This design comes from an exercise in tuning for small area, a short achievable clock period and few clock cycles per item on the open sky130 flow, not from production work. RTL that was checked went through simulation tests only; none was proved equivalent to the original. Some runs may be left out. An edit can pass the tests and still lose a function that they never use. No functional check of the RTL was part of runs 2 to 7.

==> flow/config.mk <==
export PLATFORM = sky130hd
export DESIGN_NAME = gost89_ofb_encrypt
export DESIGN_NICKNAME = gost89_ofb_encrypt
export VERILOG_FILES = /design/flow/design.v
export SDC_FILE = /design/flow/constraint.sdc
export NUM_CORES = 4
export LEC_CHECK = 0
export CAP_MARGIN = 20
export CORE_AREA = 10 10 370 370
export DIE_AREA = 0 0 380 380
export SLEW_MARGIN = 20
==> flow/constraint.sdc <==
create_clock -name core_clock -period 10.0 [get_ports {clk}]
set_input_delay 2.0000 -clock core_clock [delete_from_list [all_inputs] [get_ports {clk}]]
set_output_delay 2.0000 -clock core_clock [all_outputs]
set_load 0.01 [all_outputs]
==> flow/design.v <==
module gost89_sbox(
  input      [63:0] sbox,
  input      [3:0]  in,
  output reg [3:0]  out
);
  always @(in or sbox)
    case (in)
      4'h0: out <= sbox[63:60];
      4'h1: out <= sbox[59:56];
      4'h2: out <= sbox[55:52];
      4'h3: out <= sbox[51:48];
      4'h4: out <= sbox[47:44];
      4'h5: out <= sbox[43:40];
      4'h6: out <= sbox[39:36];
      4'h7: out <= sbox[35:32];
      4'h8: out <= sbox[31:28];
      4'h9: out <= sbox[27:24];
      4'ha: out <= sbox[23:20];
      4'hb: out <= sbox[19:16];
      4'hc: out <= sbox[15:12];
      4'hd: out <= sbox[11:8];
      4'he: out <= sbox[7:4];
      4'hf: out <= sbox[3:0];
    endcase
endmodule
module gost89_round(
  input          clk,
  input  [511:0] sbox,
  input  [31:0]  key,
  input  [31:0]  n1,
  input  [31:0]  n2,
  output [31:0]  out1,
  output [31:0]  out2
);
  wire [31:0] tmp1, tmp2;
  assign tmp1 = n1 + key;
  gost89_sbox
    sbox1(sbox[511:448], tmp1[3:0],   tmp2[3:0]),
    sbox2(sbox[447:384], tmp1[7:4],   tmp2[7:4]),
    sbox3(sbox[383:320], tmp1[11:8],  tmp2[11:8]),
    sbox4(sbox[319:256], tmp1[15:12], tmp2[15:12]),
    sbox5(sbox[255:192], tmp1[19:16], tmp2[19:16]),
    sbox6(sbox[191:128], tmp1[23:20], tmp2[23:20]),
    sbox7(sbox[127:64],  tmp1[27:24], tmp2[27:24]),
    sbox8(sbox[63 :0],   tmp1[31:28], tmp2[31:28]);
  assign out1[10:0]  = tmp2[31:21] ^ n2[10:0];
  assign out1[31:11] = tmp2[20:0]  ^ n2[31:11];
  assign out2 = n1;
endmodule
module gost89_ofb_encrypt(
  input              clk,
  input              reset,
  input              load_data,
  input              load_IV,
  input      [255:0] key,
  input      [63:0]  in,
  input      [63:0]  IV,
  output     [63:0]  out,
  output reg         busy
);
  reg  [5:0]  round_num;
  reg  [31:0] n1, n2, round_key;
  reg  [63:0] fb;
  wire [31:0] out1, out2;
  wire  [511:0] sbox;
  assign sbox = 512'h4a92d80e6b1c7f53eb4c6dfa23810759581da342efc7609b7da1089fe46cb2536c715fd84a9e03b24ba0721d36859cfedb413f590ae7682c1fd057a4923e6b8c;
  gost89_round
    rnd(clk, sbox, round_key, n1, n2, out1, out2);
  always @(posedge clk) begin
    if (load_data) begin
      busy <= 1;
      round_num <= 0;
      if (load_IV) begin
        n1 <= IV[63:32];
        n2 <= IV[31:0];
      end
      else begin
        n1 <= fb[63:32];
        n2 <= fb[31:0];
      end
    end
    if (reset && !load_data) begin
      busy <= 0;
      round_num <= 32;
    end
    if (!reset && !load_data) begin
      if (round_num < 32)
        round_num <= round_num + 1;
      if (round_num > 0 && round_num < 32) begin
        n1 <= out1;
        n2 <= out2;
      end
      if (round_num == 32) begin
        fb[63:32] <= out2;
        fb[31:0]  <= out1;
        busy <= 0;
      end
    end
  end
  assign out = fb ^ in;
  always @(posedge clk)
    case (round_num)
      0:  round_key <= key[255:224];
      1:  round_key <= key[223:192];
      2:  round_key <= key[191:160];
      3:  round_key <= key[159:128];
      4:  round_key <= key[127:96];
      5:  round_key <= key[95:64];
      6:  round_key <= key[63:32];
      7:  round_key <= key[31:0];
      8:  round_key <= key[255:224];
      9:  round_key <= key[223:192];
      10: round_key <= key[191:160];
      11: round_key <= key[159:128];
      12: round_key <= key[127:96];
      13: round_key <= key[95:64];
      14: round_key <= key[63:32];
      15: round_key <= key[31:0];
      16: round_key <= key[255:224];
      17: round_key <= key[223:192];
      18: round_key <= key[191:160];
      19: round_key <= key[159:128];
      20: round_key <= key[127:96];
      21: round_key <= key[95:64];
      22: round_key <= key[63:32];
      23: round_key <= key[31:0];
      24: round_key <= key[31:0];
      25: round_key <= key[63:32];
      26: round_key <= key[95:64];
      27: round_key <= key[127:96];
      28: round_key <= key[159:128];
      29: round_key <= key[191:160];
      30: round_key <= key[223:192];
      31: round_key <= key[255:224];
    endcase
endmodule
==> flow/run.sh <==
#!/bin/bash
# synth_recipe.tcl (not shown) runs the flow's synth.tcl, then flattens the netlist and writes it again
# the make line also repeats each setting of config.mk as NAME=value (left out here)
make -C /OpenROAD-flow-scripts/flow DESIGN_CONFIG=/design/flow/config.mk WORK_HOME=/design/flow/orfs CLKGATE_MAP_FILE= SYNTH_SCRIPT=/design/flow/synth_recipe.tcl finish
**Run 1: wiring heat map**

(1 px per um) 38 x 38 tiles, from white (low) to dark blue (high), scaled to the fullest tile. Values are wire area over tile area, all layers added.
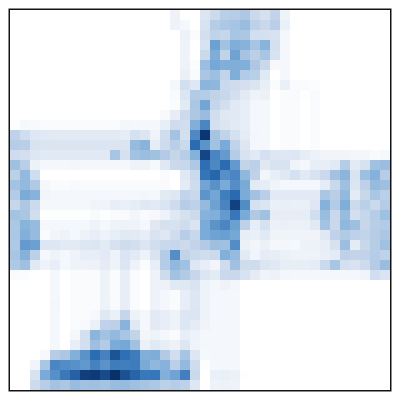
fullest tile: 0.54
densest ninth of the die: centre
emptiest ninth of the die: north-west
nearly empty tiles: 39%
tiles over half the peak: 5.0%
mean over tiles: 0.071
DR vias: 12,240
all-layer global routing usage: 8.450%

**Run 1: sequential cells grouped by signal name**

(1.5 px per um) Other sequential cells in the stronger grey, the rest of the logic in the fainter grey.
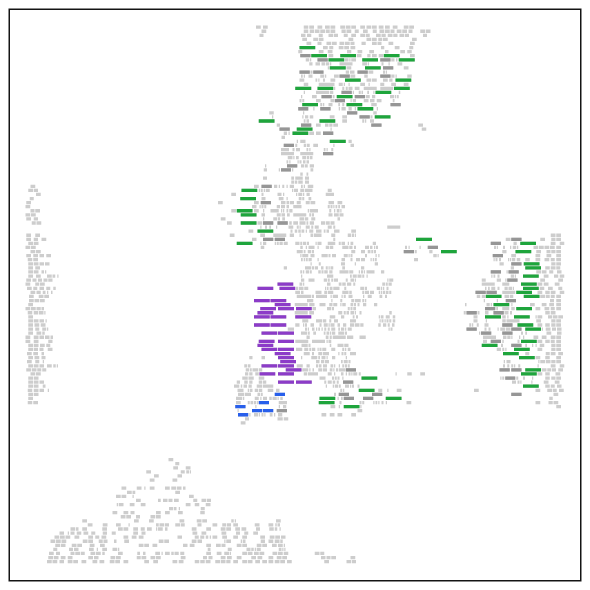
| netlist name | colour | placed flops |
|---|---|---|
| fb | green | 64 |
| round_num | blue | 6 |
| round_key | purple | 32 |
not coloured: 65
Seq area share: 22.41%
Finished Core Util: 14.87%
FF+latch area: 4304 um2

**Run 1: placed cells, one colour a class**

(2 px per um)
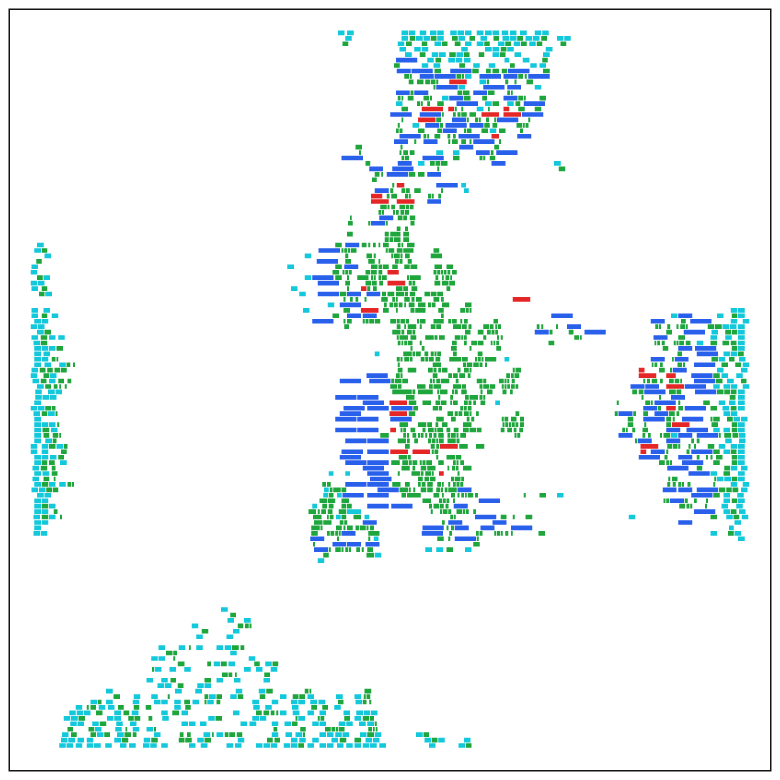
| class | colour | cells | share of their area |
|---|---|---|---|
| remaining logic cells | green | 1,064 | 44% |
| clock drivers and dummy loads | red | 32 | 3.7% |
| remaining buffers and delay cells | cyan | 467 | 27% |
| registers | blue | 167 | 25% |
row cnt: 132
post-route cell area: 19,200 um2
core area: 129,200 um2

**Run 1: final layout**

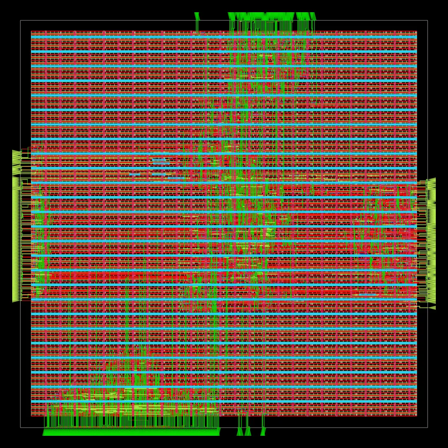
die area: 144,400 um2
die width: 380 um
io pins: 453
Die Ht: 380 um
final wirelength: 64,350 um

==> summary.txt, run 1 <==
cts repair resizes=0; Max FO, Critical Path=1; M1 WL=28,620 um; share of layout cells above drive strength 1=5.145%; dpl hpwl=53,610 um; total grt overflow=0; run status=finished clean; Worst Path Required=8000 ps; top cell type by total area after synthesis=edfxtp_1; gpl congestion=0.8949; slew margin rel.=26.00%; cts hold-fix bufs=0; vias per inst=3.521; count of flip-flops with a built-in enable after synthesis=96; initial core utilization=9.311%; clock sink count=167; Mapped Area=12,030 um2; setup TNS=0 ps; Non-Filler Instances=3,476; placed cell count=3,440; yosys warns=2; count of different cell masters after synthesis=83; WL/cell=18.51 um; first-pass GRT wire length=88,460 um; Worst-path clk slew=80 ps; Area growth, synth to finish=59.68%; Final Hold Fails=0; met3 wire len=4267 um; share of the synthesized area in the top cell type=23.97%; post-CTS setup buffer count=0; antenna violations before repair=20; post-synthesis area per instance=9.138 um2; Setup violations, final=0; fin. max-slew vios=0; vias in the first global route=11,940; FILL cells=14,640; H-Tree Depth=4; Tcrit/Tclk final=55.67%; Routed Antenna Nets=0; Worst EP arrival=3570 ps; drt first pass iters=8; Seq/Total Area, Yosys=35.79%; CTS root buf=clkbuf_16; commonest non-fill, non-tap cell in the layout=clkdlybuf4s50_1; TritonCTS clock tree=yes; Max clock buf depth=2; Final Critical Period=5567 ps; DRC Markers=0; Gate Count Post-Synth=1,316; DR iter-0 viols=931; WL met2=30,260 um; Async SR Flop Fraction=0%; CP Launch Type=input pin; input/output buffers=452; largest net degree at the start of global routing=89; Mapped Nets=1,740; RSZ-0062 raised after global routing=no; WS Path Type=input pin to primary output; CTS buffer count=17; most frequent cells in the layout=clkdlybuf4s50_1 (450), nand2_1 (127), o21ai_0 (102), edfxtp_1 (96), xor2_1 (89); HP Class=register to register; top layer in use=met5; synth top area cells=edfxtp_1 (24%), dfxtp_1 (12%), xor2_1 (6.5%), mux2i_1 (6.1%), o21ai_0 (4.2%); FMAX=0.1796 GHz; Worst Setup End Kind=primary output; clock latency (worst-skew pair)=470 ps
Testbench counts for the RTL of run 1, summed over its fixed seeds: cycles 34,816, items 1,024.
## run 1: per-stage QoR
stage | setup slack (ps) | cell area, um2 | hold WS (ps)
after floorplan | 4361 | 12030 | 453.1
after global placement | 4207 | 18540 | 481.1
after detailed placement | 4198 | 18560 | 485.0
final | 4433 | 19200 | 510.1
after global routing | 4217 | 19200 | 530.0
after CTS | 4198 | 19190 | 503.6
## run 1: logic make-up (layout without fill, tap and decap cells)
family	count (synthesis)	count (layout)	share of synthesized area, %
compound gates	464	464	27.83
simple gates	331	331	12.70
flops	167	167	35.79
xor+xnor	136	136	10.03
buf+inv	108	522	3.663
mux	74	74	6.170
fa+ha+maj	36	36	3.808
other cells	0	4	0
## run 1: synthesized netlist by cell type (8+ instances only)
cell type  number
a22o_1         33
nand2_1       128
a22oi_1        10
a21oi_1        53
nor3_1         15
nor2_1         94
ha_1           35
o22ai_1         8
nand4_1        11
mux2i_1        73
clkbuf_1       60
a222oi_1       32
a31oi_1        41
nand3_1        19
buf_2          16
edfxtp_1       96
dfxtp_1        71
a211oi_1       34
a21o_1         39
o21ai_0       102
and3_1         10
inv_1          23
xor2_1         89
a221oi_1       33
xnor2_1        45
## run 1: flip-flops by register name, summed over array words and instances, names as in the netlist
register / cells
busy: 1
fb: 64
n1: 32
n2: 32
round_key: 32
round_num: 6
## run 1: metal layers
layer  up-vias  global-route usage [%]
met2       485                   13.97
met5         -                       0
met1      5828                   10.94
li1       5865                       -
met4        12                   2.054
met3        49                   2.085
## run 1: worst paths after layout
path,from,end,slack [ps],depth (start not counted)
max reg2reg,n1[0],n1[28],5910,13
min reg2reg,busy,busy,510,1
min,busy,busy,510,1
max,in[33],out[33],4430,3
## run 1: final cells by class
class | count | area (um2) | share of cell area (%)
multi-input combinational | 1041 | 7355 | 38.30
timing repair buffer | 467 | 4644 | 24.19
sequential | 167 | 4304 | 22.41
tap | 1742 | 2180 | 11.35
clock buffer | 20 | 478.0 | 2.489
clock inverter | 12 | 145.1 | 0.7558
inverter | 23 | 86.33 | 0.4496
antenna | 4 | 10.01 | 0.05213
## run 1: critical path: stages
cell             delay [ps]
clkdlybuf4s50_1         600
xor2_1                  340
clkdlybuf4s50_1         620
==> run 2: changes to the inputs <==
==> flow/design.v (replaced) <==
module gost89_sbox #(parameter integer I = 0) (
  input      [3:0] in,
  output     [3:0] out
);
  localparam [511:0] SBOX = 512'h4a92d80e6b1c7f53eb4c6dfa23810759581da342efc7609b7da1089fe46cb2536c715fd84a9e03b24ba0721d36859cfedb413f590ae7682c1fd057a4923e6b8c;
  localparam [63:0]  ROW  = SBOX[511-64*I -: 64];
  assign out = ROW[63 - 4*in -: 4];
endmodule
module gost89_round(
  input  [31:0] key,
  input  [31:0] n1,
  input  [31:0] n2,
  output [31:0] out1,
  output [31:0] out2
);
  wire [31:0] sum = n1 + key;
  wire [31:0] s;
  genvar i;
  generate
    for (i = 0; i < 8; i = i + 1) begin : g_sb
      gost89_sbox #(.I(i)) sb(.in(sum[4*i +: 4]), .out(s[4*i +: 4]));
    end
  endgenerate
  assign out1 = {s[20:0], s[31:21]} ^ n2;
  assign out2 = n1;
endmodule
module gost89_ofb_encrypt(
  input              clk,
  input              reset,
  input              load_data,
  input              load_IV,
  input      [255:0] key,
  input      [63:0]  in,
  input      [63:0]  IV,
  output     [63:0]  out,
  output reg         busy
);
  localparam integer K  = 2;             
  localparam integer NC = 32 / K;        
  localparam integer CW = (NC > 1) ? $clog2(NC) : 1;
  reg  [31:0]   a, b;
  reg  [CW-1:0] cnt;
  localparam integer RK = (K > 1) ? 1 : 1;  
  reg  [32*RK-1:0] rk;             
  function [2:0] kidx(input [4:0] r);
    kidx = r[2:0] ^ {3{r[4] & r[3]}};
  endfunction
  function [31:0] ksel(input [255:0] k, input [2:0] i);
    ksel = k[255 - 32*i -: 32];
  endfunction
  wire [31:0] n1 [0:K];
  wire [31:0] n2 [0:K];
  assign n1[0] = a;
  assign n2[0] = b;
  genvar j;
  generate
    for (j = 0; j < K; j = j + 1) begin : g_rnd
      wire [4:0]  r  = cnt * K + j;
      wire [31:0] kj = (j < RK) ? rk[32*j +: 32] : ksel(key, kidx(r));
      gost89_round rnd(.key(kj), .n1(n1[j]), .n2(n2[j]),
                       .out1(n1[j+1]), .out2(n2[j+1]));
    end
  endgenerate
  wire [CW-1:0] cnt_n = load_data ? {CW{1'b0}} : cnt + 1'b1;
  wire [4:0]    r_n   = cnt_n * K;
  integer i;
  always @(posedge clk) begin
    if (load_data) begin
      busy <= 1'b1;
      if (load_IV) begin
        a <= IV[63:32];
        b <= IV[31:0];
      end else begin
        a <= b;
        b <= a;
      end
    end else if (reset) begin
      busy <= 1'b0;
    end else if (busy) begin
      a <= n1[K];
      b <= n2[K];
      if (cnt == NC - 1)
        busy <= 1'b0;
    end
    if (load_data || busy) begin
      cnt <= cnt_n;
      for (i = 0; i < RK; i = i + 1)
        rk[32*i +: 32] <= ksel(key, kidx(r_n + i));
    end
  end
  assign out = {b, a} ^ in;
endmodule
--- a/flow/config.mk
+++ b/flow/config.mk
@@ -8,4 +8,5 @@
 export CAP_MARGIN = 20
-export CORE_AREA = 10 10 370 370
-export DIE_AREA = 0 0 380 380
+export CORE_MARGIN = 2
+export CORE_UTILIZATION = 50
+export SETUP_SLACK_MARGIN = 4
 export SLEW_MARGIN = 20
**Run 2: drive-strength map**

(2 px per um)
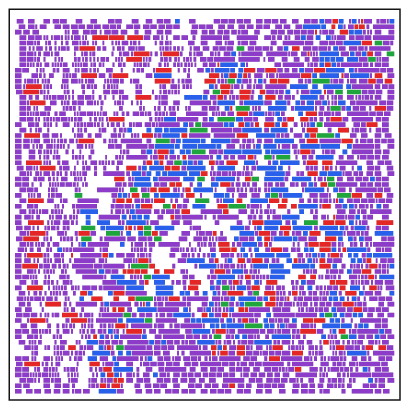
| size | colour | cells |
|---|---|---|
| x1 and smaller | purple | 2,418 |
| x3 and x4 | blue | 355 |
| x2 | red | 249 |
| x6 and larger | green | 54 |
Non-clk bufs: 693
Area growth, synth to finish: 52.57%

**Run 2: placed cells, one colour a class**

(3 px per um)
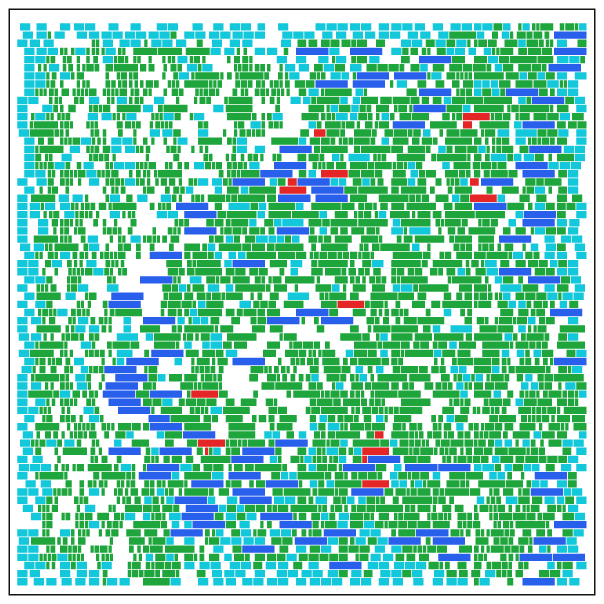
| class | colour | cells | share of their area |
|---|---|---|---|
| remaining buffers and delay cells | cyan | 693 | 24% |
| registers | blue | 101 | 11% |
| clock drivers and dummy loads | red | 16 | 1.0% |
| remaining logic cells | green | 2,266 | 64% |
core area: 35,660 um2
post-route cell area: 27,740 um2
Finished Core Util: 77.79%

==> run 2 against run 1 <==
Compared with the run above: flip-flop and latch count fell by 66; via count rose by 84%; clock-buffer cell count fell by 10; final area rose by 44%; worst setup slack got worse by 1800 ps; register-to-register slack got worse by 3300 ps; sequential share of layout area fell by 12 points; cell count rose by 2.1%; non-clock buffer count rose by 226; fmax fell by 25%; largest cell class unchanged.
==> summary.txt, run 2 <==
placed cell count=3,303 (-4.0%); Final Hold Fails=0 (unchanged); count leader, synth=nand2_1; initial core utilization=50.99% (+42 points); run status=finished clean; CTS buffer count=9 (-8); first-pass GRT wire length=120,800 um (+37%); drt first pass iters=8 (unchanged); RSZ-0062 raised after global routing=yes; Final Critical Period=7400 ps (+1834 ps); most common library cells after synthesis=nand2_1 (566), a21oi_1 (225), o21ai_0 (219), ha_1 (144), nor2_1 (139); busiest grt layer=met2; total grt overflow=0 (unchanged); CTS root buf=clkbuf_16; count of flip-flops with a built-in enable after synthesis=100 (+4.2%); Die Ht=194.7 um (-49%); GR met2 Demand/Resource=69.16% (+55 points); gpl congestion=0.9933 (+11%); clock sink count=101 (-40%); top cell type by total area after synthesis=edfxtp_1; Hold Path Cell Cnt=2 (+1); Max stage delay cell, worst path=edfxtp_1; cell mode on critical path=buf_6; DR iter-0 viols=2,365 (+150%); io pins=453 (unchanged); count of different cell masters after synthesis=95 (+14%); H-Tree Depth=3 (-1); most frequent cells in the layout=nand2_1 (554), clkdlybuf4s50_1 (450), buf_4 (203), a21oi_1 (194), o21ai_0 (179); die width=194.7 um (-49%); Mapped Area=18,180 um2 (+51%); clock latency (worst-skew pair)=390 ps (-80 ps); FMAX=0.1351 GHz (-25%); setup TNS=0 ps (unchanged); HP Class=register to register; GRT met1 Usage=48.48% (+38 points); Worst-path clk slew=100 ps (+20 ps); met3 Use GR=7.860% (+5.8 points); synth top area cells=edfxtp_1 (17%), nand2_1 (12%), ha_1 (9.9%), xor2_1 (6.2%), a21oi_1 (6.2%); die area=37,900 um2 (-74%)
**Run 2: wiring heat map**

(2 px per um) 39 x 39 tiles, from white (low) to dark blue (high), scaled to the fullest tile. Values are wire area over tile area, all layers added.
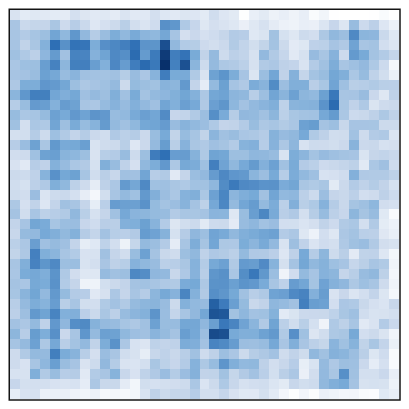
fullest tile: 1.1
nearly empty tiles: 0.70%
mean over tiles: 0.38
DR vias: 22,510
WL/cell: 23.26 um
final wirelength: 82,570 um
all-layer global routing usage: 40.67%

## run 2: cell count changes in the layout (fill, tap and decap cells not counted), sizes merged, moves of 47 or more
cell and change:
a21oi +171, buf +226, dfxtp -70, ha +109, nand2 +438, o21ai +113, xnor2 +47
## run 2: metrics by stage
step / area [um2] / setup slack [ps]
floorplan: 18730 / 3000
global placement: 23430 / 1751
detailed placement: 23430 / 1591
CTS: 26810 / 2778
global route: 27730 / 2331
finish: 27740 / 2600
## run 2: cell type report
class / instances / area (um2)
inverter: 74 / 302.8
fill: 2511 / 7918
multi-input combinational: 2192 / 16960
sequential: 101 / 3023
clock buffer: 10 / 229.0
timing repair buffer: 693 / 6565
tap: 461 / 576.8
antenna: 13 / 32.53
clock inverter: 6 / 51.30
## run 2: path summary, 6_finish.rpt
kind / startpoint / endpoint / slack (ps)
max: a[0] / a[8] / 2600
min: b[11] / a[11] / 770
max reg2reg: a[0] / a[8] / 2600
min reg2reg: b[11] / a[11] / 770
## run 2: cell families (layout without fill, tap and decap cells)
kind of cell	after synthesis	count (layout)	share of synthesized area, %
buffers and inverters	218	783	4.701
muxes	122	122	9.078
other	0	13	0
DFF	101	101	16.63
and+or+nand+nor	933	933	22.19
xor gates and xnor gates	228	228	11.42
AOI/OAI and AO/OA	759	759	25.63
adders and majority gates	150	150	10.35
## run 2: worst max-delay path: cells and delay by family (launching register included)
family | cells | cell delay, ps
simple gates | 3 | 290
buf+inv | 5 | 660
mux | 1 | 80
compound gates | 15 | 3280
xor+xnor | 6 | 1290
flops | 1 | 470
fa+ha+maj | 4 | 1030
## run 2: routing by layer
layer  vias up  wire length [um]  share of wire (%)
li1      10150                 -                  -
met1     10520             29900                 36
met2      1517             39630                 48
met3       322              8274                 10
met4         2              4754                5.8
met5         -                10              0.012
## run 2: repair_timing
| action | 4_1_cts | 5_1_grt |
|---|---|---|
| gates resized for setup | 314 | 101 |
| setup endpoints to repair | 32 | 32 |
| pin swaps | 127 | 90 |
| setup buffers | 170 | 48 |
| hold endpoints to repair | 0 | 0 |
**Run 2: final layout**

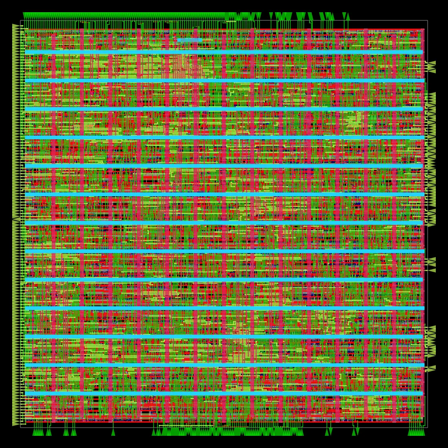

==> run 3: changes to the inputs <==
--- a/flow/design.v
+++ b/flow/design.v
@@ -37,3 +37,3 @@
 );
-  localparam integer K  = 2;             
+  localparam integer K  = 1;             
   localparam integer NC = 32 / K;        
--- a/flow/config.mk
+++ b/flow/config.mk
@@ -10,3 +10,3 @@
 export CORE_UTILIZATION = 50
-export SETUP_SLACK_MARGIN = 4
+export SETUP_SLACK_MARGIN = 5
 export SLEW_MARGIN = 20
**Run 3: final layout**

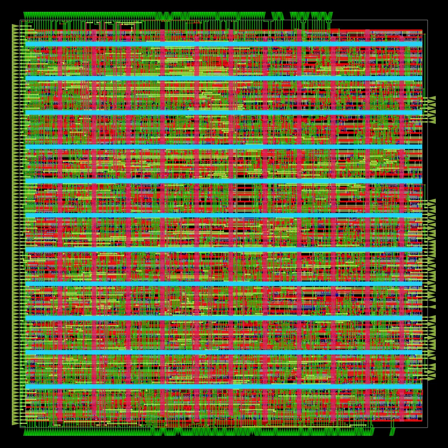
final wirelength: 50,410 um
die width: 161.9 um

**Run 3: drive-strength map**

(3 px per um)
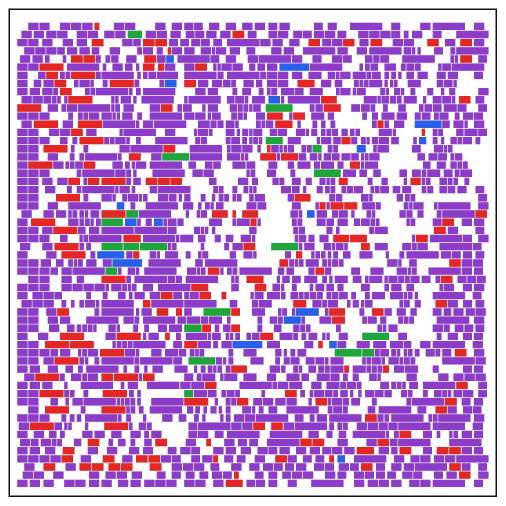
| size | colour | cells |
|---|---|---|
| x3 and x4 | blue | 18 |
| x1 and smaller | purple | 1,583 |
| x2 | red | 173 |
| x6 and larger | green | 20 |
Area growth, synth to finish: 40.39%
post-route setup slack: 5003 ps
post-route cell area: 17,490 um2
Non-clk bufs: 464

==> run 3 against run 2 <==
Compared with the run above: still clean on timing, DRC and antenna; synthesized area down 31%; synthesized cell count fell by 44%; register-to-register slack improved by 2700 ps; via count decreased by 41%; first-iteration DRC count is 37% lower; wire length decreased by 39%; critical endpoint is now out[38]; largest cell class unchanged.
==> summary.txt, run 3 <==
multiplexer area fraction after synthesis=15.27% (+6.2 points); Tcrit/Tclk final=49.97%; TritonCTS clock tree=yes; Mapped Nets=1,865; count of flip-flops with a built-in enable after synthesis=101 (+1.0%); clock sink count=102 (+0.99%); clock latency (worst-skew pair)=380 ps (about the same); CP Cell Sequence=clkdlybuf4s50_1 > xor2_2 > clkbuf_2; setup TNS=0 ps (unchanged); CTS buffer count=9 (unchanged); share of layout cells above drive strength 1=11.76%; vias per inst=6.202; antenna violations before repair=13; Max FO, Critical Path=1; skew final=19.13 ps; Worst Setup End Kind=primary output; Final Critical Period=4997 ps (-2403 ps); DR iter-0 viols=1,484 (-37%); Worst EP arrival=3000 ps; post-synthesis compound-gate area fraction=23.03% (-2.6 points); Worst-path clk slew=90 ps (about the same); WL/cell=23.64 um (+1.6%); total grt overflow=0 (unchanged); initial core utilization=51.08% (+0.095 points); Largest regs=a: 32 flops, b: 32 flops, rk: 32 flops; share of the synthesized area in the top cell type=24.34%; ys flop type=edfxtp_1; most frequent cells in the layout=clkdlybuf4s50_1 (386), nand2_1 (137), o21ai_0 (128), a21oi_1 (106), edfxtp_1 (101); io pins=453 (unchanged); run status=finished clean; count leader, synth=nand2_1; Top delay family on crit path=buffers and inverters; Setup violations, final=0; maxcap violations=0; fin. max-slew vios=0; Routed Antenna Nets=0; Seq/Total Area, Yosys=24.50%; Placement Setup Slack=4190 ps (+2599 ps); Max stage delay cell, worst path=clkdlybuf4s50_1; simple-gate area share of the yosys netlist=15.61% (-6.6 points); slowest stage delay, CP=590 ps; slew margin rel.=33.15%; yosys warns=1; Mapped Area=12,460 um2 (-31%); final net count=2,249; cts hold-fix bufs=0; post-synthesis area per instance=8.868 um2; Async SR Flop Fraction=0%; gpl congestion=0.9594 (-3.4%); H-Tree Depth=3 (unchanged); placed cell count=2,100 (-36%); Gate Count Post-Synth=1,405; DRC Markers=0; synth top area cells=edfxtp_1 (24%), mux2_2 (7.1%), ha_1 (7.1%), xor2_1 (6.2%), mux4_2 (6.0%); Final Hold Fails=0 (unchanged); Seq cells post-synth=102; post-synthesis xor/xnor area fraction=9.460% (-2.0 points); top cell type by total area after synthesis=edfxtp_1; WS Path Type=input pin to primary output; Finished Core Util=71.71% (-6.1 points); Non-Filler Instances=2,133; placed instance area=17,110 um2 (-27%); Max clock buf depth=2; drt first pass iters=6 (-2); worst path bufs/invs=2 (-3); Adder-Cell Fraction of Synth Area=7.371% (-3.0 points); final hold slack=600.4 ps; Worst Path Required=8000 ps; FMAX=0.2001 GHz (+48%); HP Class=register to register; CTS root buf=clkbuf_16; input/output buffers=452; die area=26,200 um2 (-31%); commonest non-fill, non-tap cell in the layout=clkdlybuf4s50_1; most common library cells after synthesis=nand2_1 (140), o21ai_0 (128), a21oi_1 (106), edfxtp_1 (101), xor2_1 (88); largest family of logic cells by synthesized area=compound AO/OA/AOI/OAI gates; first-pass GRT wire length=73,260 um (-39%); CP Launch Type=input pin; worst-margin pin slew=995.5 ps; all-layer global routing usage=36.78% (-3.9 points); dpl hpwl=39,770 um; largest net degree at the start of global routing=65; RSZ-0062 raised after global routing=yes; DR vias=13,230 (-41%); vias in the first global route=12,410; count of different cell masters after synthesis=99 (+4.2%)
**Run 3: placed cells, one colour a class**

(4 px per um)
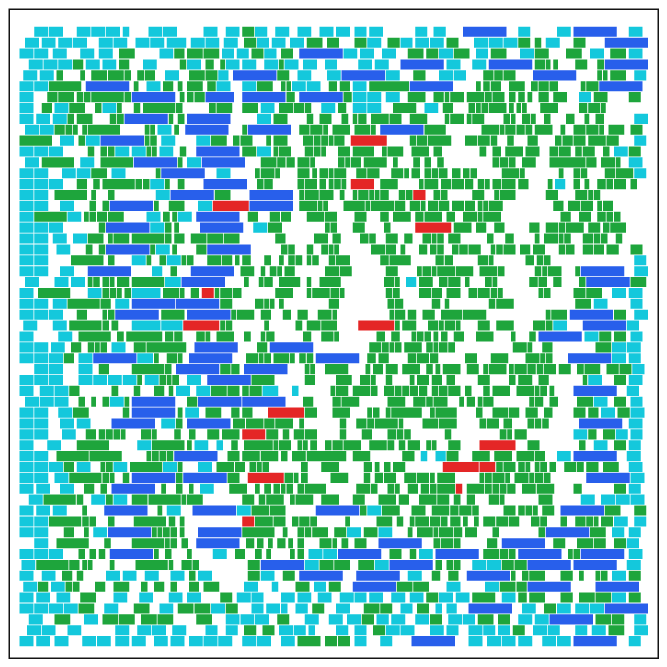
| class | colour | cells | share of their area |
|---|---|---|---|
| remaining logic cells | green | 1,212 | 54% |
| clock drivers and dummy loads | red | 16 | 1.8% |
| registers | blue | 102 | 18% |
| remaining buffers and delay cells | cyan | 464 | 27% |
Seq area share: 17.45%
core area: 24,390 um2
row cnt: 57

[run 3: what timing repair did]
action | CTS | global route
endpoints found under the setup margin | 98 | 45
resized for setup | 81 | 25
setup buffers | 1 | 1
pin swaps | 1 | 1
[run 3: worst paths after layout]
kind | start | to | slack, ps | depth (start not counted)
setup / recovery | in[38] | out[38] | 5000 | 3
hold / removal | busy | busy | 600 | 2
setup reg to reg | a[0] | a[5] | 5250 | 17
hold reg to reg | busy | busy | 600 | 2
[run 3: cells by family after synthesis]
kind of cell	after synthesis
compound gates	435
xor+xnor	129
fa+ha+maj	73
buf+inv	143
flops	102
mux	139
simple gates	384
[run 3: cell type report]
type / instances / area, um2
sequential: 102 / 3053
tap: 324 / 405.4
clock inverter: 7 / 75.07
clock buffer: 9 / 225.2
antenna: 15 / 37.54
timing repair buffer: 464 / 4553
multi-input combinational: 1160 / 8947
inverter: 52 / 195.2
fill: 1933 / 6899
[run 3: routing by layer]
metal / vias to the layer above / routed length [um] / part of all wire [%] / track usage, %
met5: - / 0 / 0 / 0
met3: 79 / 4590 / 9.1 / 6.537
met4: 0 / 1579 / 3.1 / 14.56
met1: 6342 / 19890 / 39 / 47.81
met2: 711 / 24360 / 48 / 60.99
li1: 6097 / - / - / -
[run 3: worst register-to-register path: cells and delay by family (launching register included)]
family                     cells  cell delay [ps]
AOI/OAI and AO/OA              9             1950
adders and majority gates      3             1080
buffers and inverters          2              450
DFF                            1              490
muxes                          1              110
and+or+nand+nor                2              410
**Run 3: sequential cells grouped by signal name**

(4 px per um) Other sequential cells in the stronger grey, the rest of the logic in the fainter grey.
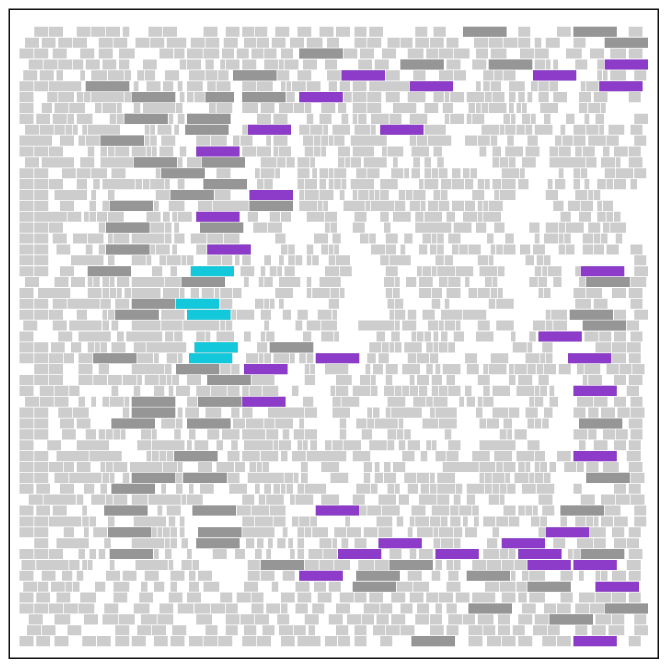

==> run 4: changes to the inputs <==
--- a/flow/design.v
+++ b/flow/design.v
@@ -37,9 +37,5 @@
 );
-  localparam integer K  = 1;             
-  localparam integer NC = 32 / K;        
-  localparam integer CW = (NC > 1) ? $clog2(NC) : 1;
-  reg  [31:0]   a, b;
-  reg  [CW-1:0] cnt;
-  localparam integer RK = (K > 1) ? 1 : 1;  
-  reg  [32*RK-1:0] rk;             
+  reg  [31:0] a, b;      
+  reg  [31:0] rk;        
+  reg  [4:0]  cnt;       
   function [2:0] kidx(input [4:0] r);
@@ -50,18 +46,5 @@
   endfunction
-  wire [31:0] n1 [0:K];
-  wire [31:0] n2 [0:K];
-  assign n1[0] = a;
-  assign n2[0] = b;
-  genvar j;
-  generate
-    for (j = 0; j < K; j = j + 1) begin : g_rnd
-      wire [4:0]  r  = cnt * K + j;
-      wire [31:0] kj = (j < RK) ? rk[32*j +: 32] : ksel(key, kidx(r));
-      gost89_round rnd(.key(kj), .n1(n1[j]), .n2(n2[j]),
-                       .out1(n1[j+1]), .out2(n2[j+1]));
-    end
-  endgenerate
-  wire [CW-1:0] cnt_n = load_data ? {CW{1'b0}} : cnt + 1'b1;
-  wire [4:0]    r_n   = cnt_n * K;
-  integer i;
+  wire [31:0] ra, rb;
+  gost89_round rnd(.key(rk), .n1(a), .n2(b), .out1(ra), .out2(rb));
+  wire [4:0] cnt_inc = cnt + 5'd1;
   always @(posedge clk) begin
@@ -79,12 +62,9 @@
     end else if (busy) begin
-      a <= n1[K];
-      b <= n2[K];
-      if (cnt == NC - 1)
+      a <= ra;
+      b <= rb;
+      if (cnt == 5'd31)
         busy <= 1'b0;
     end
-    if (load_data || busy) begin
-      cnt <= cnt_n;
-      for (i = 0; i < RK; i = i + 1)
-        rk[32*i +: 32] <= ksel(key, kidx(r_n + i));
-    end
+    cnt <= load_data ? 5'd0 : cnt_inc;
+    rk  <= load_data ? key[255:224] : ksel(key, kidx(cnt_inc));
   end
**Run 4: sequential cells grouped by signal name**

(4 px per um) Other sequential cells in the stronger grey, the rest of the logic in the fainter grey.
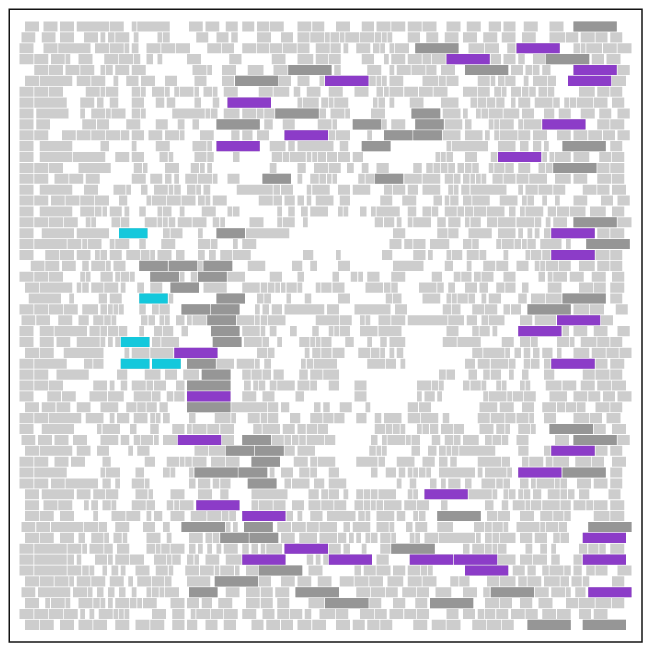
| netlist name | colour | placed flops |
|---|---|---|
| a | purple | 32 |
| cnt | cyan | 5 |
Finished Core Util: 71.89%
Seq area share: 15.99%
FF+latch area: 2683 um2

**Run 4: placed cells, one colour a class**

(4 px per um)
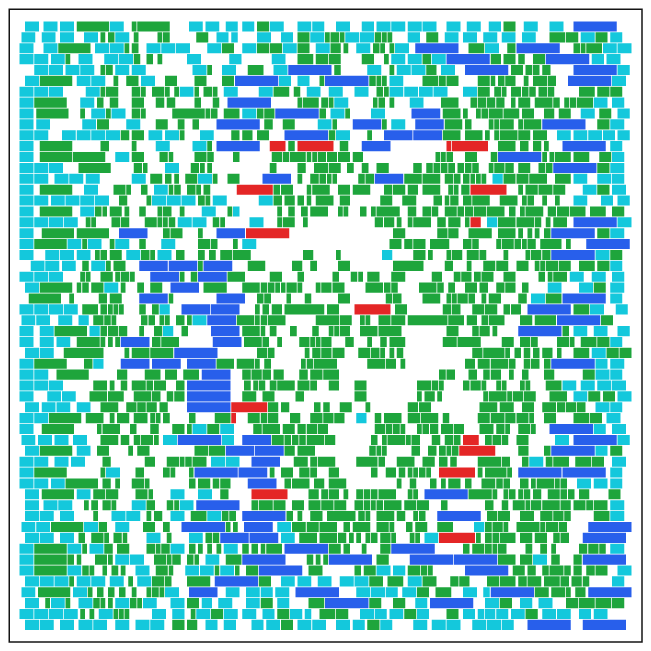
| class | colour | cells | share of their area |
|---|---|---|---|
| remaining buffers and delay cells | cyan | 464 | 28% |
| registers | blue | 102 | 16% |
| remaining logic cells | green | 1,218 | 54% |
| clock drivers and dummy loads | red | 16 | 1.9% |
core area: 23,330 um2
row cnt: 56
post-route cell area: 16,770 um2

**Run 4: wiring heat map**

(2 px per um) 32 x 32 tiles, from white (low) to dark blue (high), scaled to the fullest tile. Values are wire area over tile area, all layers added.
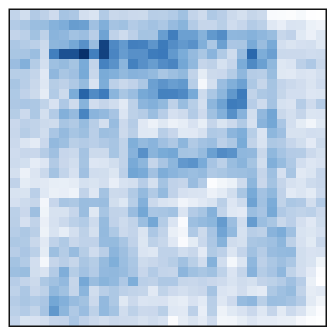
fullest tile: 1.0
nearly empty tiles: 0.90%
tiles over half the peak: 8.6%
WL/cell: 21.21 um
final wirelength: 45,120 um
DR vias: 12,890

==> run 4 against run 3 <==
Compared with the run above: critical path depth did not move; worst setup slack got worse by 6.1 ps; die area fell by 4.9%; register-to-register slack barely moved; sequential share of layout area fell by 1.5 points; critical endpoint is now out[50]; global-route usage fell by 2.0 points; core utilization rose by 0.18 points; clock skew fell by 6.5 ps; largest cell class unchanged.
==> summary.txt, run 4 <==
all-layer global routing usage=34.73% (-2.0 points); multi-input logic area=8711 um2 (-2.6%); Routed Antenna Nets=0 (unchanged); slew margin rel.=27.03% (-6.1 points); clock latency (worst-skew pair)=370 ps (about the same); placed instance area=16,490 um2 (-3.6%); vias in the first global route=12,040 (-2.9%); drt first pass iters=5 (-1); die area=24,900 um2 (-4.9%); Setup violations, final=0 (unchanged); fin. max-slew vios=0 (unchanged); count of flip-flops with a built-in enable after synthesis=64 (-37%); skew final=12.62 ps (-6.514 ps); worst path bufs/invs=2 (unchanged); CTS buffer count=9 (unchanged); post-synthesis area per instance=8.365 um2 (-5.7%); Seq cells post-synth=102 (unchanged); Area growth, synth to finish=41.82%; Gate Count Post-Synth=1,414 (+0.64%); synth top area cells=edfxtp_1 (16%), ha_1 (7.4%), xor2_1 (6.7%), dfxtp_1 (6.4%), mux4_2 (6.1%); first-pass GRT wire length=66,220 um (-9.6%); initial core utilization=50.69% (-0.39 points); CP Cell Sequence=clkdlybuf4s50_1 > xor2_1 > dlygate4sd2_1; commonest non-fill, non-tap cell in the layout=clkdlybuf4s50_1; RSZ-0062 raised after global routing=no; Top delay family on crit path=buffers and inverters; run status=finished clean; dpl hpwl=36,160 um (-9.1%); DR iter-0 viols=953 (-36%); Largest regs=a: 32 flops, b: 32 flops, rk: 32 flops; most common library cells after synthesis=nand2_1 (172), a21oi_1 (117), nor2_1 (103), o21ai_0 (91), xor2_1 (91); top cell type by total area after synthesis=edfxtp_1; vias per inst=6.062 (-2.3%); clock sink count=102 (unchanged); maxcap violations=0 (unchanged); placed cell count=2,103 (+0.14%); Seq/Total Area, Yosys=22.68% (-1.8 points); Max FO, Critical Path=1 (unchanged); Async SR Flop Fraction=0% (unchanged); count leader, synth=nand2_1; FMAX=0.1999 GHz (-0.12%); Final Hold Fails=0 (unchanged); count of different cell masters after synthesis=92 (-7.1%); io pins=453 (unchanged); Worst Path Required=8000 ps (about the same); Worst-path clk slew=80 ps (about the same); antenna violations before repair=8 (-5); HP Class=register to register; final net count=2,254 (+0.22%); Max stage delay cell, worst path=clkdlybuf4s50_1; setup TNS=0 ps (unchanged)
run 4: changes by cell type after synthesis, moves of 10 or more:
cell / previous run / this run
o21ai_0: 128 / 91
a221oi_1: 3 / 36
nor2_1: 55 / 103
dfxtp_1: 1 / 38
a31oi_1: 17 / 51
mux2_2: 79 / 45
inv_1: 47 / 30
a21oi_1: 106 / 117
nand2_1: 140 / 172
nand3_1: 36 / 20
nor3b_1: 33 / 2
xnor2_1: 36 / 46
edfxtp_1: 101 / 64
run 4: timing repair:
action                     in CTS  in global routing
gates resized for setup        66                 14
setup buffers                   0                  0
setup endpoints to repair      64                 15
run 4: path summary, 6_finish.rpt:
kind,to,cells past startpoint,start,slack (ps)
max,out[50],3,in[50],5000
min,busy,2,busy,570
max reg2reg,a[6],16,a[0],5250
min reg2reg,busy,2,busy,570
run 4: layer usage:
layer / vias to the layer above / global-route usage (%) / routed length [um]
li1: 6070 / - / -
met1: 6091 / 42.98 / 17210
met2: 641 / 59.32 / 22000
met3: 88 / 8.842 / 4596
met4: 4 / 10.61 / 1278
met5: - / 0 / 33
run 4: worst register-to-register path: stages, from the launching register on:
cell,delay (ps)
edfxtp_1,480
ha_1,290
fa_1,440
a21o_1,240
a311o_1,480
nand4_2,160
a211oi_1,120
o21ba_1,230
or3_4,370
and2_2,270
inv_1,120
ha_2,310
inv_1,160
nand4_1,120
nand4_1,140
a2111oi_1,460
nor3b_2,100
run 4: area by class of cell:
| cell class | instances | share of cell area [%] |
|---|---|---|
| Clock buffer | 11 | 1.514 |
| Inverter | 34 | 0.7609 |
| Sequential cell | 102 | 15.99 |
| Multi-Input combinational cell | 1184 | 51.93 |
| Clock inverter | 5 | 0.3804 |
| Antenna cell | 8 | 0.1193 |
| Timing Repair Buffer | 464 | 26.92 |
| Tap cell | 319 | 2.380 |
run 4: per-stage QoR:
stage	setup WS (ps)	util, %	hold WS, ps
final	4997	71.89	574.3
after global routing	5003	71.83	582.4
after CTS	4963	71.72	574.9
after detailed placement	4623	70.67	563.8
after global placement	4549	70.67	532.2
after floorplan	5612	-	521.4
run 4: cells by family (layout without fill, tap and decap cells):
| logic type | after synthesis | in the layout | share of synthesized area [%] |
|---|---|---|---|
| adders and majority gates | 72 | 72 | 7.659 |
| other | 0 | 8 | 0 |
| and+or+nand+nor | 414 | 414 | 16.13 |
| buffers and inverters | 128 | 514 | 4.475 |
| DFF | 102 | 102 | 22.68 |
| xor gates and xnor gates | 142 | 142 | 10.93 |
| muxes | 98 | 98 | 12.15 |
| AOI/OAI and AO/OA | 458 | 458 | 25.97 |
**Run 4: final layout**

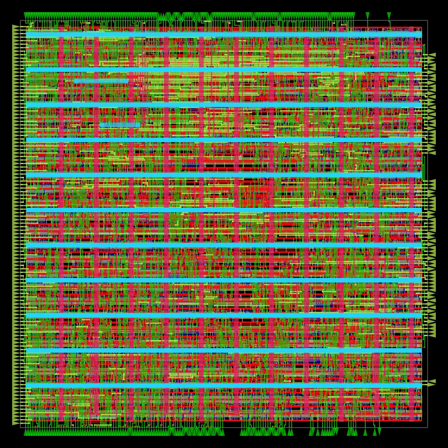

==> run 5: changes to the inputs <==
==> flow/flow/run.sh (new file) <==
#!/bin/bash
# The standard ORFS layout (standard.sh) with two changes:
#  - the port buffers that buffer_ports puts on every input and output are the
#    smallest buffer (sky130_fd_sc_hd__buf_1) instead of ORFS's default choice;
#    the resizer may still upsize any of them where timing needs it;
#  - synthesis skips the extraction of full/half adder cells (extract_fa), so
#    ABC maps all of the combinational logic itself.
# Each tool's full output goes to standard.log (ORFS keeps per-step logs too).
export BUFFER_PORTS_ARGS="-buffer_cell sky130_fd_sc_hd__buf_1"
export ADDER_MAP_FILE=
bash standard.sh SETUP_SLACK_MARGIN=5.6 finish > standard.log 2>&1
==> flow/standard.sh (new file) <==
#!/bin/bash
# synth_recipe.tcl (not shown) runs the flow's synth.tcl, then flattens the netlist and writes it again
# the make line also repeats each setting of config.mk as NAME=value (left out here)
make -C /OpenROAD-flow-scripts/flow DESIGN_CONFIG=/design/flow/config.mk WORK_HOME=/design/flow/orfs CLKGATE_MAP_FILE= SYNTH_SCRIPT=/design/flow/synth_recipe.tcl "${@:-finish}"
removed: flow/run.sh
**Run 5: final layout**

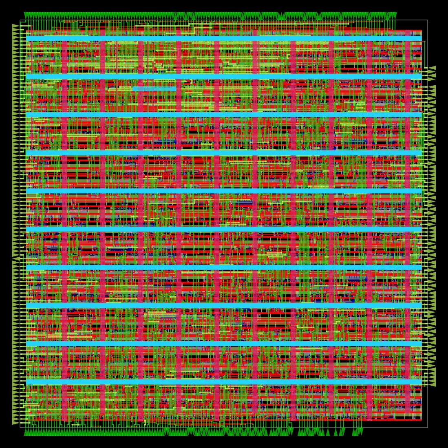
final wirelength: 36,580 um
die width: 145.2 um
Finished Core Util: 63.44%

**Run 5: placed cells, one colour a class**

(4 px per um)
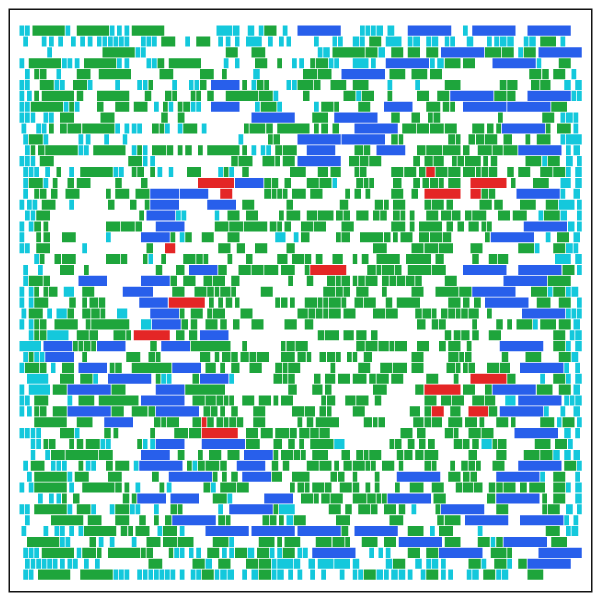
| class | colour | cells | share of their area |
|---|---|---|---|
| remaining logic cells | green | 948 | 59% |
| registers | blue | 102 | 22% |
| remaining buffers and delay cells | cyan | 461 | 16% |
| clock drivers and dummy loads | red | 16 | 2.3% |
post-route cell area: 12,390 um2
core area: 19,530 um2
row cnt: 51
Seq area share: 21.66%

**Run 5: drive-strength map**

(3 px per um)
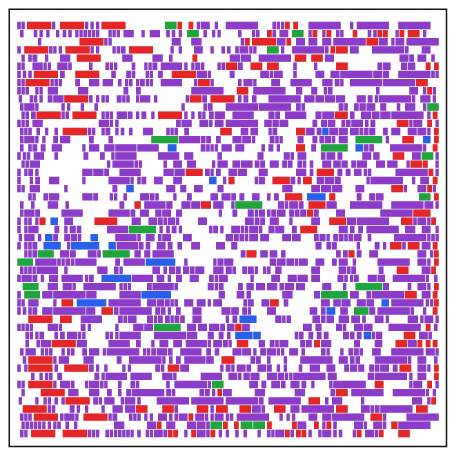
| size | colour | cells |
|---|---|---|
| x2 | red | 166 |
| x6 and larger | green | 25 |
| x3 and x4 | blue | 23 |
| x1 and smaller | purple | 1,313 |
Non-clk bufs: 461
Area growth, synth to finish: 24.21%
post-route setup slack: 5534 ps

==> run 5 against run 4 <==
Compared with the run above: first-iteration DRC count shrank 13%; cell count shrank 16%; final area shrank 26%; fmax grew 12%; via count shrank 20%; core utilization shrank 8.4 points; worst setup slack gained 540 ps; global-route usage shrank 1.5 points; clock skew grew 0.52 ps; synthesized area shrank 16%; critical path type unchanged.
==> summary.txt, run 5 <==
count of different cell masters after synthesis=70 (-24%); clock latency (worst-skew pair)=360 ps (about the same); die area=21,090 um2 (-15%); Worst-path clk slew=70 ps (about the same); reg-to-reg slack, setup=5950 ps (+700 ps); run status=finished clean; DR iter-0 viols=827 (-13%); Final Hold Fails=0 (unchanged); CTS buffer count=9 (unchanged); maxcap violations=0 (unchanged); Largest regs=a: 32 flops, b: 32 flops, rk: 32 flops; multiplexer area fraction after synthesis=20.61% (+8.5 points); setup TNS=0 ps (unchanged); post-CTS setup buffer count=0 (unchanged); reg-to-reg critical path startpoint=a[17]; post-synthesis xor/xnor area fraction=15.51% (+4.6 points); placed instance area=11,780 um2 (-29%); dpl hpwl=29,610 um (-18%); Seq/Total Area, Yosys=26.90% (+4.2 points); all-layer global routing usage=33.27% (-1.5 points); WL/cell=20.36 um (-4.0%); Max FO, Critical Path=1 (unchanged); count of flip-flops with a built-in enable after synthesis=64 (unchanged); Placement Setup Slack=5314 ps (+691.0 ps); skew final=13.14 ps (+0.5208 ps); largest family of logic cells by synthesized area=multiplexers; first-pass GRT wire length=54,550 um (-18%); HP Class=register to register; antenna violations before repair=4 (-4); drt first pass iters=6 (+1); slew margin rel.=32.79% (+5.8 points); count leader, synth=nand2_1; Worst Path Required=8000 ps (about the same); final net count=1,910 (-15%); commonest non-fill, non-tap cell in the layout=buf_1; Routed Antenna Nets=0 (unchanged); synth top area cells=edfxtp_1 (19%), xor2_1 (8.6%), mux2i_1 (8.5%), dfxtp_1 (7.6%), mux4_2 (7.2%); fin. max-slew vios=0 (unchanged); post-synthesis compound-gate area fraction=18.78% (-7.2 points); Seq cells post-synth=102 (unchanged); Adder-Cell Fraction of Synth Area=1.217% (-6.4 points); most common library cells after synthesis=nand2_1 (115), o21ai_0 (106), xor2_1 (98), mux2i_1 (85), nor2_1 (75); io pins=453 (unchanged); post-synthesis area per instance=8.795 um2 (+5.1%); top cell type by total area after synthesis=edfxtp_1; vias in the first global route=9,361 (-22%); RSZ-0062 raised after global routing=yes
run 5: changes by cell type after synthesis, sizes merged, moves of 13 or more:
cell	delta
mux2i	+64
ha	-70
o211ai	-13
nor2	-29
nand2	-57
inv	-21
a211oi	-24
a31oi	-32
xnor2	+26
nor2b	-13
and3	-14
a21oi	-47
a221oi	-33
run 5: logic make-up (layout without fill, tap and decap cells):
| group | count (synthesis) | count (layout) |
|---|---|---|
| xor+xnor | 174 | 174 |
| buf+inv | 97 | 490 |
| flops | 102 | 102 |
| mux | 160 | 160 |
| simple gates | 288 | 288 |
| compound gates | 301 | 301 |
| other cells | 0 | 5 |
| fa+ha+maj | 12 | 12 |
run 5: repair_timing:
| action | 4_1_cts | 5_1_grt |
|---|---|---|
| pin swaps | 1 | 0 |
| resized for setup | 50 | 88 |
| hold buffers | 0 | 0 |
| setup endpoints to repair | 26 | 56 |
run 5: final cells by class:
cell class                 count  area (um2)
clock buffer                  12       250.2
tap                          265       331.6
sequential                   102        2684
inverter                      13       48.80
antenna                        5       12.51
clock inverter                 4       31.28
fill                        1803        7138
timing repair buffer         461        1971
multi-input combinational    935        7059
run 5: path summary, 6_finish.rpt:
path,to,cells past startpoint
max,out[50],3
min,cnt[0],1
max reg2reg,a[10],12
min reg2reg,cnt[0],1
run 5: critical path, stage by stage:
cell    delay, ps
buf_8         100
xor2_4        220
buf_6         140
run 5: metrics by stage:
step                std cells  utilization, %
floorplan                1134               -
global placement         1776           60.32
detailed placement       1776           60.32
CTS                      1792           62.54
global route             1792           63.38
finish                   1797           63.44
run 5: routing by layer:
metal | GRT usage [%] | wire length (um)
met5 | 0 | 13
met4 | 5.980 | 452
met3 | 5.314 | 2945
met2 | 52.99 | 16860
met1 | 48.30 | 16310
**Run 5: wiring heat map**

(2 px per um) 29 x 29 tiles, from white (low) to dark blue (high), scaled to the fullest tile. Values are wire area over tile area, all layers added.
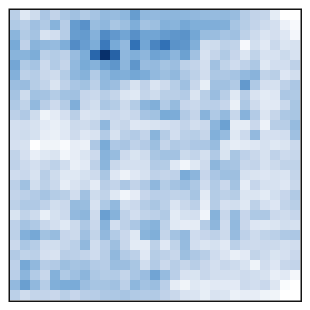

==> run 6: changes to the inputs <==
--- a/flow/flow/run.sh
+++ b/flow/flow/run.sh
@@ -10,2 +10,2 @@
 export ADDER_MAP_FILE=
-bash standard.sh SETUP_SLACK_MARGIN=5.6 finish > standard.log 2>&1
+bash standard.sh "$@" > standard.log 2>&1
**Run 6: wiring heat map**

(2 px per um) 29 x 29 tiles, from white (low) to dark blue (high), scaled to the fullest tile. Values are wire area over tile area, all layers added.
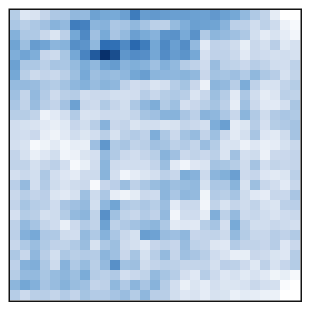
fullest tile: 0.92
tiles over half the peak: 8.8%
densest ninth of the die: north
mean over tiles: 0.28
DR vias: 10,310
all-layer global routing usage: 33.13%
WL/cell: 20.23 um
final wirelength: 36,340 um

**Run 6: sequential cells grouped by signal name**

(4 px per um) Other sequential cells in the stronger grey, the rest of the logic in the fainter grey.
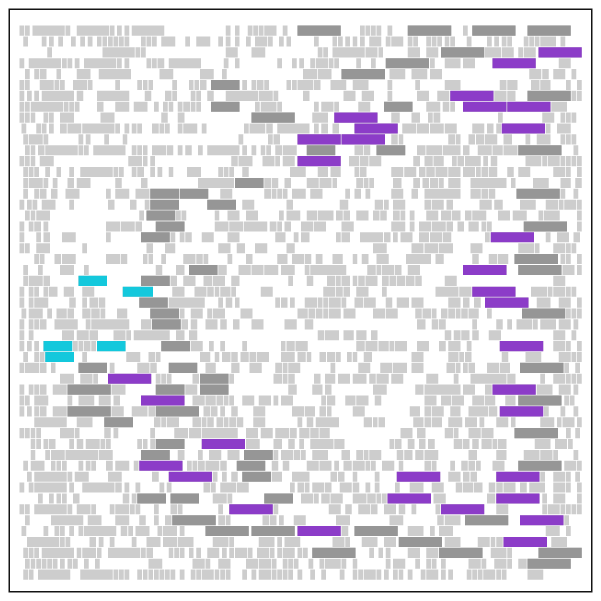
| netlist name | colour | placed flops |
|---|---|---|
| cnt | cyan | 5 |
| a | purple | 32 |
Seq area share: 22.24%
FF+latch area: 2684 um2

==> run 6 against run 5 <==
Compared with the run above: still clean; wire length decreased by 0.66%; fmax is 5.0% lower; global-route usage is 0.14 points lower; register-to-register slack got worse by 170 ps; critical endpoint is now out[17].
==> summary.txt, run 6 <==
FMAX=0.2127 GHz; post-route setup slack=5298 ps (-235.7 ps); vias per inst=5.738; post-CTS setup buffer count=0 (unchanged); share of the synthesized area in the top cell type=19.27%; Worst Path Required=8000 ps (about the same); dpl hpwl=29,610 um (unchanged); Async SR Flop Fraction=0%; drt first pass iters=6 (unchanged); RSZ-0062 raised after global routing=no; Mapped Nets=1,522; DR iter-0 viols=778 (-5.9%); slew margin rel.=33.62% (+0.83 points); Area growth, synth to finish=21.01%; Largest regs=a: 32 flops, b: 32 flops, rk: 32 flops; HP Class=register to register; fin. max-slew vios=0 (unchanged); most common library cells after synthesis=nand2_1 (115), o21ai_0 (106), xor2_1 (98), mux2i_1 (85), nor2_1 (75); total grt overflow=0; maxcap violations=0 (unchanged); synth top area cells=edfxtp_1 (19%), xor2_1 (8.6%), mux2i_1 (8.5%), dfxtp_1 (7.6%), mux4_2 (7.2%); Seq/Total Area, Yosys=26.90% (unchanged); gpl congestion=1.002; share of layout cells above drive strength 1=8.448%; input/output buffers=452; CTS buffer count=9 (unchanged); post-synthesis area per instance=8.795 um2 (unchanged); DRC Markers=0; Worst-path clk slew=70 ps (about the same); cts hold-fix bufs=0 (unchanged); TritonCTS clock tree=yes; Max clock buf depth=2; CTS root buf=clkbuf_16; yosys warns=1; cts repair resizes=0 (-100%); top cell type by total area after synthesis=edfxtp_1; Final Hold Fails=0 (unchanged); vias in the first global route=9,334 (-0.29%); count of flip-flops with a built-in enable after synthesis=64 (unchanged); WS Path Type=input pin to primary output; antenna violations before repair=4 (unchanged); commonest non-fill, non-tap cell in the layout=buf_1; Setup violations, final=0; Placement Setup Slack=5314 ps (unchanged); Mapped Area=9973 um2; Max FO, Critical Path=1 (unchanged); setup TNS=0 ps (unchanged); core area=19,530 um2 (unchanged); H-Tree Depth=3; Gate Count Post-Synth=1,134; Seq cells post-synth=102 (unchanged); Worst Setup End Kind=primary output; clock latency (worst-skew pair)=360 ps (about the same); final net count=1,910 (unchanged); run status=finished clean; clock sink count=102; initial core utilization=51.08%; Final Critical Period=4702 ps; largest net degree at the start of global routing=84; most frequent cells in the layout=buf_1 (450), nand2_1 (114), o21ai_0 (105), xor2_1 (98), mux2i_1 (85); row cnt=51 (unchanged); count of different cell masters after synthesis=70 (unchanged); first-pass GRT wire length=54,390 um (-0.29%); skew final=12.66 ps (-0.4832 ps); Worst EP arrival=2700 ps; Tcrit/Tclk final=47.02%; die width=145.2 um (unchanged); worst-margin pin slew=988.7 ps; final hold slack=493.6 ps; count leader, synth=nand2_1; CP Launch Type=input pin; io pins=453 (unchanged); ys flop type=edfxtp_1; Routed Antenna Nets=0 (unchanged)
**Run 6: final layout**

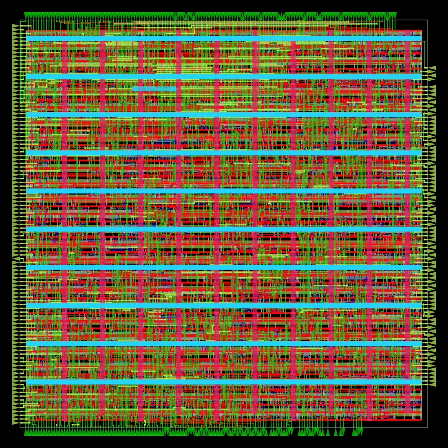
die area: 21,090 um2
Finished Core Util: 61.81%
post-route cell area: 12,070 um2
Die Ht: 145.2 um

-- run 6: stage by stage --
step / std cells / instance area [um2] / utilization [%]
finish: 1796 / 12070 / 61.81
CTS: 1792 / 12060 / 61.76
global placement: 1776 / 11780 / 60.32
detailed placement: 1776 / 11780 / 60.32
floorplan: 1134 / 9977 / -
global route: 1792 / 12060 / 61.76
-- run 6: cells by family after synthesis --
kind of cell | after synthesis | synth area share (%)
compound gates | 301 | 18.78
xor+xnor | 174 | 15.51
fa+ha+maj | 12 | 1.217
buf+inv | 97 | 3.902
flops | 102 | 26.90
mux | 160 | 20.61
simple gates | 288 | 13.09
-- run 6: layer usage --
metal | up-vias | global-route usage, % | part of all wire (%)
met5 | - | 0 | 0.036
met4 | 2 | 6.275 | 1.3
met1 | 4851 | 48.13 | 44
met3 | 36 | 5.409 | 8.2
met2 | 478 | 52.46 | 46
li1 | 4938 | - | -
-- run 6: final cells by class --
class | instances | area (um2)
Tap cell | 265 | 331.6
Inverter | 13 | 48.80
Antenna cell | 4 | 10.01
Clock inverter | 4 | 31.28
Timing Repair Buffer | 461 | 1767
Clock buffer | 12 | 250.2
Multi-Input combinational cell | 935 | 6947
Fill cell | 1847 | 7457
Sequential cell | 102 | 2684
-- run 6: final timing paths --
| check | start | to | slack, ps | cells past startpoint |
|---|---|---|---|---|
| worst max-delay path | in[17] | out[17] | 5300 | 3 |
| worst min register to register | cnt[0] | cnt[0] | 490 | 1 |
| worst min-delay path | cnt[0] | cnt[0] | 490 | 1 |
| worst max register to register | a[0] | a[5] | 5780 | 12 |
-- run 6: critical path: stages --
cell and delay [ps]:
buf_1 120, xor2_1 380, buf_1 200
**Run 6: drive-strength map**

(3 px per um)
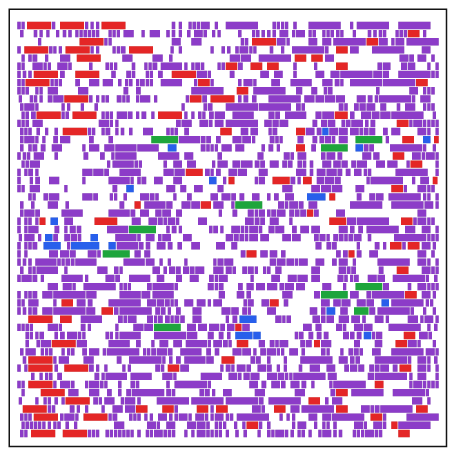

==> run 7: changes to the inputs <==
--- a/flow/design.v
+++ b/flow/design.v
@@ -49,20 +49,13 @@
   wire [4:0] cnt_inc = cnt + 5'd1;
+  wire        ld_iv = load_data & load_IV;
+  wire [31:0] fm    = load_data ? 32'd0 : (ra ^ b);
   always @(posedge clk) begin
-    if (load_data) begin
+    if (load_data || busy) begin
+      a <= ld_iv ? IV[63:32] : (b ^ fm);
+      b <= ld_iv ? IV[31:0]  : a;
+    end
+    if (load_data)
       busy <= 1'b1;
-      if (load_IV) begin
-        a <= IV[63:32];
-        b <= IV[31:0];
-      end else begin
-        a <= b;
-        b <= a;
-      end
-    end else if (reset) begin
+    else if (reset || cnt == 5'd31)
       busy <= 1'b0;
-    end else if (busy) begin
-      a <= ra;
-      b <= rb;
-      if (cnt == 5'd31)
-        busy <= 1'b0;
-    end
     cnt <= load_data ? 5'd0 : cnt_inc;
--- a/flow/flow/run.sh
+++ b/flow/flow/run.sh
@@ -10,2 +10,2 @@
 export ADDER_MAP_FILE=
-bash standard.sh "$@" > standard.log 2>&1
+bash standard.sh SETUP_SLACK_MARGIN=5.6 finish > standard.log 2>&1
**Run 7: drive-strength map**

(3 px per um)
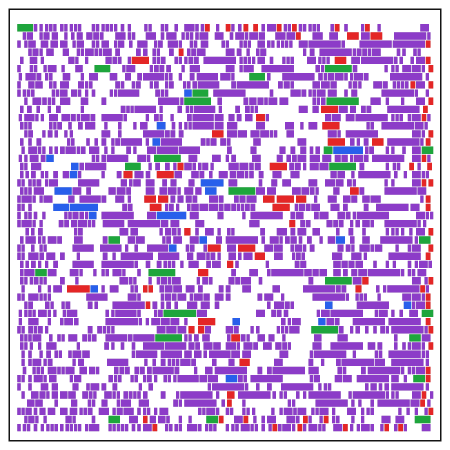
| size | colour | cells |
|---|---|---|
| x6 and larger | green | 27 |
| x2 | red | 95 |
| x1 and smaller | purple | 1,519 |
| x3 and x4 | blue | 23 |
post-route cell area: 12,030 um2
Area growth, synth to finish: 23.99%

**Run 7: sequential cells grouped by signal name**

(4 px per um) Other sequential cells in the stronger grey, the rest of the logic in the fainter grey.
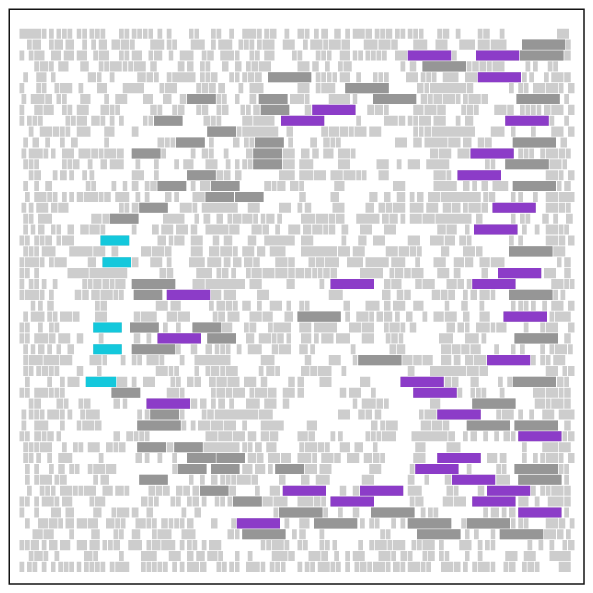
| netlist name | colour | placed flops |
|---|---|---|
| cnt | cyan | 5 |
| a | purple | 32 |
not coloured: 65
Seq area share: 22.31%
Finished Core Util: 63.67%

==> run 7 against run 6 <==
Compared with the run above: worst hold slack lost 0.51 ps; clock skew shrank 4.0 ps; sequential share of layout area grew 0.074 points; non-clock buffer count shrank 1; worst setup slack gained 240 ps; fmax grew 5.3%; final area shrank 0.33%; register-to-register slack is essentially flat; synthesized area shrank 2.7%; cell count grew 7.2%; critical endpoint is now out[13]; largest cell class unchanged.
==> summary.txt, run 7 <==
Worst Setup End Kind=primary output; Top delay family on crit path=buffers and inverters; share of the synthesized area in the top cell type=19.81% (+0.54 points); count of flip-flops with a built-in enable after synthesis=64 (unchanged); Worst Path Required=8000 ps (about the same); DRC Markers=0 (unchanged); CTS root buf=clkbuf_16; Max FO, Critical Path=1 (unchanged); clock sink count=102 (unchanged); Max clock buf depth=2 (unchanged); input/output buffers=452 (unchanged); clock latency (worst-skew pair)=370 ps (about the same); total grt overflow=0 (unchanged); Mapped Nets=1,679 (+10%); final net count=2,047 (+7.2%); Largest regs=a: 32 flops, b: 32 flops, rk: 32 flops; Seq/Total Area, Yosys=27.65% (+0.75 points); drt first pass iters=6 (unchanged); initial core utilization=51.35% (+0.27 points); CTS buffer count=9 (unchanged); slowest stage delay, CP=190 ps (-190 ps); worst path bufs/invs=2 (unchanged); Final Critical Period=4464 ps (-238.0 ps); Max stage delay cell, worst path=xor2_2; yosys warns=1 (unchanged); RSZ-0062 raised after global routing=yes; vias in the first global route=9,564 (+2.5%); Gate Count Post-Synth=1,291 (+14%); fin. max-slew vios=0 (unchanged); die area=20,530 um2 (-2.6%); count leader, synth=nand2_1; most common library cells after synthesis=nand2_1 (274), o21ai_0 (112), xor2_1 (103), a21oi_1 (80); count of different cell masters after synthesis=76 (+8.6%); core area=18,890 um2 (-3.2%); top cell type by total area after synthesis=edfxtp_1; FILL cells=1,830 (-0.92%); WL/cell=18.52 um (-8.5%); share of layout cells above drive strength 1=8.714% (+0.27 points); Mapped Area=9702 um2 (-2.7%); slew margin rel.=31.14% (-2.5 points); Async SR Flop Fraction=0% (unchanged); Setup violations, final=0 (unchanged); synth top area cells=edfxtp_1 (20%), nand2_1 (11%), xor2_1 (9.3%), dfxtp_1 (7.8%), o21ai_0 (5.8%); post-synthesis area per instance=7.515 um2 (-15%); TritonCTS clock tree=yes; worst-margin pin slew=1033 ps (+44.22 ps); CP Launch Type=input pin; io pins=453 (unchanged); Die Ht=143.3 um (-1.3%); Seq cells post-synth=102 (unchanged); ys flop type=edfxtp_1; post-route setup slack=5536 ps (+238.0 ps); vias per inst=5.619 (-2.1%); antenna violations before repair=3 (-1); Tcrit/Tclk final=44.64% (-2.4 points); dpl hpwl=28,170 um (-4.9%); gpl congestion=0.9272 (-7.5%); Worst EP arrival=2460 ps (-240 ps); WS Path Type=input pin to primary output; M1 WL=15,370 um (-4.8%); Routed Antenna Nets=0 (unchanged); die width=143.3 um (-1.3%); DR vias=10,820 (+5.0%); most frequent cells in the layout=buf_1 (380), nand2_1 (273), o21ai_0 (111), xor2_1 (98), a21oi_1 (80); DR iter-0 viols=763 (-1.9%); maxcap violations=0 (unchanged); HP Class=register to register; FMAX=0.2240 GHz (+5.3%); first-pass GRT wire length=52,270 um (-3.9%); Worst-path clk slew=70 ps (about the same); largest net degree at the start of global routing=99 (+18%); run status=finished clean; Placement Setup Slack=5279 ps (-35.07 ps); commonest non-fill, non-tap cell in the layout=buf_1; Final Hold Fails=0 (unchanged); row cnt=50 (-2.0%)
**Run 7: wiring heat map**

(2 px per um) 29 x 29 tiles, from white (low) to dark blue (high), scaled to the fullest tile. Values are wire area over tile area, all layers added.
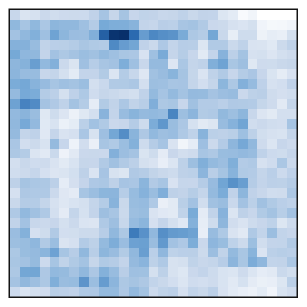
mean over tiles: 0.28
fullest tile: 0.92
tiles over half the peak: 5.6%
nearly empty tiles: 0.50%
final wirelength: 35,670 um
all-layer global routing usage: 33.13%

-- run 7: area by class of cell --
cell class	count	area (um2)	share of cell area, %
Sequential cell	102	2684	22.31
Timing Repair Buffer	460	1966	16.34
Tap cell	260	325.3	2.704
Inverter	14	56.30	0.4681
Clock inverter	7	96.34	0.8009
Multi-Input combinational cell	1072	6671	55.46
Antenna cell	2	5.005	0.04161
Clock buffer	9	225.2	1.872
-- run 7: routing by layer --
layer / GRT usage, % / vias up
li1: - / 5311
met2: 54.80 / 505
met1: 45.38 / 4959
met4: 10.06 / 2
met5: 0 / -
met3: 4.265 / 46
-- run 7: cell families (layout without fill, tap and decap cells) --
group | after synthesis | after routing | synth area share, %
and+or+nand+nor | 480 | 480 | 21.64
AOI/OAI and AO/OA | 376 | 376 | 25.06
xor gates and xnor gates | 155 | 155 | 14.50
buffers and inverters | 117 | 490 | 4.759
DFF | 102 | 102 | 27.65
muxes | 41 | 41 | 4.269
adders and majority gates | 20 | 20 | 2.128
other | 0 | 2 | 0
-- run 7: final timing paths --
| check | from | to | slack (ps) | depth (start not counted) |
|---|---|---|---|---|
| setup / recovery | in[13] | out[13] | 5540 | 3 |
| hold / removal | busy | busy | 490 | 2 |
| hold reg to reg | busy | busy | 490 | 2 |
| setup reg to reg | a[13] | a[2] | 5790 | 11 |
-- run 7: timing repair --
item | in CTS | in global routing
resized for setup | 39 | 94
buffers inserted | 0 | 0
hold buffers | 0 | 0
setup endpoints to repair | 13 | 71
-- run 7: through the flow --
step	cells	area, um2	util [%]
6_report	1926	12030	63.67
5_1_grt	1926	12030	63.67
4_1_cts	1923	11850	62.71
3_5_place_dp	1907	11410	60.40
3_3_place_gp	1907	11410	60.40
2_1_floorplan	1291	9702	-
-- run 7: worst reg2reg max path: cells and delay by family (launching register included) --
family                   cells  cell delay, ps
AO/OA/AOI/OAI                5            1700
adder cells (fa/ha/maj)      3            1000
flip-flops                   1             590
AND/OR/NAND/NOR              2             500
XOR/XNOR                     1             170
**Run 7: placed cells, one colour a class**

(4 px per um)
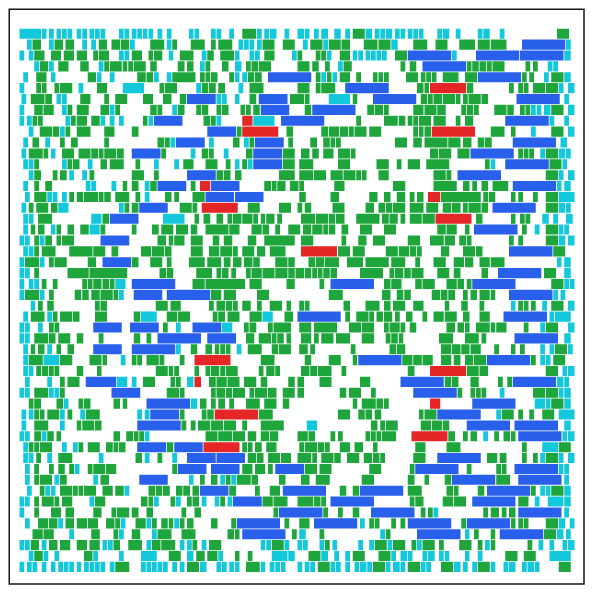

==> run 8: changes to the inputs <==
--- a/flow/design.v
+++ b/flow/design.v
@@ -51,2 +51,10 @@
   wire [31:0] fm    = load_data ? 32'd0 : (ra ^ b);
+  wire [2:0] ki = load_data ? 3'd0 : kidx(cnt_inc);
+  reg  [31:0] kmux;
+  integer i;
+  always @* begin
+    kmux = 32'd0;
+    for (i = 0; i < 8; i = i + 1)
+      kmux = kmux | (ksel(key, i) & {32{ki == i}});
+  end
   always @(posedge clk) begin
@@ -61,3 +69,3 @@
     cnt <= load_data ? 5'd0 : cnt_inc;
-    rk  <= load_data ? key[255:224] : ksel(key, kidx(cnt_inc));
+    rk  <= kmux;
   end
**Run 8: placed cells, one colour a class**

(4 px per um)
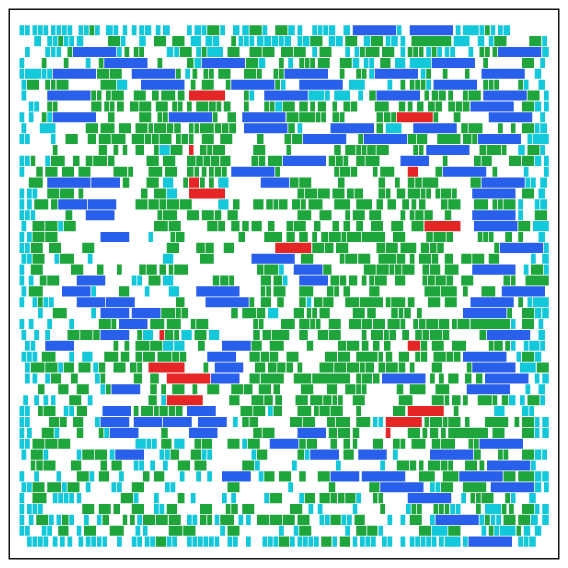
| class | colour | cells | share of their area |
|---|---|---|---|
| registers | blue | 102 | 24% |
| remaining logic cells | green | 899 | 54% |
| remaining buffers and delay cells | cyan | 474 | 19% |
| clock drivers and dummy loads | red | 16 | 2.6% |
core area: 17,300 um2
post-route cell area: 11,350 um2
Finished Core Util: 65.63%
Seq area share: 23.63%

**Run 8: wiring heat map**

(3 px per um) 27 x 27 tiles, from white (low) to dark blue (high), scaled to the fullest tile. Values are wire area over tile area, all layers added.
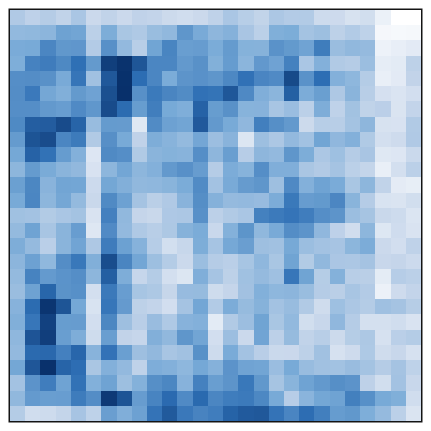
nearly empty tiles: 0.30%
fullest tile: 0.84
mean over tiles: 0.38
all-layer global routing usage: 41.38%
WL/cell: 23.21 um
DR vias: 10,540
final wirelength: 40,420 um

==> run 8 against run 7 <==
Compared with the run above: still clean; final area fell by 5.6%; sequential share of layout area rose by 1.3 points; flip-flop and latch count did not move; first-iteration DRC count rose by 75%; register-to-register slack barely moved; clock skew rose by 4.4 ps.
==> summary.txt, run 8 <==
count leader, synth=nand2_1; gpl congestion=1.005 (+8.4%); die area=18,770 um2 (-8.6%); ys flop type=edfxtp_1; multiplexer area fraction after synthesis=2.250% (-2.0 points); reg-to-reg slack, setup=5800 ps (about the same); reg2reg path depth=14 (+3); WHS Endpoint=cnt[4]; DRC Markers=0 (unchanged); Seq/Total Area, Yosys=30.33% (+2.7 points); Worst Hold Launch=cnt[4]; Worst EP arrival=2460 ps (about the same); Final Critical Period=4457 ps (-7.200 ps); slew margin rel.=28.38% (-2.8 points); Gate Count Post-Synth=1,089 (-16%); Area growth, synth to finish=28.37%; row cnt=48 (-4.0%); top cell type by total area after synthesis=edfxtp_1; clock latency (worst-skew pair)=370 ps (about the same); simple-gate area share of the yosys netlist=17.46% (-4.2 points); yosys warns=1 (unchanged); Placement Setup Slack=5448 ps (+168.3 ps); Worst-path clk slew=60 ps (about the same); most frequent cells in the layout=buf_1 (371), nand2_1 (154), xor2_1 (92), nor2_1 (74), edfxtp_1 (64); share of the synthesized area in the top cell type=21.73% (+1.9 points); maxcap violations=0 (unchanged); worst-margin pin slew=1074 ps (+41.44 ps); Tcrit/Tclk final=44.57% (-0.072 points); Final Hold Fails=0 (unchanged); final net count=1,874 (-8.5%); Async SR Flop Fraction=0% (unchanged); CTS buffer count=9 (unchanged); Routed Antenna Nets=0 (unchanged); vias per inst=6.056 (+7.8%); dpl hpwl=32,410 um (+15%); R2R Path End=a[31]; FILL cells=1,565 (-14%); Worst Path Required=8000 ps (about the same); input/output buffers=452 (unchanged); Adder-Cell Fraction of Synth Area=2.108% (-0.020 points); synth top area cells=edfxtp_1 (22%), xor2_1 (9.7%), dfxtp_1 (8.6%), nand2_1 (6.5%), xnor2_1 (5.1%); drt first pass iters=7 (+1); HP Class=register to register; Largest regs=a: 32 flops, b: 32 flops, rk: 32 flops; run status=finished clean; vias in the first global route=9,348 (-2.3%); Max FO, Critical Path=1 (unchanged); Die Ht=137.0 um (-4.4%); post-route setup slack=5543 ps (+7.200 ps); largest net degree at the start of global routing=65 (-34%); Mapped Area=8843 um2 (-8.8%); Max clock buf depth=2 (unchanged); post-synthesis compound-gate area fraction=27.97% (+2.9 points); first-pass GRT wire length=56,370 um (+7.8%); Seq cells post-synth=102 (unchanged); io pins=453 (unchanged); slowest stage delay, CP=200 ps (about the same)
Testbench counts for the RTL of run 8, summed over its fixed seeds: cycles 33,792, items 1,024.
**Run 8: sequential cells grouped by signal name**

(4 px per um) Other sequential cells in the stronger grey, the rest of the logic in the fainter grey.
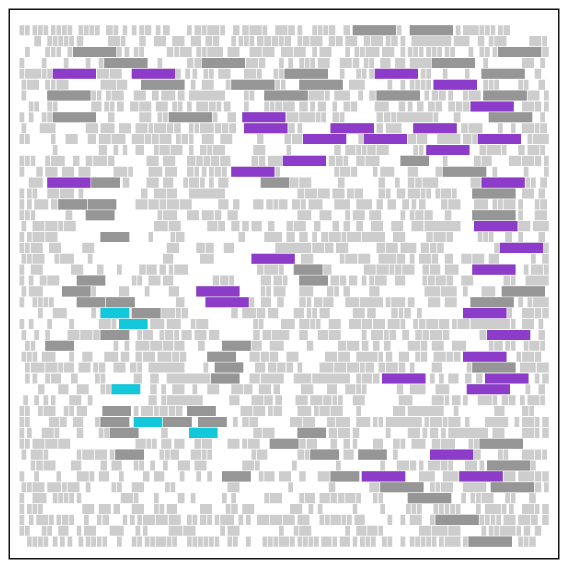
| netlist name | colour | placed flops |
|---|---|---|
| cnt | cyan | 5 |
| a | purple | 32 |
not coloured: 65
FF+latch area: 2683 um2

## run 8: changes by cell type after synthesis, moves of 26 or more
cell	delta
a22oi_1	+34
a221oi_1	+33
mux2i_1	-26
and2_1	-30
a22o_1	+28
a311oi_1	-34
nand2_1	-120
o21ai_0	-49
a211oi_1	-31
## run 8: worst max-delay path by stage
stage | from | end
6_report | in[58] | out[58]
5_1_grt | in[26] | out[26]
4_1_cts | in[58] | out[58]
3_5_place_dp | in[0] | out[0]
3_3_place_gp | in[32] | out[32]
2_1_floorplan | in[0] | out[0]
## run 8: critical path: cells and delay by family
family                 cells  cell delay [ps]
XOR/XNOR                   1              200
buffers and inverters      2              260
## run 8: metrics by stage
| stage | cells | util, % | hold WS [ps] | cell area [um2] |
|---|---|---|---|---|
| 3_5_place_dp | 1691 | 61.35 | 559.3 | 10610 |
| 4_1_cts | 1707 | 63.58 | 581.5 | 11000 |
| 6_report | 1741 | 65.63 | 584.6 | 11350 |
| 2_1_floorplan | 1089 | - | 513.7 | 8843 |
| 5_1_grt | 1738 | 65.59 | 637.7 | 11340 |
| 3_3_place_gp | 1691 | 61.35 | 546.4 | 10610 |
## run 8: cell families after synthesis
group | count (synthesis)
multiplexers | 19
flip-flops | 102
AND/OR/NAND/NOR | 346
AO/OA/AOI/OAI | 345
XOR/XNOR | 151
buffers and inverters | 108
adder cells (fa/ha/maj) | 18
## run 8: what timing repair did
item,in CTS,in global routing
pin swaps,1,0
resized for setup,37,104
setup endpoints to repair,24,70
buffers inserted,0,9
## run 8: cell type report
cell class / count / share of cell area (%)
multi-input cells: 879 / 51.80
flip-flops and latches: 102 / 23.63
repair buffers: 474 / 18.32
well taps: 225 / 2.480
clock buffers: 9 / 1.984
inverters: 20 / 0.6613
clock inverters: 7 / 0.5731
diodes: 25 / 0.5511
## run 8: layer usage
| layer | up-vias | share of wire (%) | GRT usage, % |
|---|---|---|---|
| met5 | - | 0.027 | 0 |
| met4 | 2 | 7.1 | 30.36 |
| met3 | 121 | 10 | 6.963 |
| met2 | 724 | 45 | 62.96 |
| met1 | 4859 | 38 | 52.69 |
| li1 | 4838 | - | - |
**Run 8: final layout**

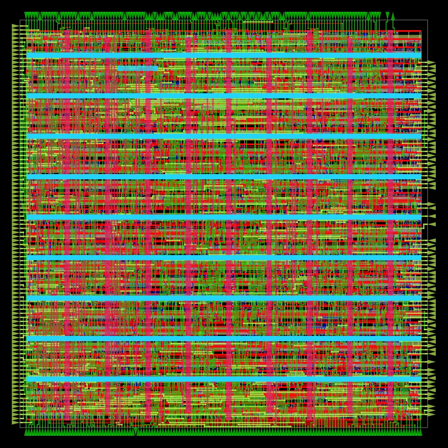

==> run 9: changes to the inputs <==
--- a/flow/flow/run.sh
+++ b/flow/flow/run.sh
@@ -10,2 +10,2 @@
 export ADDER_MAP_FILE=
-bash standard.sh SETUP_SLACK_MARGIN=5.6 finish > standard.log 2>&1
+bash standard.sh SETUP_SLACK_MARGIN=5.7 finish > standard.log 2>&1
--- a/flow/config.mk
+++ b/flow/config.mk
@@ -10,2 +10,3 @@
 export CORE_UTILIZATION = 50
+export CTS_BUF_LIST = sky130_fd_sc_hd__clkbuf_8
 export SETUP_SLACK_MARGIN = 5
**Run 9: final layout**

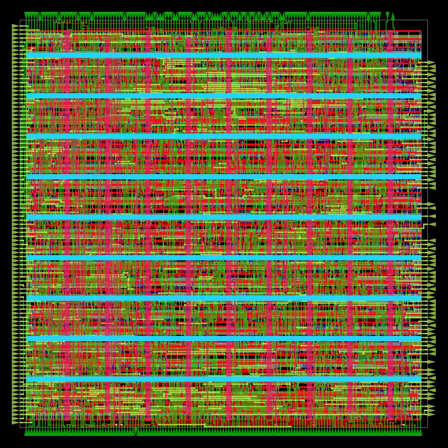
post-route cell area: 11,290 um2
die area: 18,770 um2
Finished Core Util: 65.30%
Die Ht: 137.0 um
row cnt: 48

**Run 9: drive-strength map**

(3 px per um)
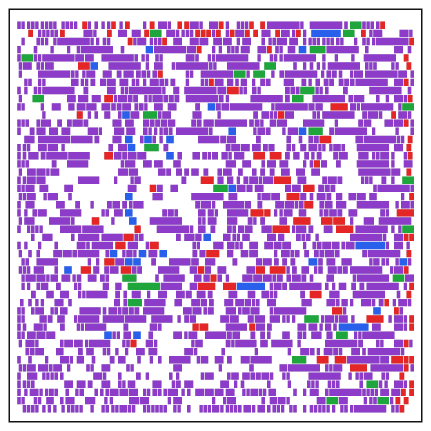
| size | colour | cells |
|---|---|---|
| x3 and x4 | blue | 32 |
| x6 and larger | green | 28 |
| x2 | red | 114 |
| x1 and smaller | purple | 1,320 |
Area growth, synth to finish: 27.72%
Non-clk bufs: 477
post-route setup slack: 5531 ps

==> run 9 against run 8 <==
Compared with the run above: still clean; worst hold slack better by 4.9 ps; first-iteration DRC count is 2.2% lower; critical path depth stayed put; global-route usage is 0.14 points lower; flip-flop and latch count stayed put; fmax is 0.27% lower; critical path type unchanged.
==> summary.txt, run 9 <==
run status=finished clean; io pins=453 (unchanged); gpl congestion=1.005 (unchanged); worst-margin pin slew=1067 ps (-7.155 ps); slowest stage delay, CP=210 ps (about the same); first-pass GRT wire length=56,150 um (-0.38%); reg2reg path depth=14 (unchanged); FF+latch area=2683 um2 (unchanged); Worst Hold Launch=cnt[3]; Final Critical Period=4469 ps (+12.25 ps); CTS buffer count=9 (unchanged); core area=17,300 um2 (unchanged); Tcrit/Tclk final=44.69% (+0.12 points); drt first pass iters=8 (+1); all-layer global routing usage=41.23% (-0.14 points); yosys warns=1 (unchanged); Gate Count Post-Synth=1,089 (unchanged); dpl hpwl=32,410 um (unchanged); vias per inst=6.048 (-0.13%); clock latency (worst-skew pair)=400 ps (+30 ps); Routed Antenna Nets=0 (unchanged); FILL cells=1,583 (+1.2%); Final Hold Fails=0 (unchanged); count leader, synth=nand2_1; R2R Path End=a[8]; slew margin rel.=28.85% (+0.48 points); Seq/Total Area, Yosys=30.33% (unchanged); input/output buffers=452 (unchanged); Worst-path clk slew=90 ps (+30 ps); most frequent cells in the layout=buf_1 (371), nand2_1 (154), xor2_1 (91), nor2_1 (74), edfxtp_1 (64); Worst Path Required=8000 ps (about the same); reg-to-reg slack, setup=5790 ps (about the same); ys flop type=edfxtp_1; DRC Markers=0 (unchanged); final wirelength=40,450 um (about the same); maxcap violations=0 (unchanged); Worst EP arrival=2470 ps (about the same); share of the synthesized area in the top cell type=21.73% (unchanged); largest net degree at the start of global routing=65 (unchanged); Non-Filler Instances=1,744 (+0.17%); Mapped Area=8843 um2 (unchanged); final net count=1,877 (+0.16%)
**Run 9: placed cells, one colour a class**

(4 px per um)
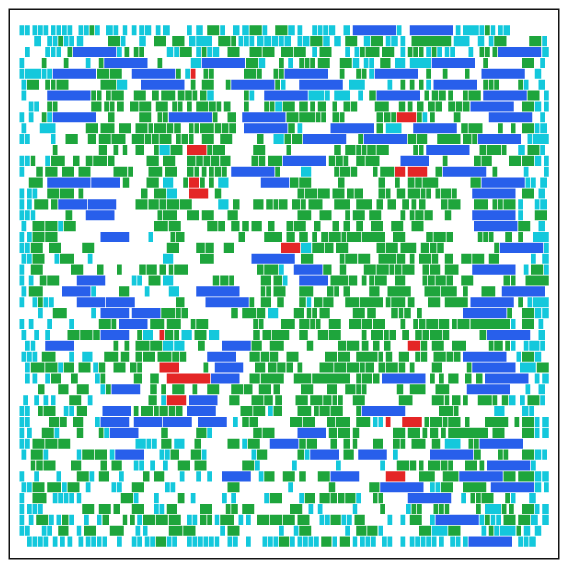
| class | colour | cells | share of their area |
|---|---|---|---|
| registers | blue | 102 | 24% |
| remaining buffers and delay cells | cyan | 477 | 19% |
| remaining logic cells | green | 899 | 55% |
| clock drivers and dummy loads | red | 16 | 1.7% |
Seq area share: 23.75%

## run 9: worst max-delay path by stage
stage / start / end / slack [ps] / cells after the start
floorplan: in[0] / out[0] / 5780 / 1
global placement: in[32] / out[32] / 5460 / 3
detailed placement: in[0] / out[0] / 5450 / 3
CTS: in[58] / out[58] / 5550 / 3
global route: in[26] / out[26] / 5510 / 3
finish: in[25] / out[25] / 5530 / 3
## run 9: metal layers
metal  wire length [um]  track usage [%]  vias up  share of wire [%]
li1                   -                -     4840                  -
met1              15540            52.46     4894                 38
met2              18330            62.16      703                 45
met3               3774            7.111      111                9.3
met4               2813            31.33        0                7.0
met5                  0                0        -                  0
## run 9: layout make-up
cell class              instances  share of cell area, %
flip-flops and latches        102                  23.75
clock buffers                   9                  1.097
multi-input cells             879                  52.25
inverters                      20                 0.6647
clock inverters                 7                 0.5760
well taps                     225                  2.493
repair buffers                477                  18.61
diodes                         25                 0.5539
## run 9: logic make-up (layout without fill, tap and decap cells)
logic type,count (synthesis),after routing,share of synthesized area [%]
AND/OR/NAND/NOR,346,346,17.46
AO/OA/AOI/OAI,345,345,27.97
XOR/XNOR,151,151,15.17
buffers and inverters,108,513,4.711
flip-flops,102,102,30.33
multiplexers,19,19,2.250
adder cells (fa/ha/maj),18,18,2.108
other,0,25,0
## run 9: worst max-delay path, delay by kind of cell
family / cells / cell delay, ps
buf+inv: 2 / 260
xor+xnor: 1 / 210
## run 9: what timing repair did
action / 4_1_cts / 5_1_grt
resized for setup: 74 / 47
setup buffers: 0 / 12
gates cloned: 0 / 0
setup endpoints to repair: 67 / 75
pin swaps: 6 / 0
## run 9: through the flow
stage	setup slack, ps	cell area [um2]	hold WS [ps]
final	5531	11290	589.5
after global routing	5510	11290	630.3
after CTS	5553	10950	579.8
after detailed placement	5448	10610	559.3
after global placement	5459	10610	546.4
after floorplan	5780	8843	513.7
==> run 10: changes to the inputs <==
--- a/flow/config.mk
+++ b/flow/config.mk
@@ -9,3 +9,3 @@
 export CORE_MARGIN = 2
-export CORE_UTILIZATION = 50
+export CORE_UTILIZATION = 60
 export CTS_BUF_LIST = sky130_fd_sc_hd__clkbuf_8
==> run 10 against run 9 <==
Compared with the run above: the flow now stops in I/O pin placement; synthesized cell count stayed put; synthesized area stayed put.
==> summary.txt, run 10 <==
run status=stopped before the end; failing step=I/O pin placement; First Err=[ERROR PPL-0024] Number of IO pins (453) exceeds maximum number of available positions (444). Increase the die perimeter from 501.62um to 616.08um.; Adder-Cell Fraction of Synth Area=2.108% (unchanged); share of the synthesized area in the top cell type=21.73% (unchanged); post-synthesis compound-gate area fraction=27.97% (unchanged); synth top area cells=edfxtp_1 (22%), xor2_1 (9.7%), dfxtp_1 (8.6%), nand2_1 (6.5%), xnor2_1 (5.1%); Seq/Total Area, Yosys=30.33% (unchanged); count of different cell masters after synthesis=66; post-synthesis xor/xnor area fraction=15.17% (unchanged); initial core utilization=61.08%; simple-gate area share of the yosys netlist=17.46% (unchanged); largest family of logic cells by synthesized area=compound AO/OA/AOI/OAI gates; count of flip-flops with a built-in enable after synthesis=64; Mapped Area=8843 um2 (unchanged); post-synthesis area per instance=8.121 um2; Gate Count Post-Synth=1,089 (unchanged); yosys warns=1 (unchanged); Async SR Flop Fraction=0%; top cell type by total area after synthesis=edfxtp_1; multiplexer area fraction after synthesis=2.250% (unchanged); Mapped Nets=1,477; Die Ht=125.4 um (-8.5%); most common library cells after synthesis=nand2_1 (154), xor2_1 (98), clkbuf_1 (79), nor2_1 (75), edfxtp_1 (64); ys flop type=edfxtp_1; count leader, synth=nand2_1; die width=125.4 um; Seq cells post-synth=102; row cnt=44 (-8.3%)
[run 10: cell counts after synthesis]
No cell type changed its count.
[run 10: kinds of logic after synthesis]
| group | after synthesis |
|---|---|
| buf+inv | 108 |
| simple gates | 346 |
| flops | 102 |
| xor+xnor | 151 |
| fa+ha+maj | 18 |
| mux | 19 |
| compound gates | 345 |
==> run 11: changes to the inputs <==
==> flow/flow/run.sh (replaced) <==
#!/bin/bash
# The standard ORFS layout (standard.sh) with three changes:
#  - the port buffers that buffer_ports puts on every input and output are the
#    smallest buffer (sky130_fd_sc_hd__buf_1) instead of ORFS's default choice;
#    the resizer may still upsize any of them where timing needs it;
#  - synthesis skips the extraction of full/half adder cells (extract_fa), so
#    ABC maps all of the combinational logic itself, and ABC uses the mapping
#    script flow/abc_speed.script (a copy of ORFS's scripts folder with only
#    that file replaced);
#  - the resizer aims at a setup slack of 5.6 ns.
# standard.sh's output (every tool's) goes to standard.log; ORFS keeps per-step logs too.
set -e
rm -rf orfs_scripts
cp -r "$FLOW_HOME/scripts" orfs_scripts
cp flow/abc_speed.script orfs_scripts/abc_speed.script
export SCRIPTS_DIR="$PWD/orfs_scripts"
export BUFFER_PORTS_ARGS="-buffer_cell sky130_fd_sc_hd__buf_1"
export ADDER_MAP_FILE=
bash standard.sh SETUP_SLACK_MARGIN=5.6 finish > standard.log 2>&1
==> flow/flow/abc_speed.script (new file) <==
strash
dch -f
amap
topo
stime -c
buffer -c
upsize -c
dnsize -c
--- a/flow/config.mk
+++ b/flow/config.mk
@@ -9,4 +9,3 @@
 export CORE_MARGIN = 2
-export CORE_UTILIZATION = 60
-export CTS_BUF_LIST = sky130_fd_sc_hd__clkbuf_8
+export CORE_UTILIZATION = 50
 export SETUP_SLACK_MARGIN = 5
**Run 11: wiring heat map**

(3 px per um) 27 x 27 tiles, from white (low) to dark blue (high), scaled to the fullest tile. Values are wire area over tile area, all layers added.
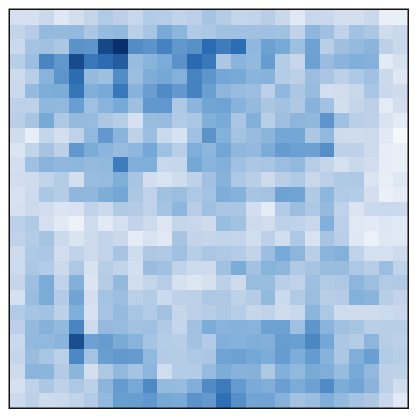
fullest tile: 1.3
mean over tiles: 0.46
tiles over half the peak: 15%
DR vias: 11,690
WL/cell: 24.54 um
all-layer global routing usage: 44.77%

**Run 11: sequential cells grouped by signal name**

(4 px per um) Other sequential cells in the stronger grey, the rest of the logic in the fainter grey.
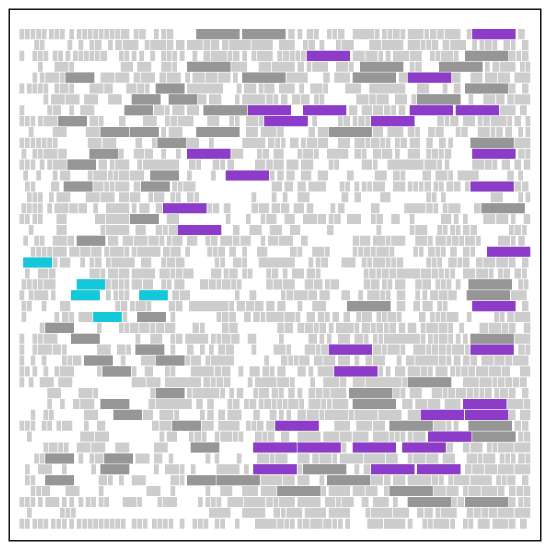
| netlist name | colour | placed flops |
|---|---|---|
| a | purple | 32 |
| cnt | cyan | 5 |
Seq area share: 23.02%
Finished Core Util: 72.82%

**Run 11: final layout**

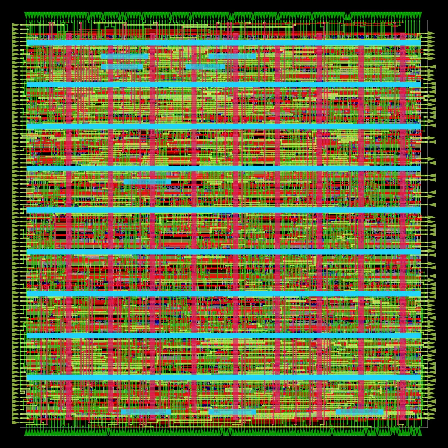
final wirelength: 43,430 um
Non-Filler Instances: 1,770
row cnt: 46
Die Ht: 132.5 um

==> run 11 against run 10 <==
Compared with the run above: synthesized area down 6.6%; synthesized cell count up 0.28%; now clean on timing, DRC and antenna.
==> summary.txt, run 11 <==
run status=finished clean; drt first pass iters=12; total grt overflow=0; DRC Markers=0; reg-to-reg slack, setup=5790 ps; Largest regs=a: 32 flops, b: 32 flops, rk: 32 flops; Hold Path Cell Cnt=1; Worst Hold Launch=cnt[0]; CTS buffer count=9; FF+latch area=2683 um2; most common library cells after synthesis=nor2_1 (179), nand2_1 (121), a21oi_1 (104), inv_1 (68), edfxtp_1 (64); post-synthesis area per instance=7.561 um2 (-6.9%); Seq/Total Area, Yosys=32.49% (+2.2 points); Tcrit/Tclk final=45.13%; CP Cell Sequence=clkbuf_2 > nor2_1 > a21oi_1 > buf_2; FMAX=0.2216 GHz; Top delay family on crit path=buffers and inverters; Final Critical Period=4513 ps; CP Launch Type=input pin; Routed Antenna Nets=0; core area=16,000 um2; share of layout cells above drive strength 1=19.72%; Seq cells post-synth=102 (unchanged); slowest stage delay, CP=180 ps; Worst Setup End Kind=primary output; WS Path Type=input pin to primary output; initial core utilization=51.60% (-9.5 points); share of the synthesized area in the top cell type=23.28% (+1.5 points); Max stage delay cell, worst path=a21oi_1; vias per inst=6.605; final net count=1,930; synth top area cells=edfxtp_1 (23%), dfxtp_1 (9.2%), nor2_1 (8.1%), a222oi_1 (7.6%), a21oi_1 (6.3%); ys flop type=edfxtp_1; first-pass GRT wire length=59,430 um; count of different cell masters after synthesis=57 (-14%); Max clock buf depth=2; HP Class=register to register; Worst-path clk slew=70 ps; worst-margin pin slew=1025 ps; Worst EP arrival=2510 ps; die area=17,560 um2; reg-to-reg critical path startpoint=a[3]; commonest non-fill, non-tap cell in the layout=buf_1; cts hold-fix bufs=0; Area growth, synth to finish=41.11%; gpl congestion=1.066; maxcap violations=0; crit path launch=in[35]; multi-input logic area=5657 um2; die width=132.5 um (+5.7%); setup TNS=0 ps; final hold slack=482.2 ps; skew final=18.00 ps; Async SR Flop Fraction=0% (unchanged); input/output buffers=452; RSZ-0062 raised after global routing=yes; reg2reg path depth=15; Mapped Nets=1,480 (+0.20%); FILL cells=1,253; most frequent cells in the layout=buf_1 (336), nor2_1 (139), nand2_1 (119), a21oi_1 (74); WHS Endpoint=cnt[0]; io pins=453; yosys warns=1 (unchanged); count leader, synth=nor2_1; Final Hold Fails=0; Gate Count Post-Synth=1,092 (+0.28%); clock sink count=102; largest net degree at the start of global routing=73; DR iter-0 viols=1,830; worst path bufs/invs=2; Max FO, Critical Path=2; Worst Path Required=8000 ps; clock latency (worst-skew pair)=370 ps; TritonCTS clock tree=yes; Mapped Area=8257 um2 (-6.6%); R2R Path End=a[31]; H-Tree Depth=3; fin. max-slew vios=0; slew margin rel.=31.64%; CTS root buf=clkbuf_16; vias in the first global route=10,030; Setup violations, final=0; top cell type by total area after synthesis=edfxtp_1; antenna violations before repair=17; dpl hpwl=33,400 um; count of flip-flops with a built-in enable after synthesis=64 (unchanged)
[run 11: worst max-delay path by stage]
stage	depth (start not counted)	slack, ps	end
after floorplan	2	5770	out[11]
after global placement	11	4720	rk[26]
after detailed placement	9	4570	rk[13]
after CTS	4	5490	out[52]
after global routing	4	5470	out[35]
final	4	5490	out[35]
[run 11: layer usage]
layer / vias to the layer above / GRT usage, % / share of wire [%]
met5: - / 0 / 0.24
met4: 16 / 17.20 / 5.1
met3: 209 / 18.20 / 16
met2: 1039 / 66.72 / 43
met1: 5284 / 58.04 / 35
li1: 5143 / - / -
[run 11: timing repair]
action,in CTS,in global routing
gates resized for setup,126,199
setup endpoints to repair,94,89
pin swaps,30,19
setup buffers,6,11
[run 11: cell families after synthesis]
kind of cell	Yosys count	share of synthesized area, %
compound gates	444	38.82
xor+xnor	10	1.061
buf+inv	118	5.364
flops	102	32.49
simple gates	418	22.26
[run 11: cell type report]
class	instances	area share, %
antenna	7	0.1503
clock buffer	9	1.933
clock inverter	7	0.5047
inverter	76	2.448
multi-input combinational	872	48.55
sequential	102	23.02
tap	216	2.320
timing repair buffer	481	21.07
[run 11: stage by stage]
stage          utilization [%]  setup WS, ps  cell area, um2  instances
2_1_floorplan                -          5767            8259       1092
3_3_place_gp             63.76          4716           10200       1730
3_5_place_dp             63.83          4567           10210       1730
4_1_cts                  68.04          5488           10890       1752
5_1_grt                  72.72          5472           11640       1764
6_report                 72.82          5487           11650       1770
**Run 11: placed cells, one colour a class**

(4 px per um)
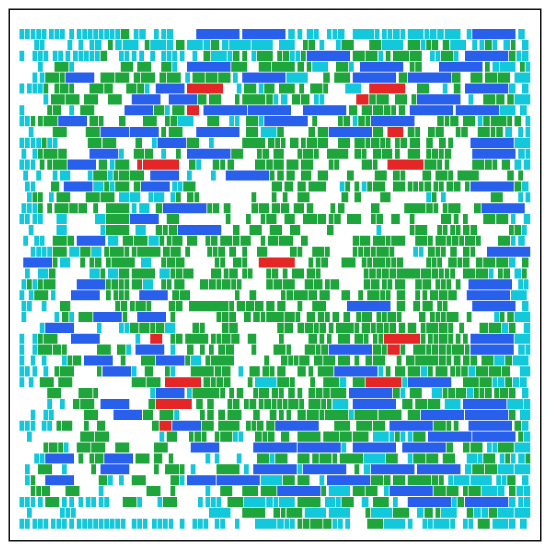

==> run 12: changes to the inputs <==
==> flow/flow/abc_speed.script (replaced) <==
strash
dch -f
amap
**Run 12: placed cells, one colour a class**

(4 px per um)
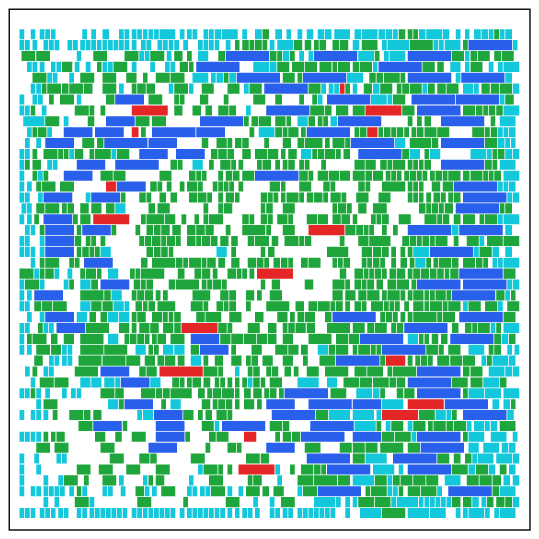
| class | colour | cells | share of their area |
|---|---|---|---|
| clock drivers and dummy loads | red | 16 | 2.6% |
| remaining logic cells | green | 948 | 52% |
| registers | blue | 102 | 24% |
| remaining buffers and delay cells | cyan | 490 | 22% |
Seq area share: 22.95%
row cnt: 45
post-route cell area: 11,690 um2

**Run 12: final layout**

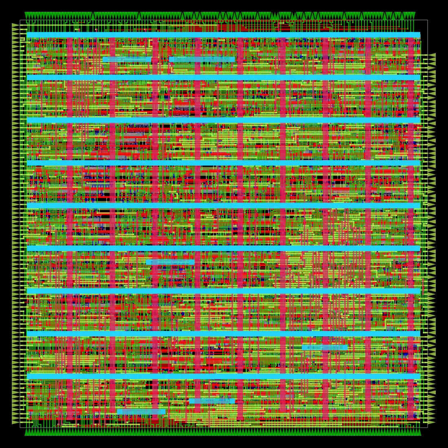
Finished Core Util: 76.32%
Non-Filler Instances: 1,775
Die Ht: 129.8 um

==> run 12 against run 11 <==
Compared with the run above: still clean; first-iteration DRC count up 16%; clock skew up 1.5 ps; wire length fell by 0.35%; die area fell by 4.0%; cell count up 0.28%; critical path type unchanged.
==> summary.txt, run 12 <==
dpl hpwl=31,580 um (-5.5%); Mapped Nets=1,438 (-2.8%); all-layer global routing usage=45.04% (+0.27 points); FMAX=0.2199 GHz (-0.78%); die area=16,850 um2 (-4.0%); ys flop type=edfxtp_1; initial core utilization=51.69% (+0.088 points); CP Cell Sequence=buf_1 > nor2_1 > a21oi_1 > buf_2; Async SR Flop Fraction=0% (unchanged); WHS Endpoint=cnt[0]; DRC Markers=0 (unchanged); Tcrit/Tclk final=45.48% (+0.35 points); placed cell count=1,725 (-0.29%); yosys warns=1 (unchanged); Worst EP arrival=2550 ps (+40 ps); Mapped Area=7916 um2 (-4.1%); clock sink count=102 (unchanged); Max FO, Critical Path=2 (unchanged); post-synthesis area per instance=7.539 um2 (-0.29%); Final Critical Period=4548 ps (+35.33 ps); reg2reg path depth=22 (+7); HP Class=register to register; Max stage delay cell, worst path=a21oi_1; input/output buffers=452 (unchanged); reg-to-reg slack, setup=5470 ps (-320 ps); skew final=19.53 ps (+1.526 ps); Final Hold Fails=0 (unchanged); RSZ-0062 raised after global routing=yes; Max clock buf depth=2 (unchanged); Seq/Total Area, Yosys=33.89% (+1.4 points); core area=15,310 um2 (-4.3%); count of different cell masters after synthesis=40 (-30%); slowest stage delay, CP=170 ps (about the same); Largest regs=a: 32 flops, b: 32 flops, rk: 32 flops; most frequent cells in the layout=buf_1 (341), nor2_1 (145), nand2_1 (120), a21oi_1 (74); antenna violations before repair=12 (-5); commonest non-fill, non-tap cell in the layout=buf_1; largest net degree at the start of global routing=74 (+1.4%); count of flip-flops with a built-in enable after synthesis=64 (unchanged); Worst Setup End Kind=primary output; vias per inst=6.727 (+1.8%); Gate Count Post-Synth=1,050 (-3.8%); share of layout cells above drive strength 1=18.51% (-1.2 points); Setup violations, final=0 (unchanged); WL/cell=24.38 um (-0.63%); Worst Path Required=8000 ps (about the same); final net count=1,939 (+0.47%); most common library cells after synthesis=nor2_1 (185), nand2_1 (123), a21oi_1 (107), o21ai_0 (94), clkinv_1 (76); die width=129.8 um (-2.0%); worst-margin pin slew=1011 ps (-14.42 ps); FF+latch area=2683 um2 (unchanged); setup TNS=0 ps (unchanged); Hold Path Cell Cnt=1 (unchanged); reg-to-reg critical path startpoint=a[1]; DR iter-0 viols=2,121 (+16%); final wirelength=43,280 um (-0.35%); worst path bufs/invs=2 (unchanged); first-pass GRT wire length=56,170 um (-5.5%); run status=finished clean; placed instance area=10,070 um2 (-1.4%); drt first pass iters=13 (+1); H-Tree Depth=3 (unchanged)
**Run 12: drive-strength map**

(4 px per um)
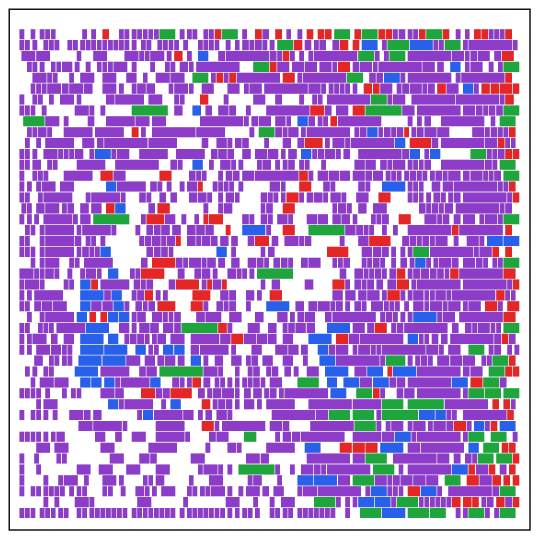
| size | colour | cells |
|---|---|---|
| x6 and larger | green | 68 |
| x1 and smaller | purple | 1,268 |
| x3 and x4 | blue | 83 |
| x2 | red | 137 |
post-route setup slack: 5452 ps
Area growth, synth to finish: 47.65%
Non-clk bufs: 490

[run 12: cell types whose count changed in the layout (fill, tap and decap cells not counted), sizes merged]
cell / change
diode: +1
clkinvlp: +2
clkdlybuf4s15: -1
bufinv: +1
clkbuf: -6
clkinv: +62
inv: -67
buf: +18
[run 12: per-layer routing]
| metal | vias to the layer above | share of wire (%) | global-route usage, % |
|---|---|---|---|
| li1 | 5158 | - | - |
| met1 | 5420 | 35 | 59.43 |
| met2 | 1116 | 45 | 69.54 |
| met3 | 234 | 15 | 13.78 |
| met4 | 12 | 4.9 | 17.52 |
| met5 | - | 0.20 | 0 |
[run 12: cell families after synthesis]
kind of cell | count (synthesis) | synth area share (%)
XOR/XNOR | 10 | 1.106
AND/OR/NAND/NOR | 418 | 22.54
flip-flops | 102 | 33.89
buffers and inverters | 76 | 3.604
AO/OA/AOI/OAI | 444 | 38.87
[run 12: worst max-delay path by stage]
| stage | startpoint | to | slack [ps] | cells past startpoint |
|---|---|---|---|---|
| floorplan | load_data | rk[26] | 5680 | 8 |
| global placement | a[1] | a[8] | 5070 | 20 |
| detailed placement | a[1] | a[8] | 4870 | 20 |
| CTS | in[36] | out[36] | 5490 | 4 |
| global route | a[1] | a[29] | 5230 | 20 |
| finish | in[55] | out[55] | 5450 | 4 |
[run 12: per-stage QoR]
step / worst slack [ps] / hold slack, ps
floorplan: 5676 / 418.7
global placement: 5066 / 435.6
detailed placement: 4868 / 440.0
CTS: 5493 / 458.0
global route: 5231 / 497.0
finish: 5452 / 460.1
[run 12: what timing repair did]
action                     CTS  global route
hold buffers                 0             0
pin swaps                   23            33
setup endpoints to repair   76           142
buffers inserted             5            21
resized for setup          148           221
gates cloned                 0             0
[run 12: layout make-up]
cell class	count	share of cell area, %
multi-input combinational	872	47.93
sequential	102	22.95
timing repair buffer	490	21.61
inverter	76	2.494
tap	211	2.259
clock buffer	11	2.077
clock inverter	5	0.5031
antenna	8	0.1713
**Run 12: wiring heat map**

(3 px per um) 26 x 26 tiles, from white (low) to dark blue (high), scaled to the fullest tile. Values are wire area over tile area, all layers added.
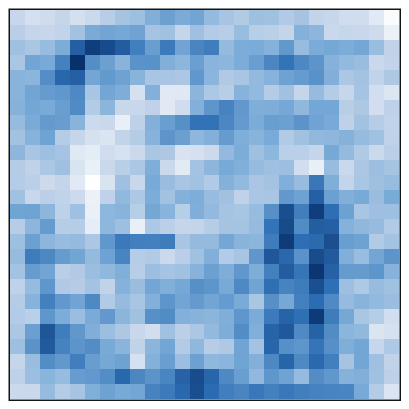

==> run 13: changes to the inputs <==
==> flow/flow/run.sh (replaced) <==
#!/bin/bash
# The standard ORFS layout (standard.sh) with these changes:
#  - the port buffers that buffer_ports puts on every input and output are the
#    smallest buffer (sky130_fd_sc_hd__buf_1) instead of ORFS's default choice;
#    the resizer may still upsize any of them where timing needs it;
#  - synthesis skips the extraction of full/half adder cells (extract_fa), so
#    ABC maps all of the combinational logic itself;
#  - the pin placer keeps each in[i] next to out[i] (out = KS ^ in is a
#    combinational port-to-port path);
#  - the resizer aims at a setup slack of 5.8 ns.
# standard.sh's output (every tool's) goes to standard.log; ORFS keeps per-step logs too.
args=""
for i in $(seq 0 63); do args="$args -group_pins {in[$i] out[$i]}"; done
export PLACE_PINS_ARGS="$args"
export BUFFER_PORTS_ARGS="-buffer_cell sky130_fd_sc_hd__buf_1"
export ADDER_MAP_FILE=
bash standard.sh SETUP_SLACK_MARGIN=5.8 finish > standard.log 2>&1
removed: flow/flow/abc_speed.script
**Run 13: wiring heat map**

(3 px per um) 27 x 27 tiles, from white (low) to dark blue (high), scaled to the fullest tile. Values are wire area over tile area, all layers added.
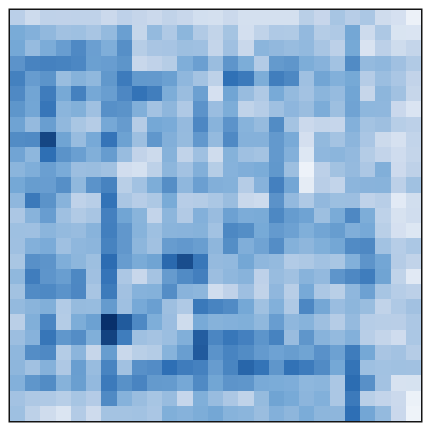
mean over tiles: 0.42
tiles over half the peak: 33%
fullest tile: 0.95
final wirelength: 44,270 um
all-layer global routing usage: 44.81%
WL/cell: 25.03 um
DR vias: 10,870

**Run 13: placed cells, one colour a class**

(4 px per um)
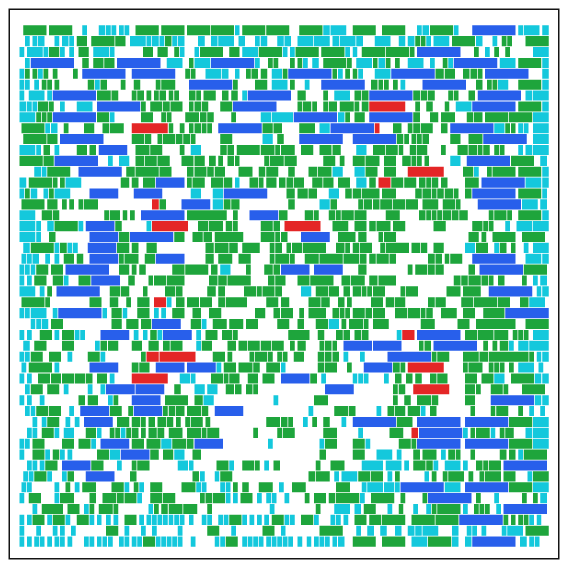
| class | colour | cells | share of their area |
|---|---|---|---|
| registers | blue | 102 | 22% |
| remaining buffers and delay cells | cyan | 487 | 21% |
| remaining logic cells | green | 899 | 54% |
| clock drivers and dummy loads | red | 16 | 2.3% |
Seq area share: 21.70%
post-route cell area: 12,360 um2
row cnt: 48
Finished Core Util: 71.48%

**Run 13: sequential cells grouped by signal name**

(4 px per um) Other sequential cells in the stronger grey, the rest of the logic in the fainter grey.
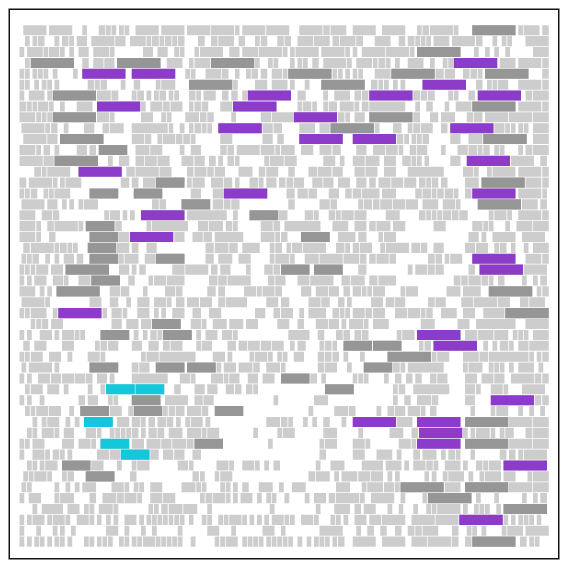
| netlist name | colour | placed flops | where |
|---|---|---|---|
| a | purple | 32 | all over the die |
| cnt | cyan | 5 | south-west |
not coloured: 65

==> run 13 against run 12 <==
Compared with the run above: clock skew fell by 5.1 ps; via count fell by 8.9%; final area rose by 5.8%; clock-buffer cell count fell by 1; largest cell class unchanged; highest routed layer unchanged.
==> summary.txt, run 13 <==
run status=finished clean; share of layout cells above drive strength 1=20.21% (+1.7 points); CP Cell Sequence=buf_8 > xor2_2 > buf_2; placed instance area=11,080 um2 (+10%); skew final=14.45 ps (-5.083 ps); cts hold-fix bufs=0 (unchanged); Worst Path Required=8000 ps (about the same); count of flip-flops with a built-in enable after synthesis=64 (unchanged); RSZ-0062 raised after global routing=yes; antenna violations before repair=40 (+28); worst path bufs/invs=2 (unchanged); core area=17,300 um2 (+13%); first-pass GRT wire length=60,090 um (+7.0%); largest net degree at the start of global routing=65 (-12%); final net count=1,887 (-2.7%); Max stage delay cell, worst path=xor2_2; drt first pass iters=8 (-5); Seq/Total Area, Yosys=30.33% (-3.6 points); post-synthesis area per instance=8.121 um2 (+7.7%); CP Depth=3 (-1); most frequent cells in the layout=buf_1 (323), nand2_1 (153), nor2_1 (74), xor2_2 (68); FMAX=0.2259 GHz (+2.8%); Final Hold Fails=0 (unchanged); dpl hpwl=34,780 um (+10%); commonest non-fill, non-tap cell in the layout=buf_1; most common library cells after synthesis=nand2_1 (154), xor2_1 (98), clkbuf_1 (79), nor2_1 (75), edfxtp_1 (64); Final Critical Period=4426 ps (-122.1 ps); Worst EP arrival=2430 ps (-120 ps); Tcrit/Tclk final=44.26% (-1.2 points); Async SR Flop Fraction=0% (unchanged); Worst Setup End Kind=primary output; reg2reg path depth=13 (-41%); input/output buffers=452 (unchanged); Largest regs=a: 32 flops, b: 32 flops, rk: 32 flops; worst-margin pin slew=1084 ps (+72.83 ps); count of different cell masters after synthesis=66 (+65%); DR iter-0 viols=1,272 (-40%)
[run 13: cell families (layout without fill, tap and decap cells)]
family                   count (synthesis)  in the layout  synth area share [%]
multiplexers                            19             19                 2.250
AO/OA/AOI/OAI                          345            345                 27.97
flip-flops                             102            102                 30.33
buffers and inverters                  108            523                 4.711
other                                    0             40                     0
AND/OR/NAND/NOR                        346            346                 17.46
adder cells (fa/ha/maj)                 18             18                 2.108
XOR/XNOR                               151            151                 15.17
[run 13: area by class of cell]
class / count / area, um2 / area share [%]
multi-input cells: 879 / 6416 / 51.89
diodes: 40 / 100.1 / 0.8095
clock buffers: 10 / 229.0 / 1.852
flip-flops and latches: 102 / 2683 / 21.70
repair buffers: 487 / 2535 / 20.50
inverters: 20 / 75.07 / 0.6072
well taps: 225 / 281.5 / 2.277
clock inverters: 6 / 45.04 / 0.3643
[run 13: metal layers]
metal / wire, um / vias up / GRT usage (%)
met5: 28 / - / 0
met4: 3236 / 6 / 36.14
met3: 5112 / 162 / 11.19
met2: 20810 / 847 / 68.79
met1: 15090 / 5026 / 53.04
li1: - / 4832 / -
[run 13: timing repair]
item,4_1_cts,5_1_grt
resized for setup,197,24
pin swaps,49,8
setup buffers,6,18
setup endpoints to repair,76,81
[run 13: per-stage QoR]
| step | std cells | hold WS (ps) | setup slack (ps) | utilization [%] |
|---|---|---|---|---|
| finish | 1769 | 579.4 | 5574 | 71.48 |
| detailed placement | 1689 | 550.6 | 5166 | 64.07 |
| global route | 1757 | 601.9 | 5565 | 71.31 |
| global placement | 1689 | 545.4 | 5206 | 64.07 |
| CTS | 1711 | 573.0 | 5545 | 69.29 |
| floorplan | 1089 | 513.7 | 5825 | - |
[run 13: final timing paths]
path,start,to,slack (ps)
max,in[8],out[8],5570
min,cnt[3],cnt[3],580
max reg2reg,a[12],a[28],5840
min reg2reg,cnt[3],cnt[3],580

==> gallery <==
Drive-strength map.
panel A
(4 px per um)
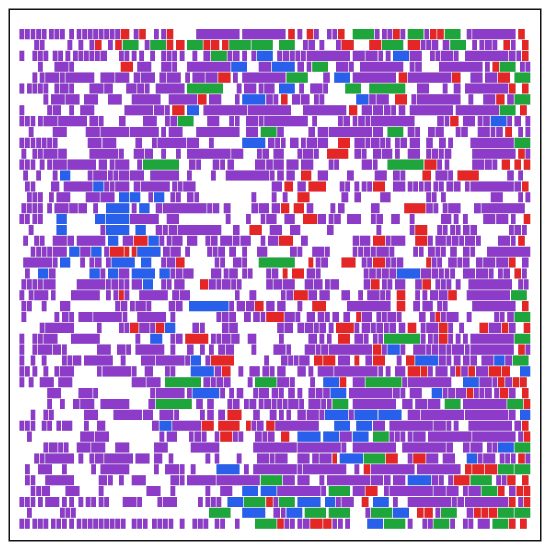
panel B
(3 px per um)
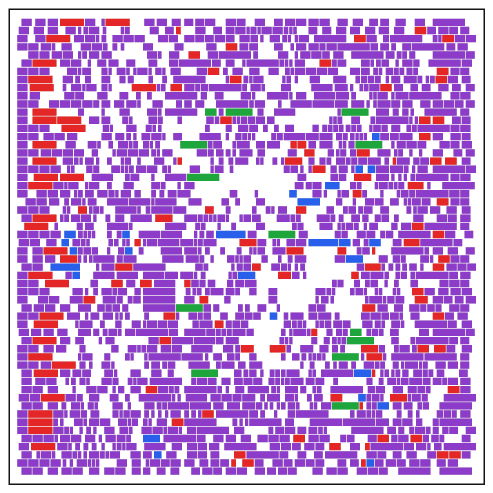
panel C
(3 px per um)
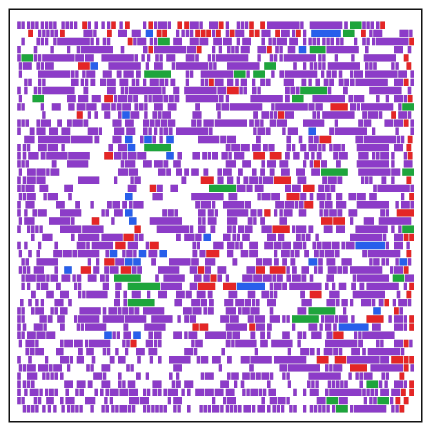
panel D
(3 px per um)
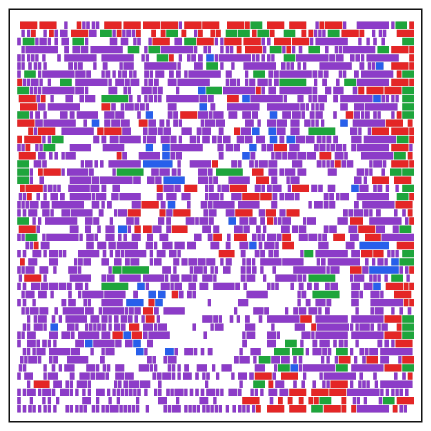
run 11: panel A
run 4: panel B
run 8: panel C
run 13: panel D


==> screenshots <==
Sequential cells grouped by signal name.
Plate I
(4 px per um) Other sequential cells in the stronger grey, the rest of the logic in the fainter grey.
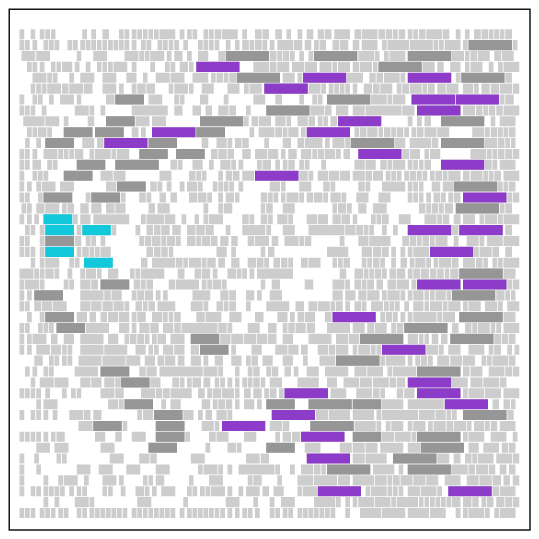
Plate II
(3 px per um) Other sequential cells in the stronger grey, the rest of the logic in the fainter grey.
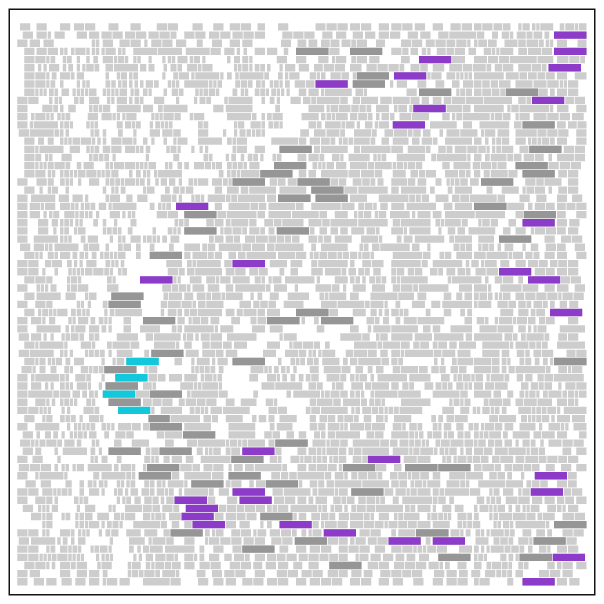
Plate III
(4 px per um) Other sequential cells in the stronger grey, the rest of the logic in the fainter grey.
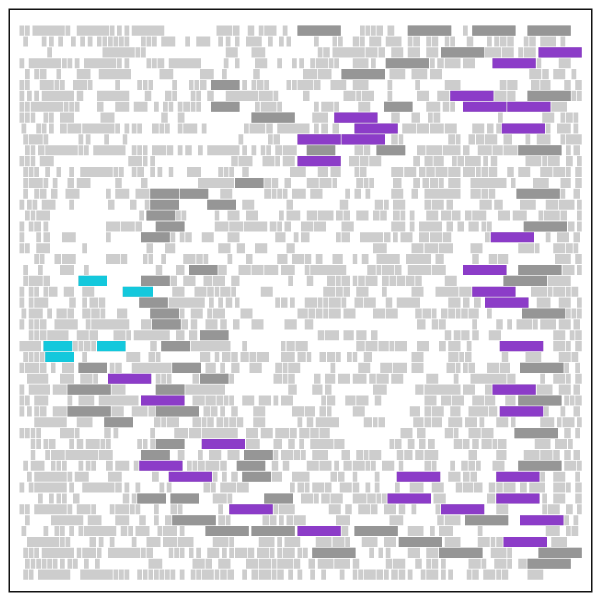
Plate IV
(4 px per um) Other sequential cells in the stronger grey, the rest of the logic in the fainter grey.
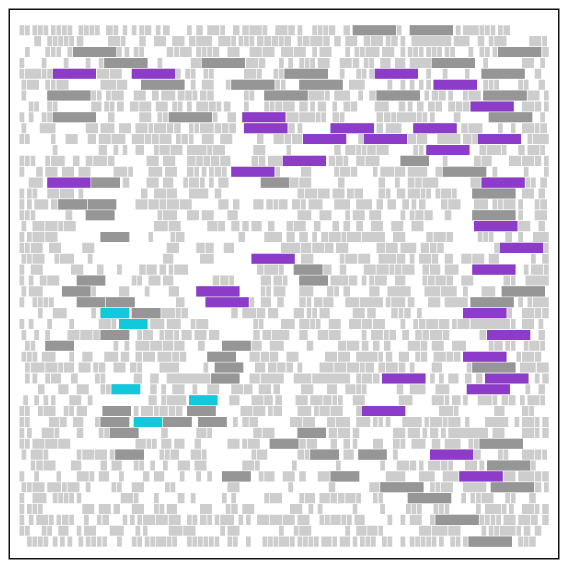
- most cells: Plate II
| picture | from |
|---|---|
| Plate III | run 5 |
| Plate I | run 12 |
| Plate II | run 2 |
| Plate IV | run 9 |

-- re-timing with driven ports --
Ports are ideal in the flow. The routed layouts listed here were re-timed in OpenROAD. Step 1 (the two cells are an assumption about what drives the block):
set clk [get_ports {clk}]
set_driving_cell -lib_cell sky130_fd_sc_hd__clkbuf_16 $clk
set_driving_cell -lib_cell sky130_fd_sc_hd__buf_2 [delete_from_list [all_inputs] $clk]
Step 2 adds t to the input delays and takes it off the output delays; t is the mean of the earliest and latest rising clock arrival at the registers after step 1. Input paths then give back, and output paths get back, about the clock's delay inside the block. a / b / c = ideal / step 1 / step 2; a / b = the first two.
run | shift t [ns] | setup slack, ns | hold slack, ns
run 1 | 0.514 | 4.433 / 4.400 / 4.400 | 0.510 / 0.510 / 0.510
run 2 | 0.423 | 2.600 / 2.600 / 2.469 | 0.769 / 0.769 / 0.769
run 3 | 0.415 | 5.003 / 4.911 / 4.869 | 0.600 / 0.600 / 0.600
run 4 | 0.421 | 4.997 / 4.959 / 4.959 | 0.574 / 0.574 / 0.574
run 5 | 0.404 | 5.534 / 5.494 / 5.494 | 0.503 / 0.503 / 0.503
run 6 | 0.404 | 5.298 / 5.276 / 5.276 | 0.494 / 0.494 / 0.494
run 7 | 0.403 | 5.536 / 5.483 / 5.388 | 0.493 / 0.493 / 0.493
run 8 | 0.404 | 5.543 / 5.469 / 5.467 | 0.585 / 0.585 / 0.585
run 9 | 0.432 | 5.531 / 5.507 / 5.486 | 0.590 / 0.590 / 0.590
run 11 | 0.413 | 5.487 / 5.464 / 5.403 | 0.482 / 0.482 / 0.482
run 12 | 0.414 | 5.452 / 5.416 / 5.416 | 0.460 / 0.460 / 0.460
run 13 | 0.403 | 5.574 / 5.524 / 5.408 | 0.579 / 0.579 / 0.579
After both steps every run listed still meets setup and hold. For run 13, which loses most, drivers alone change the setup slack by -0.050 ns; drivers and shift together by -0.166 ns.
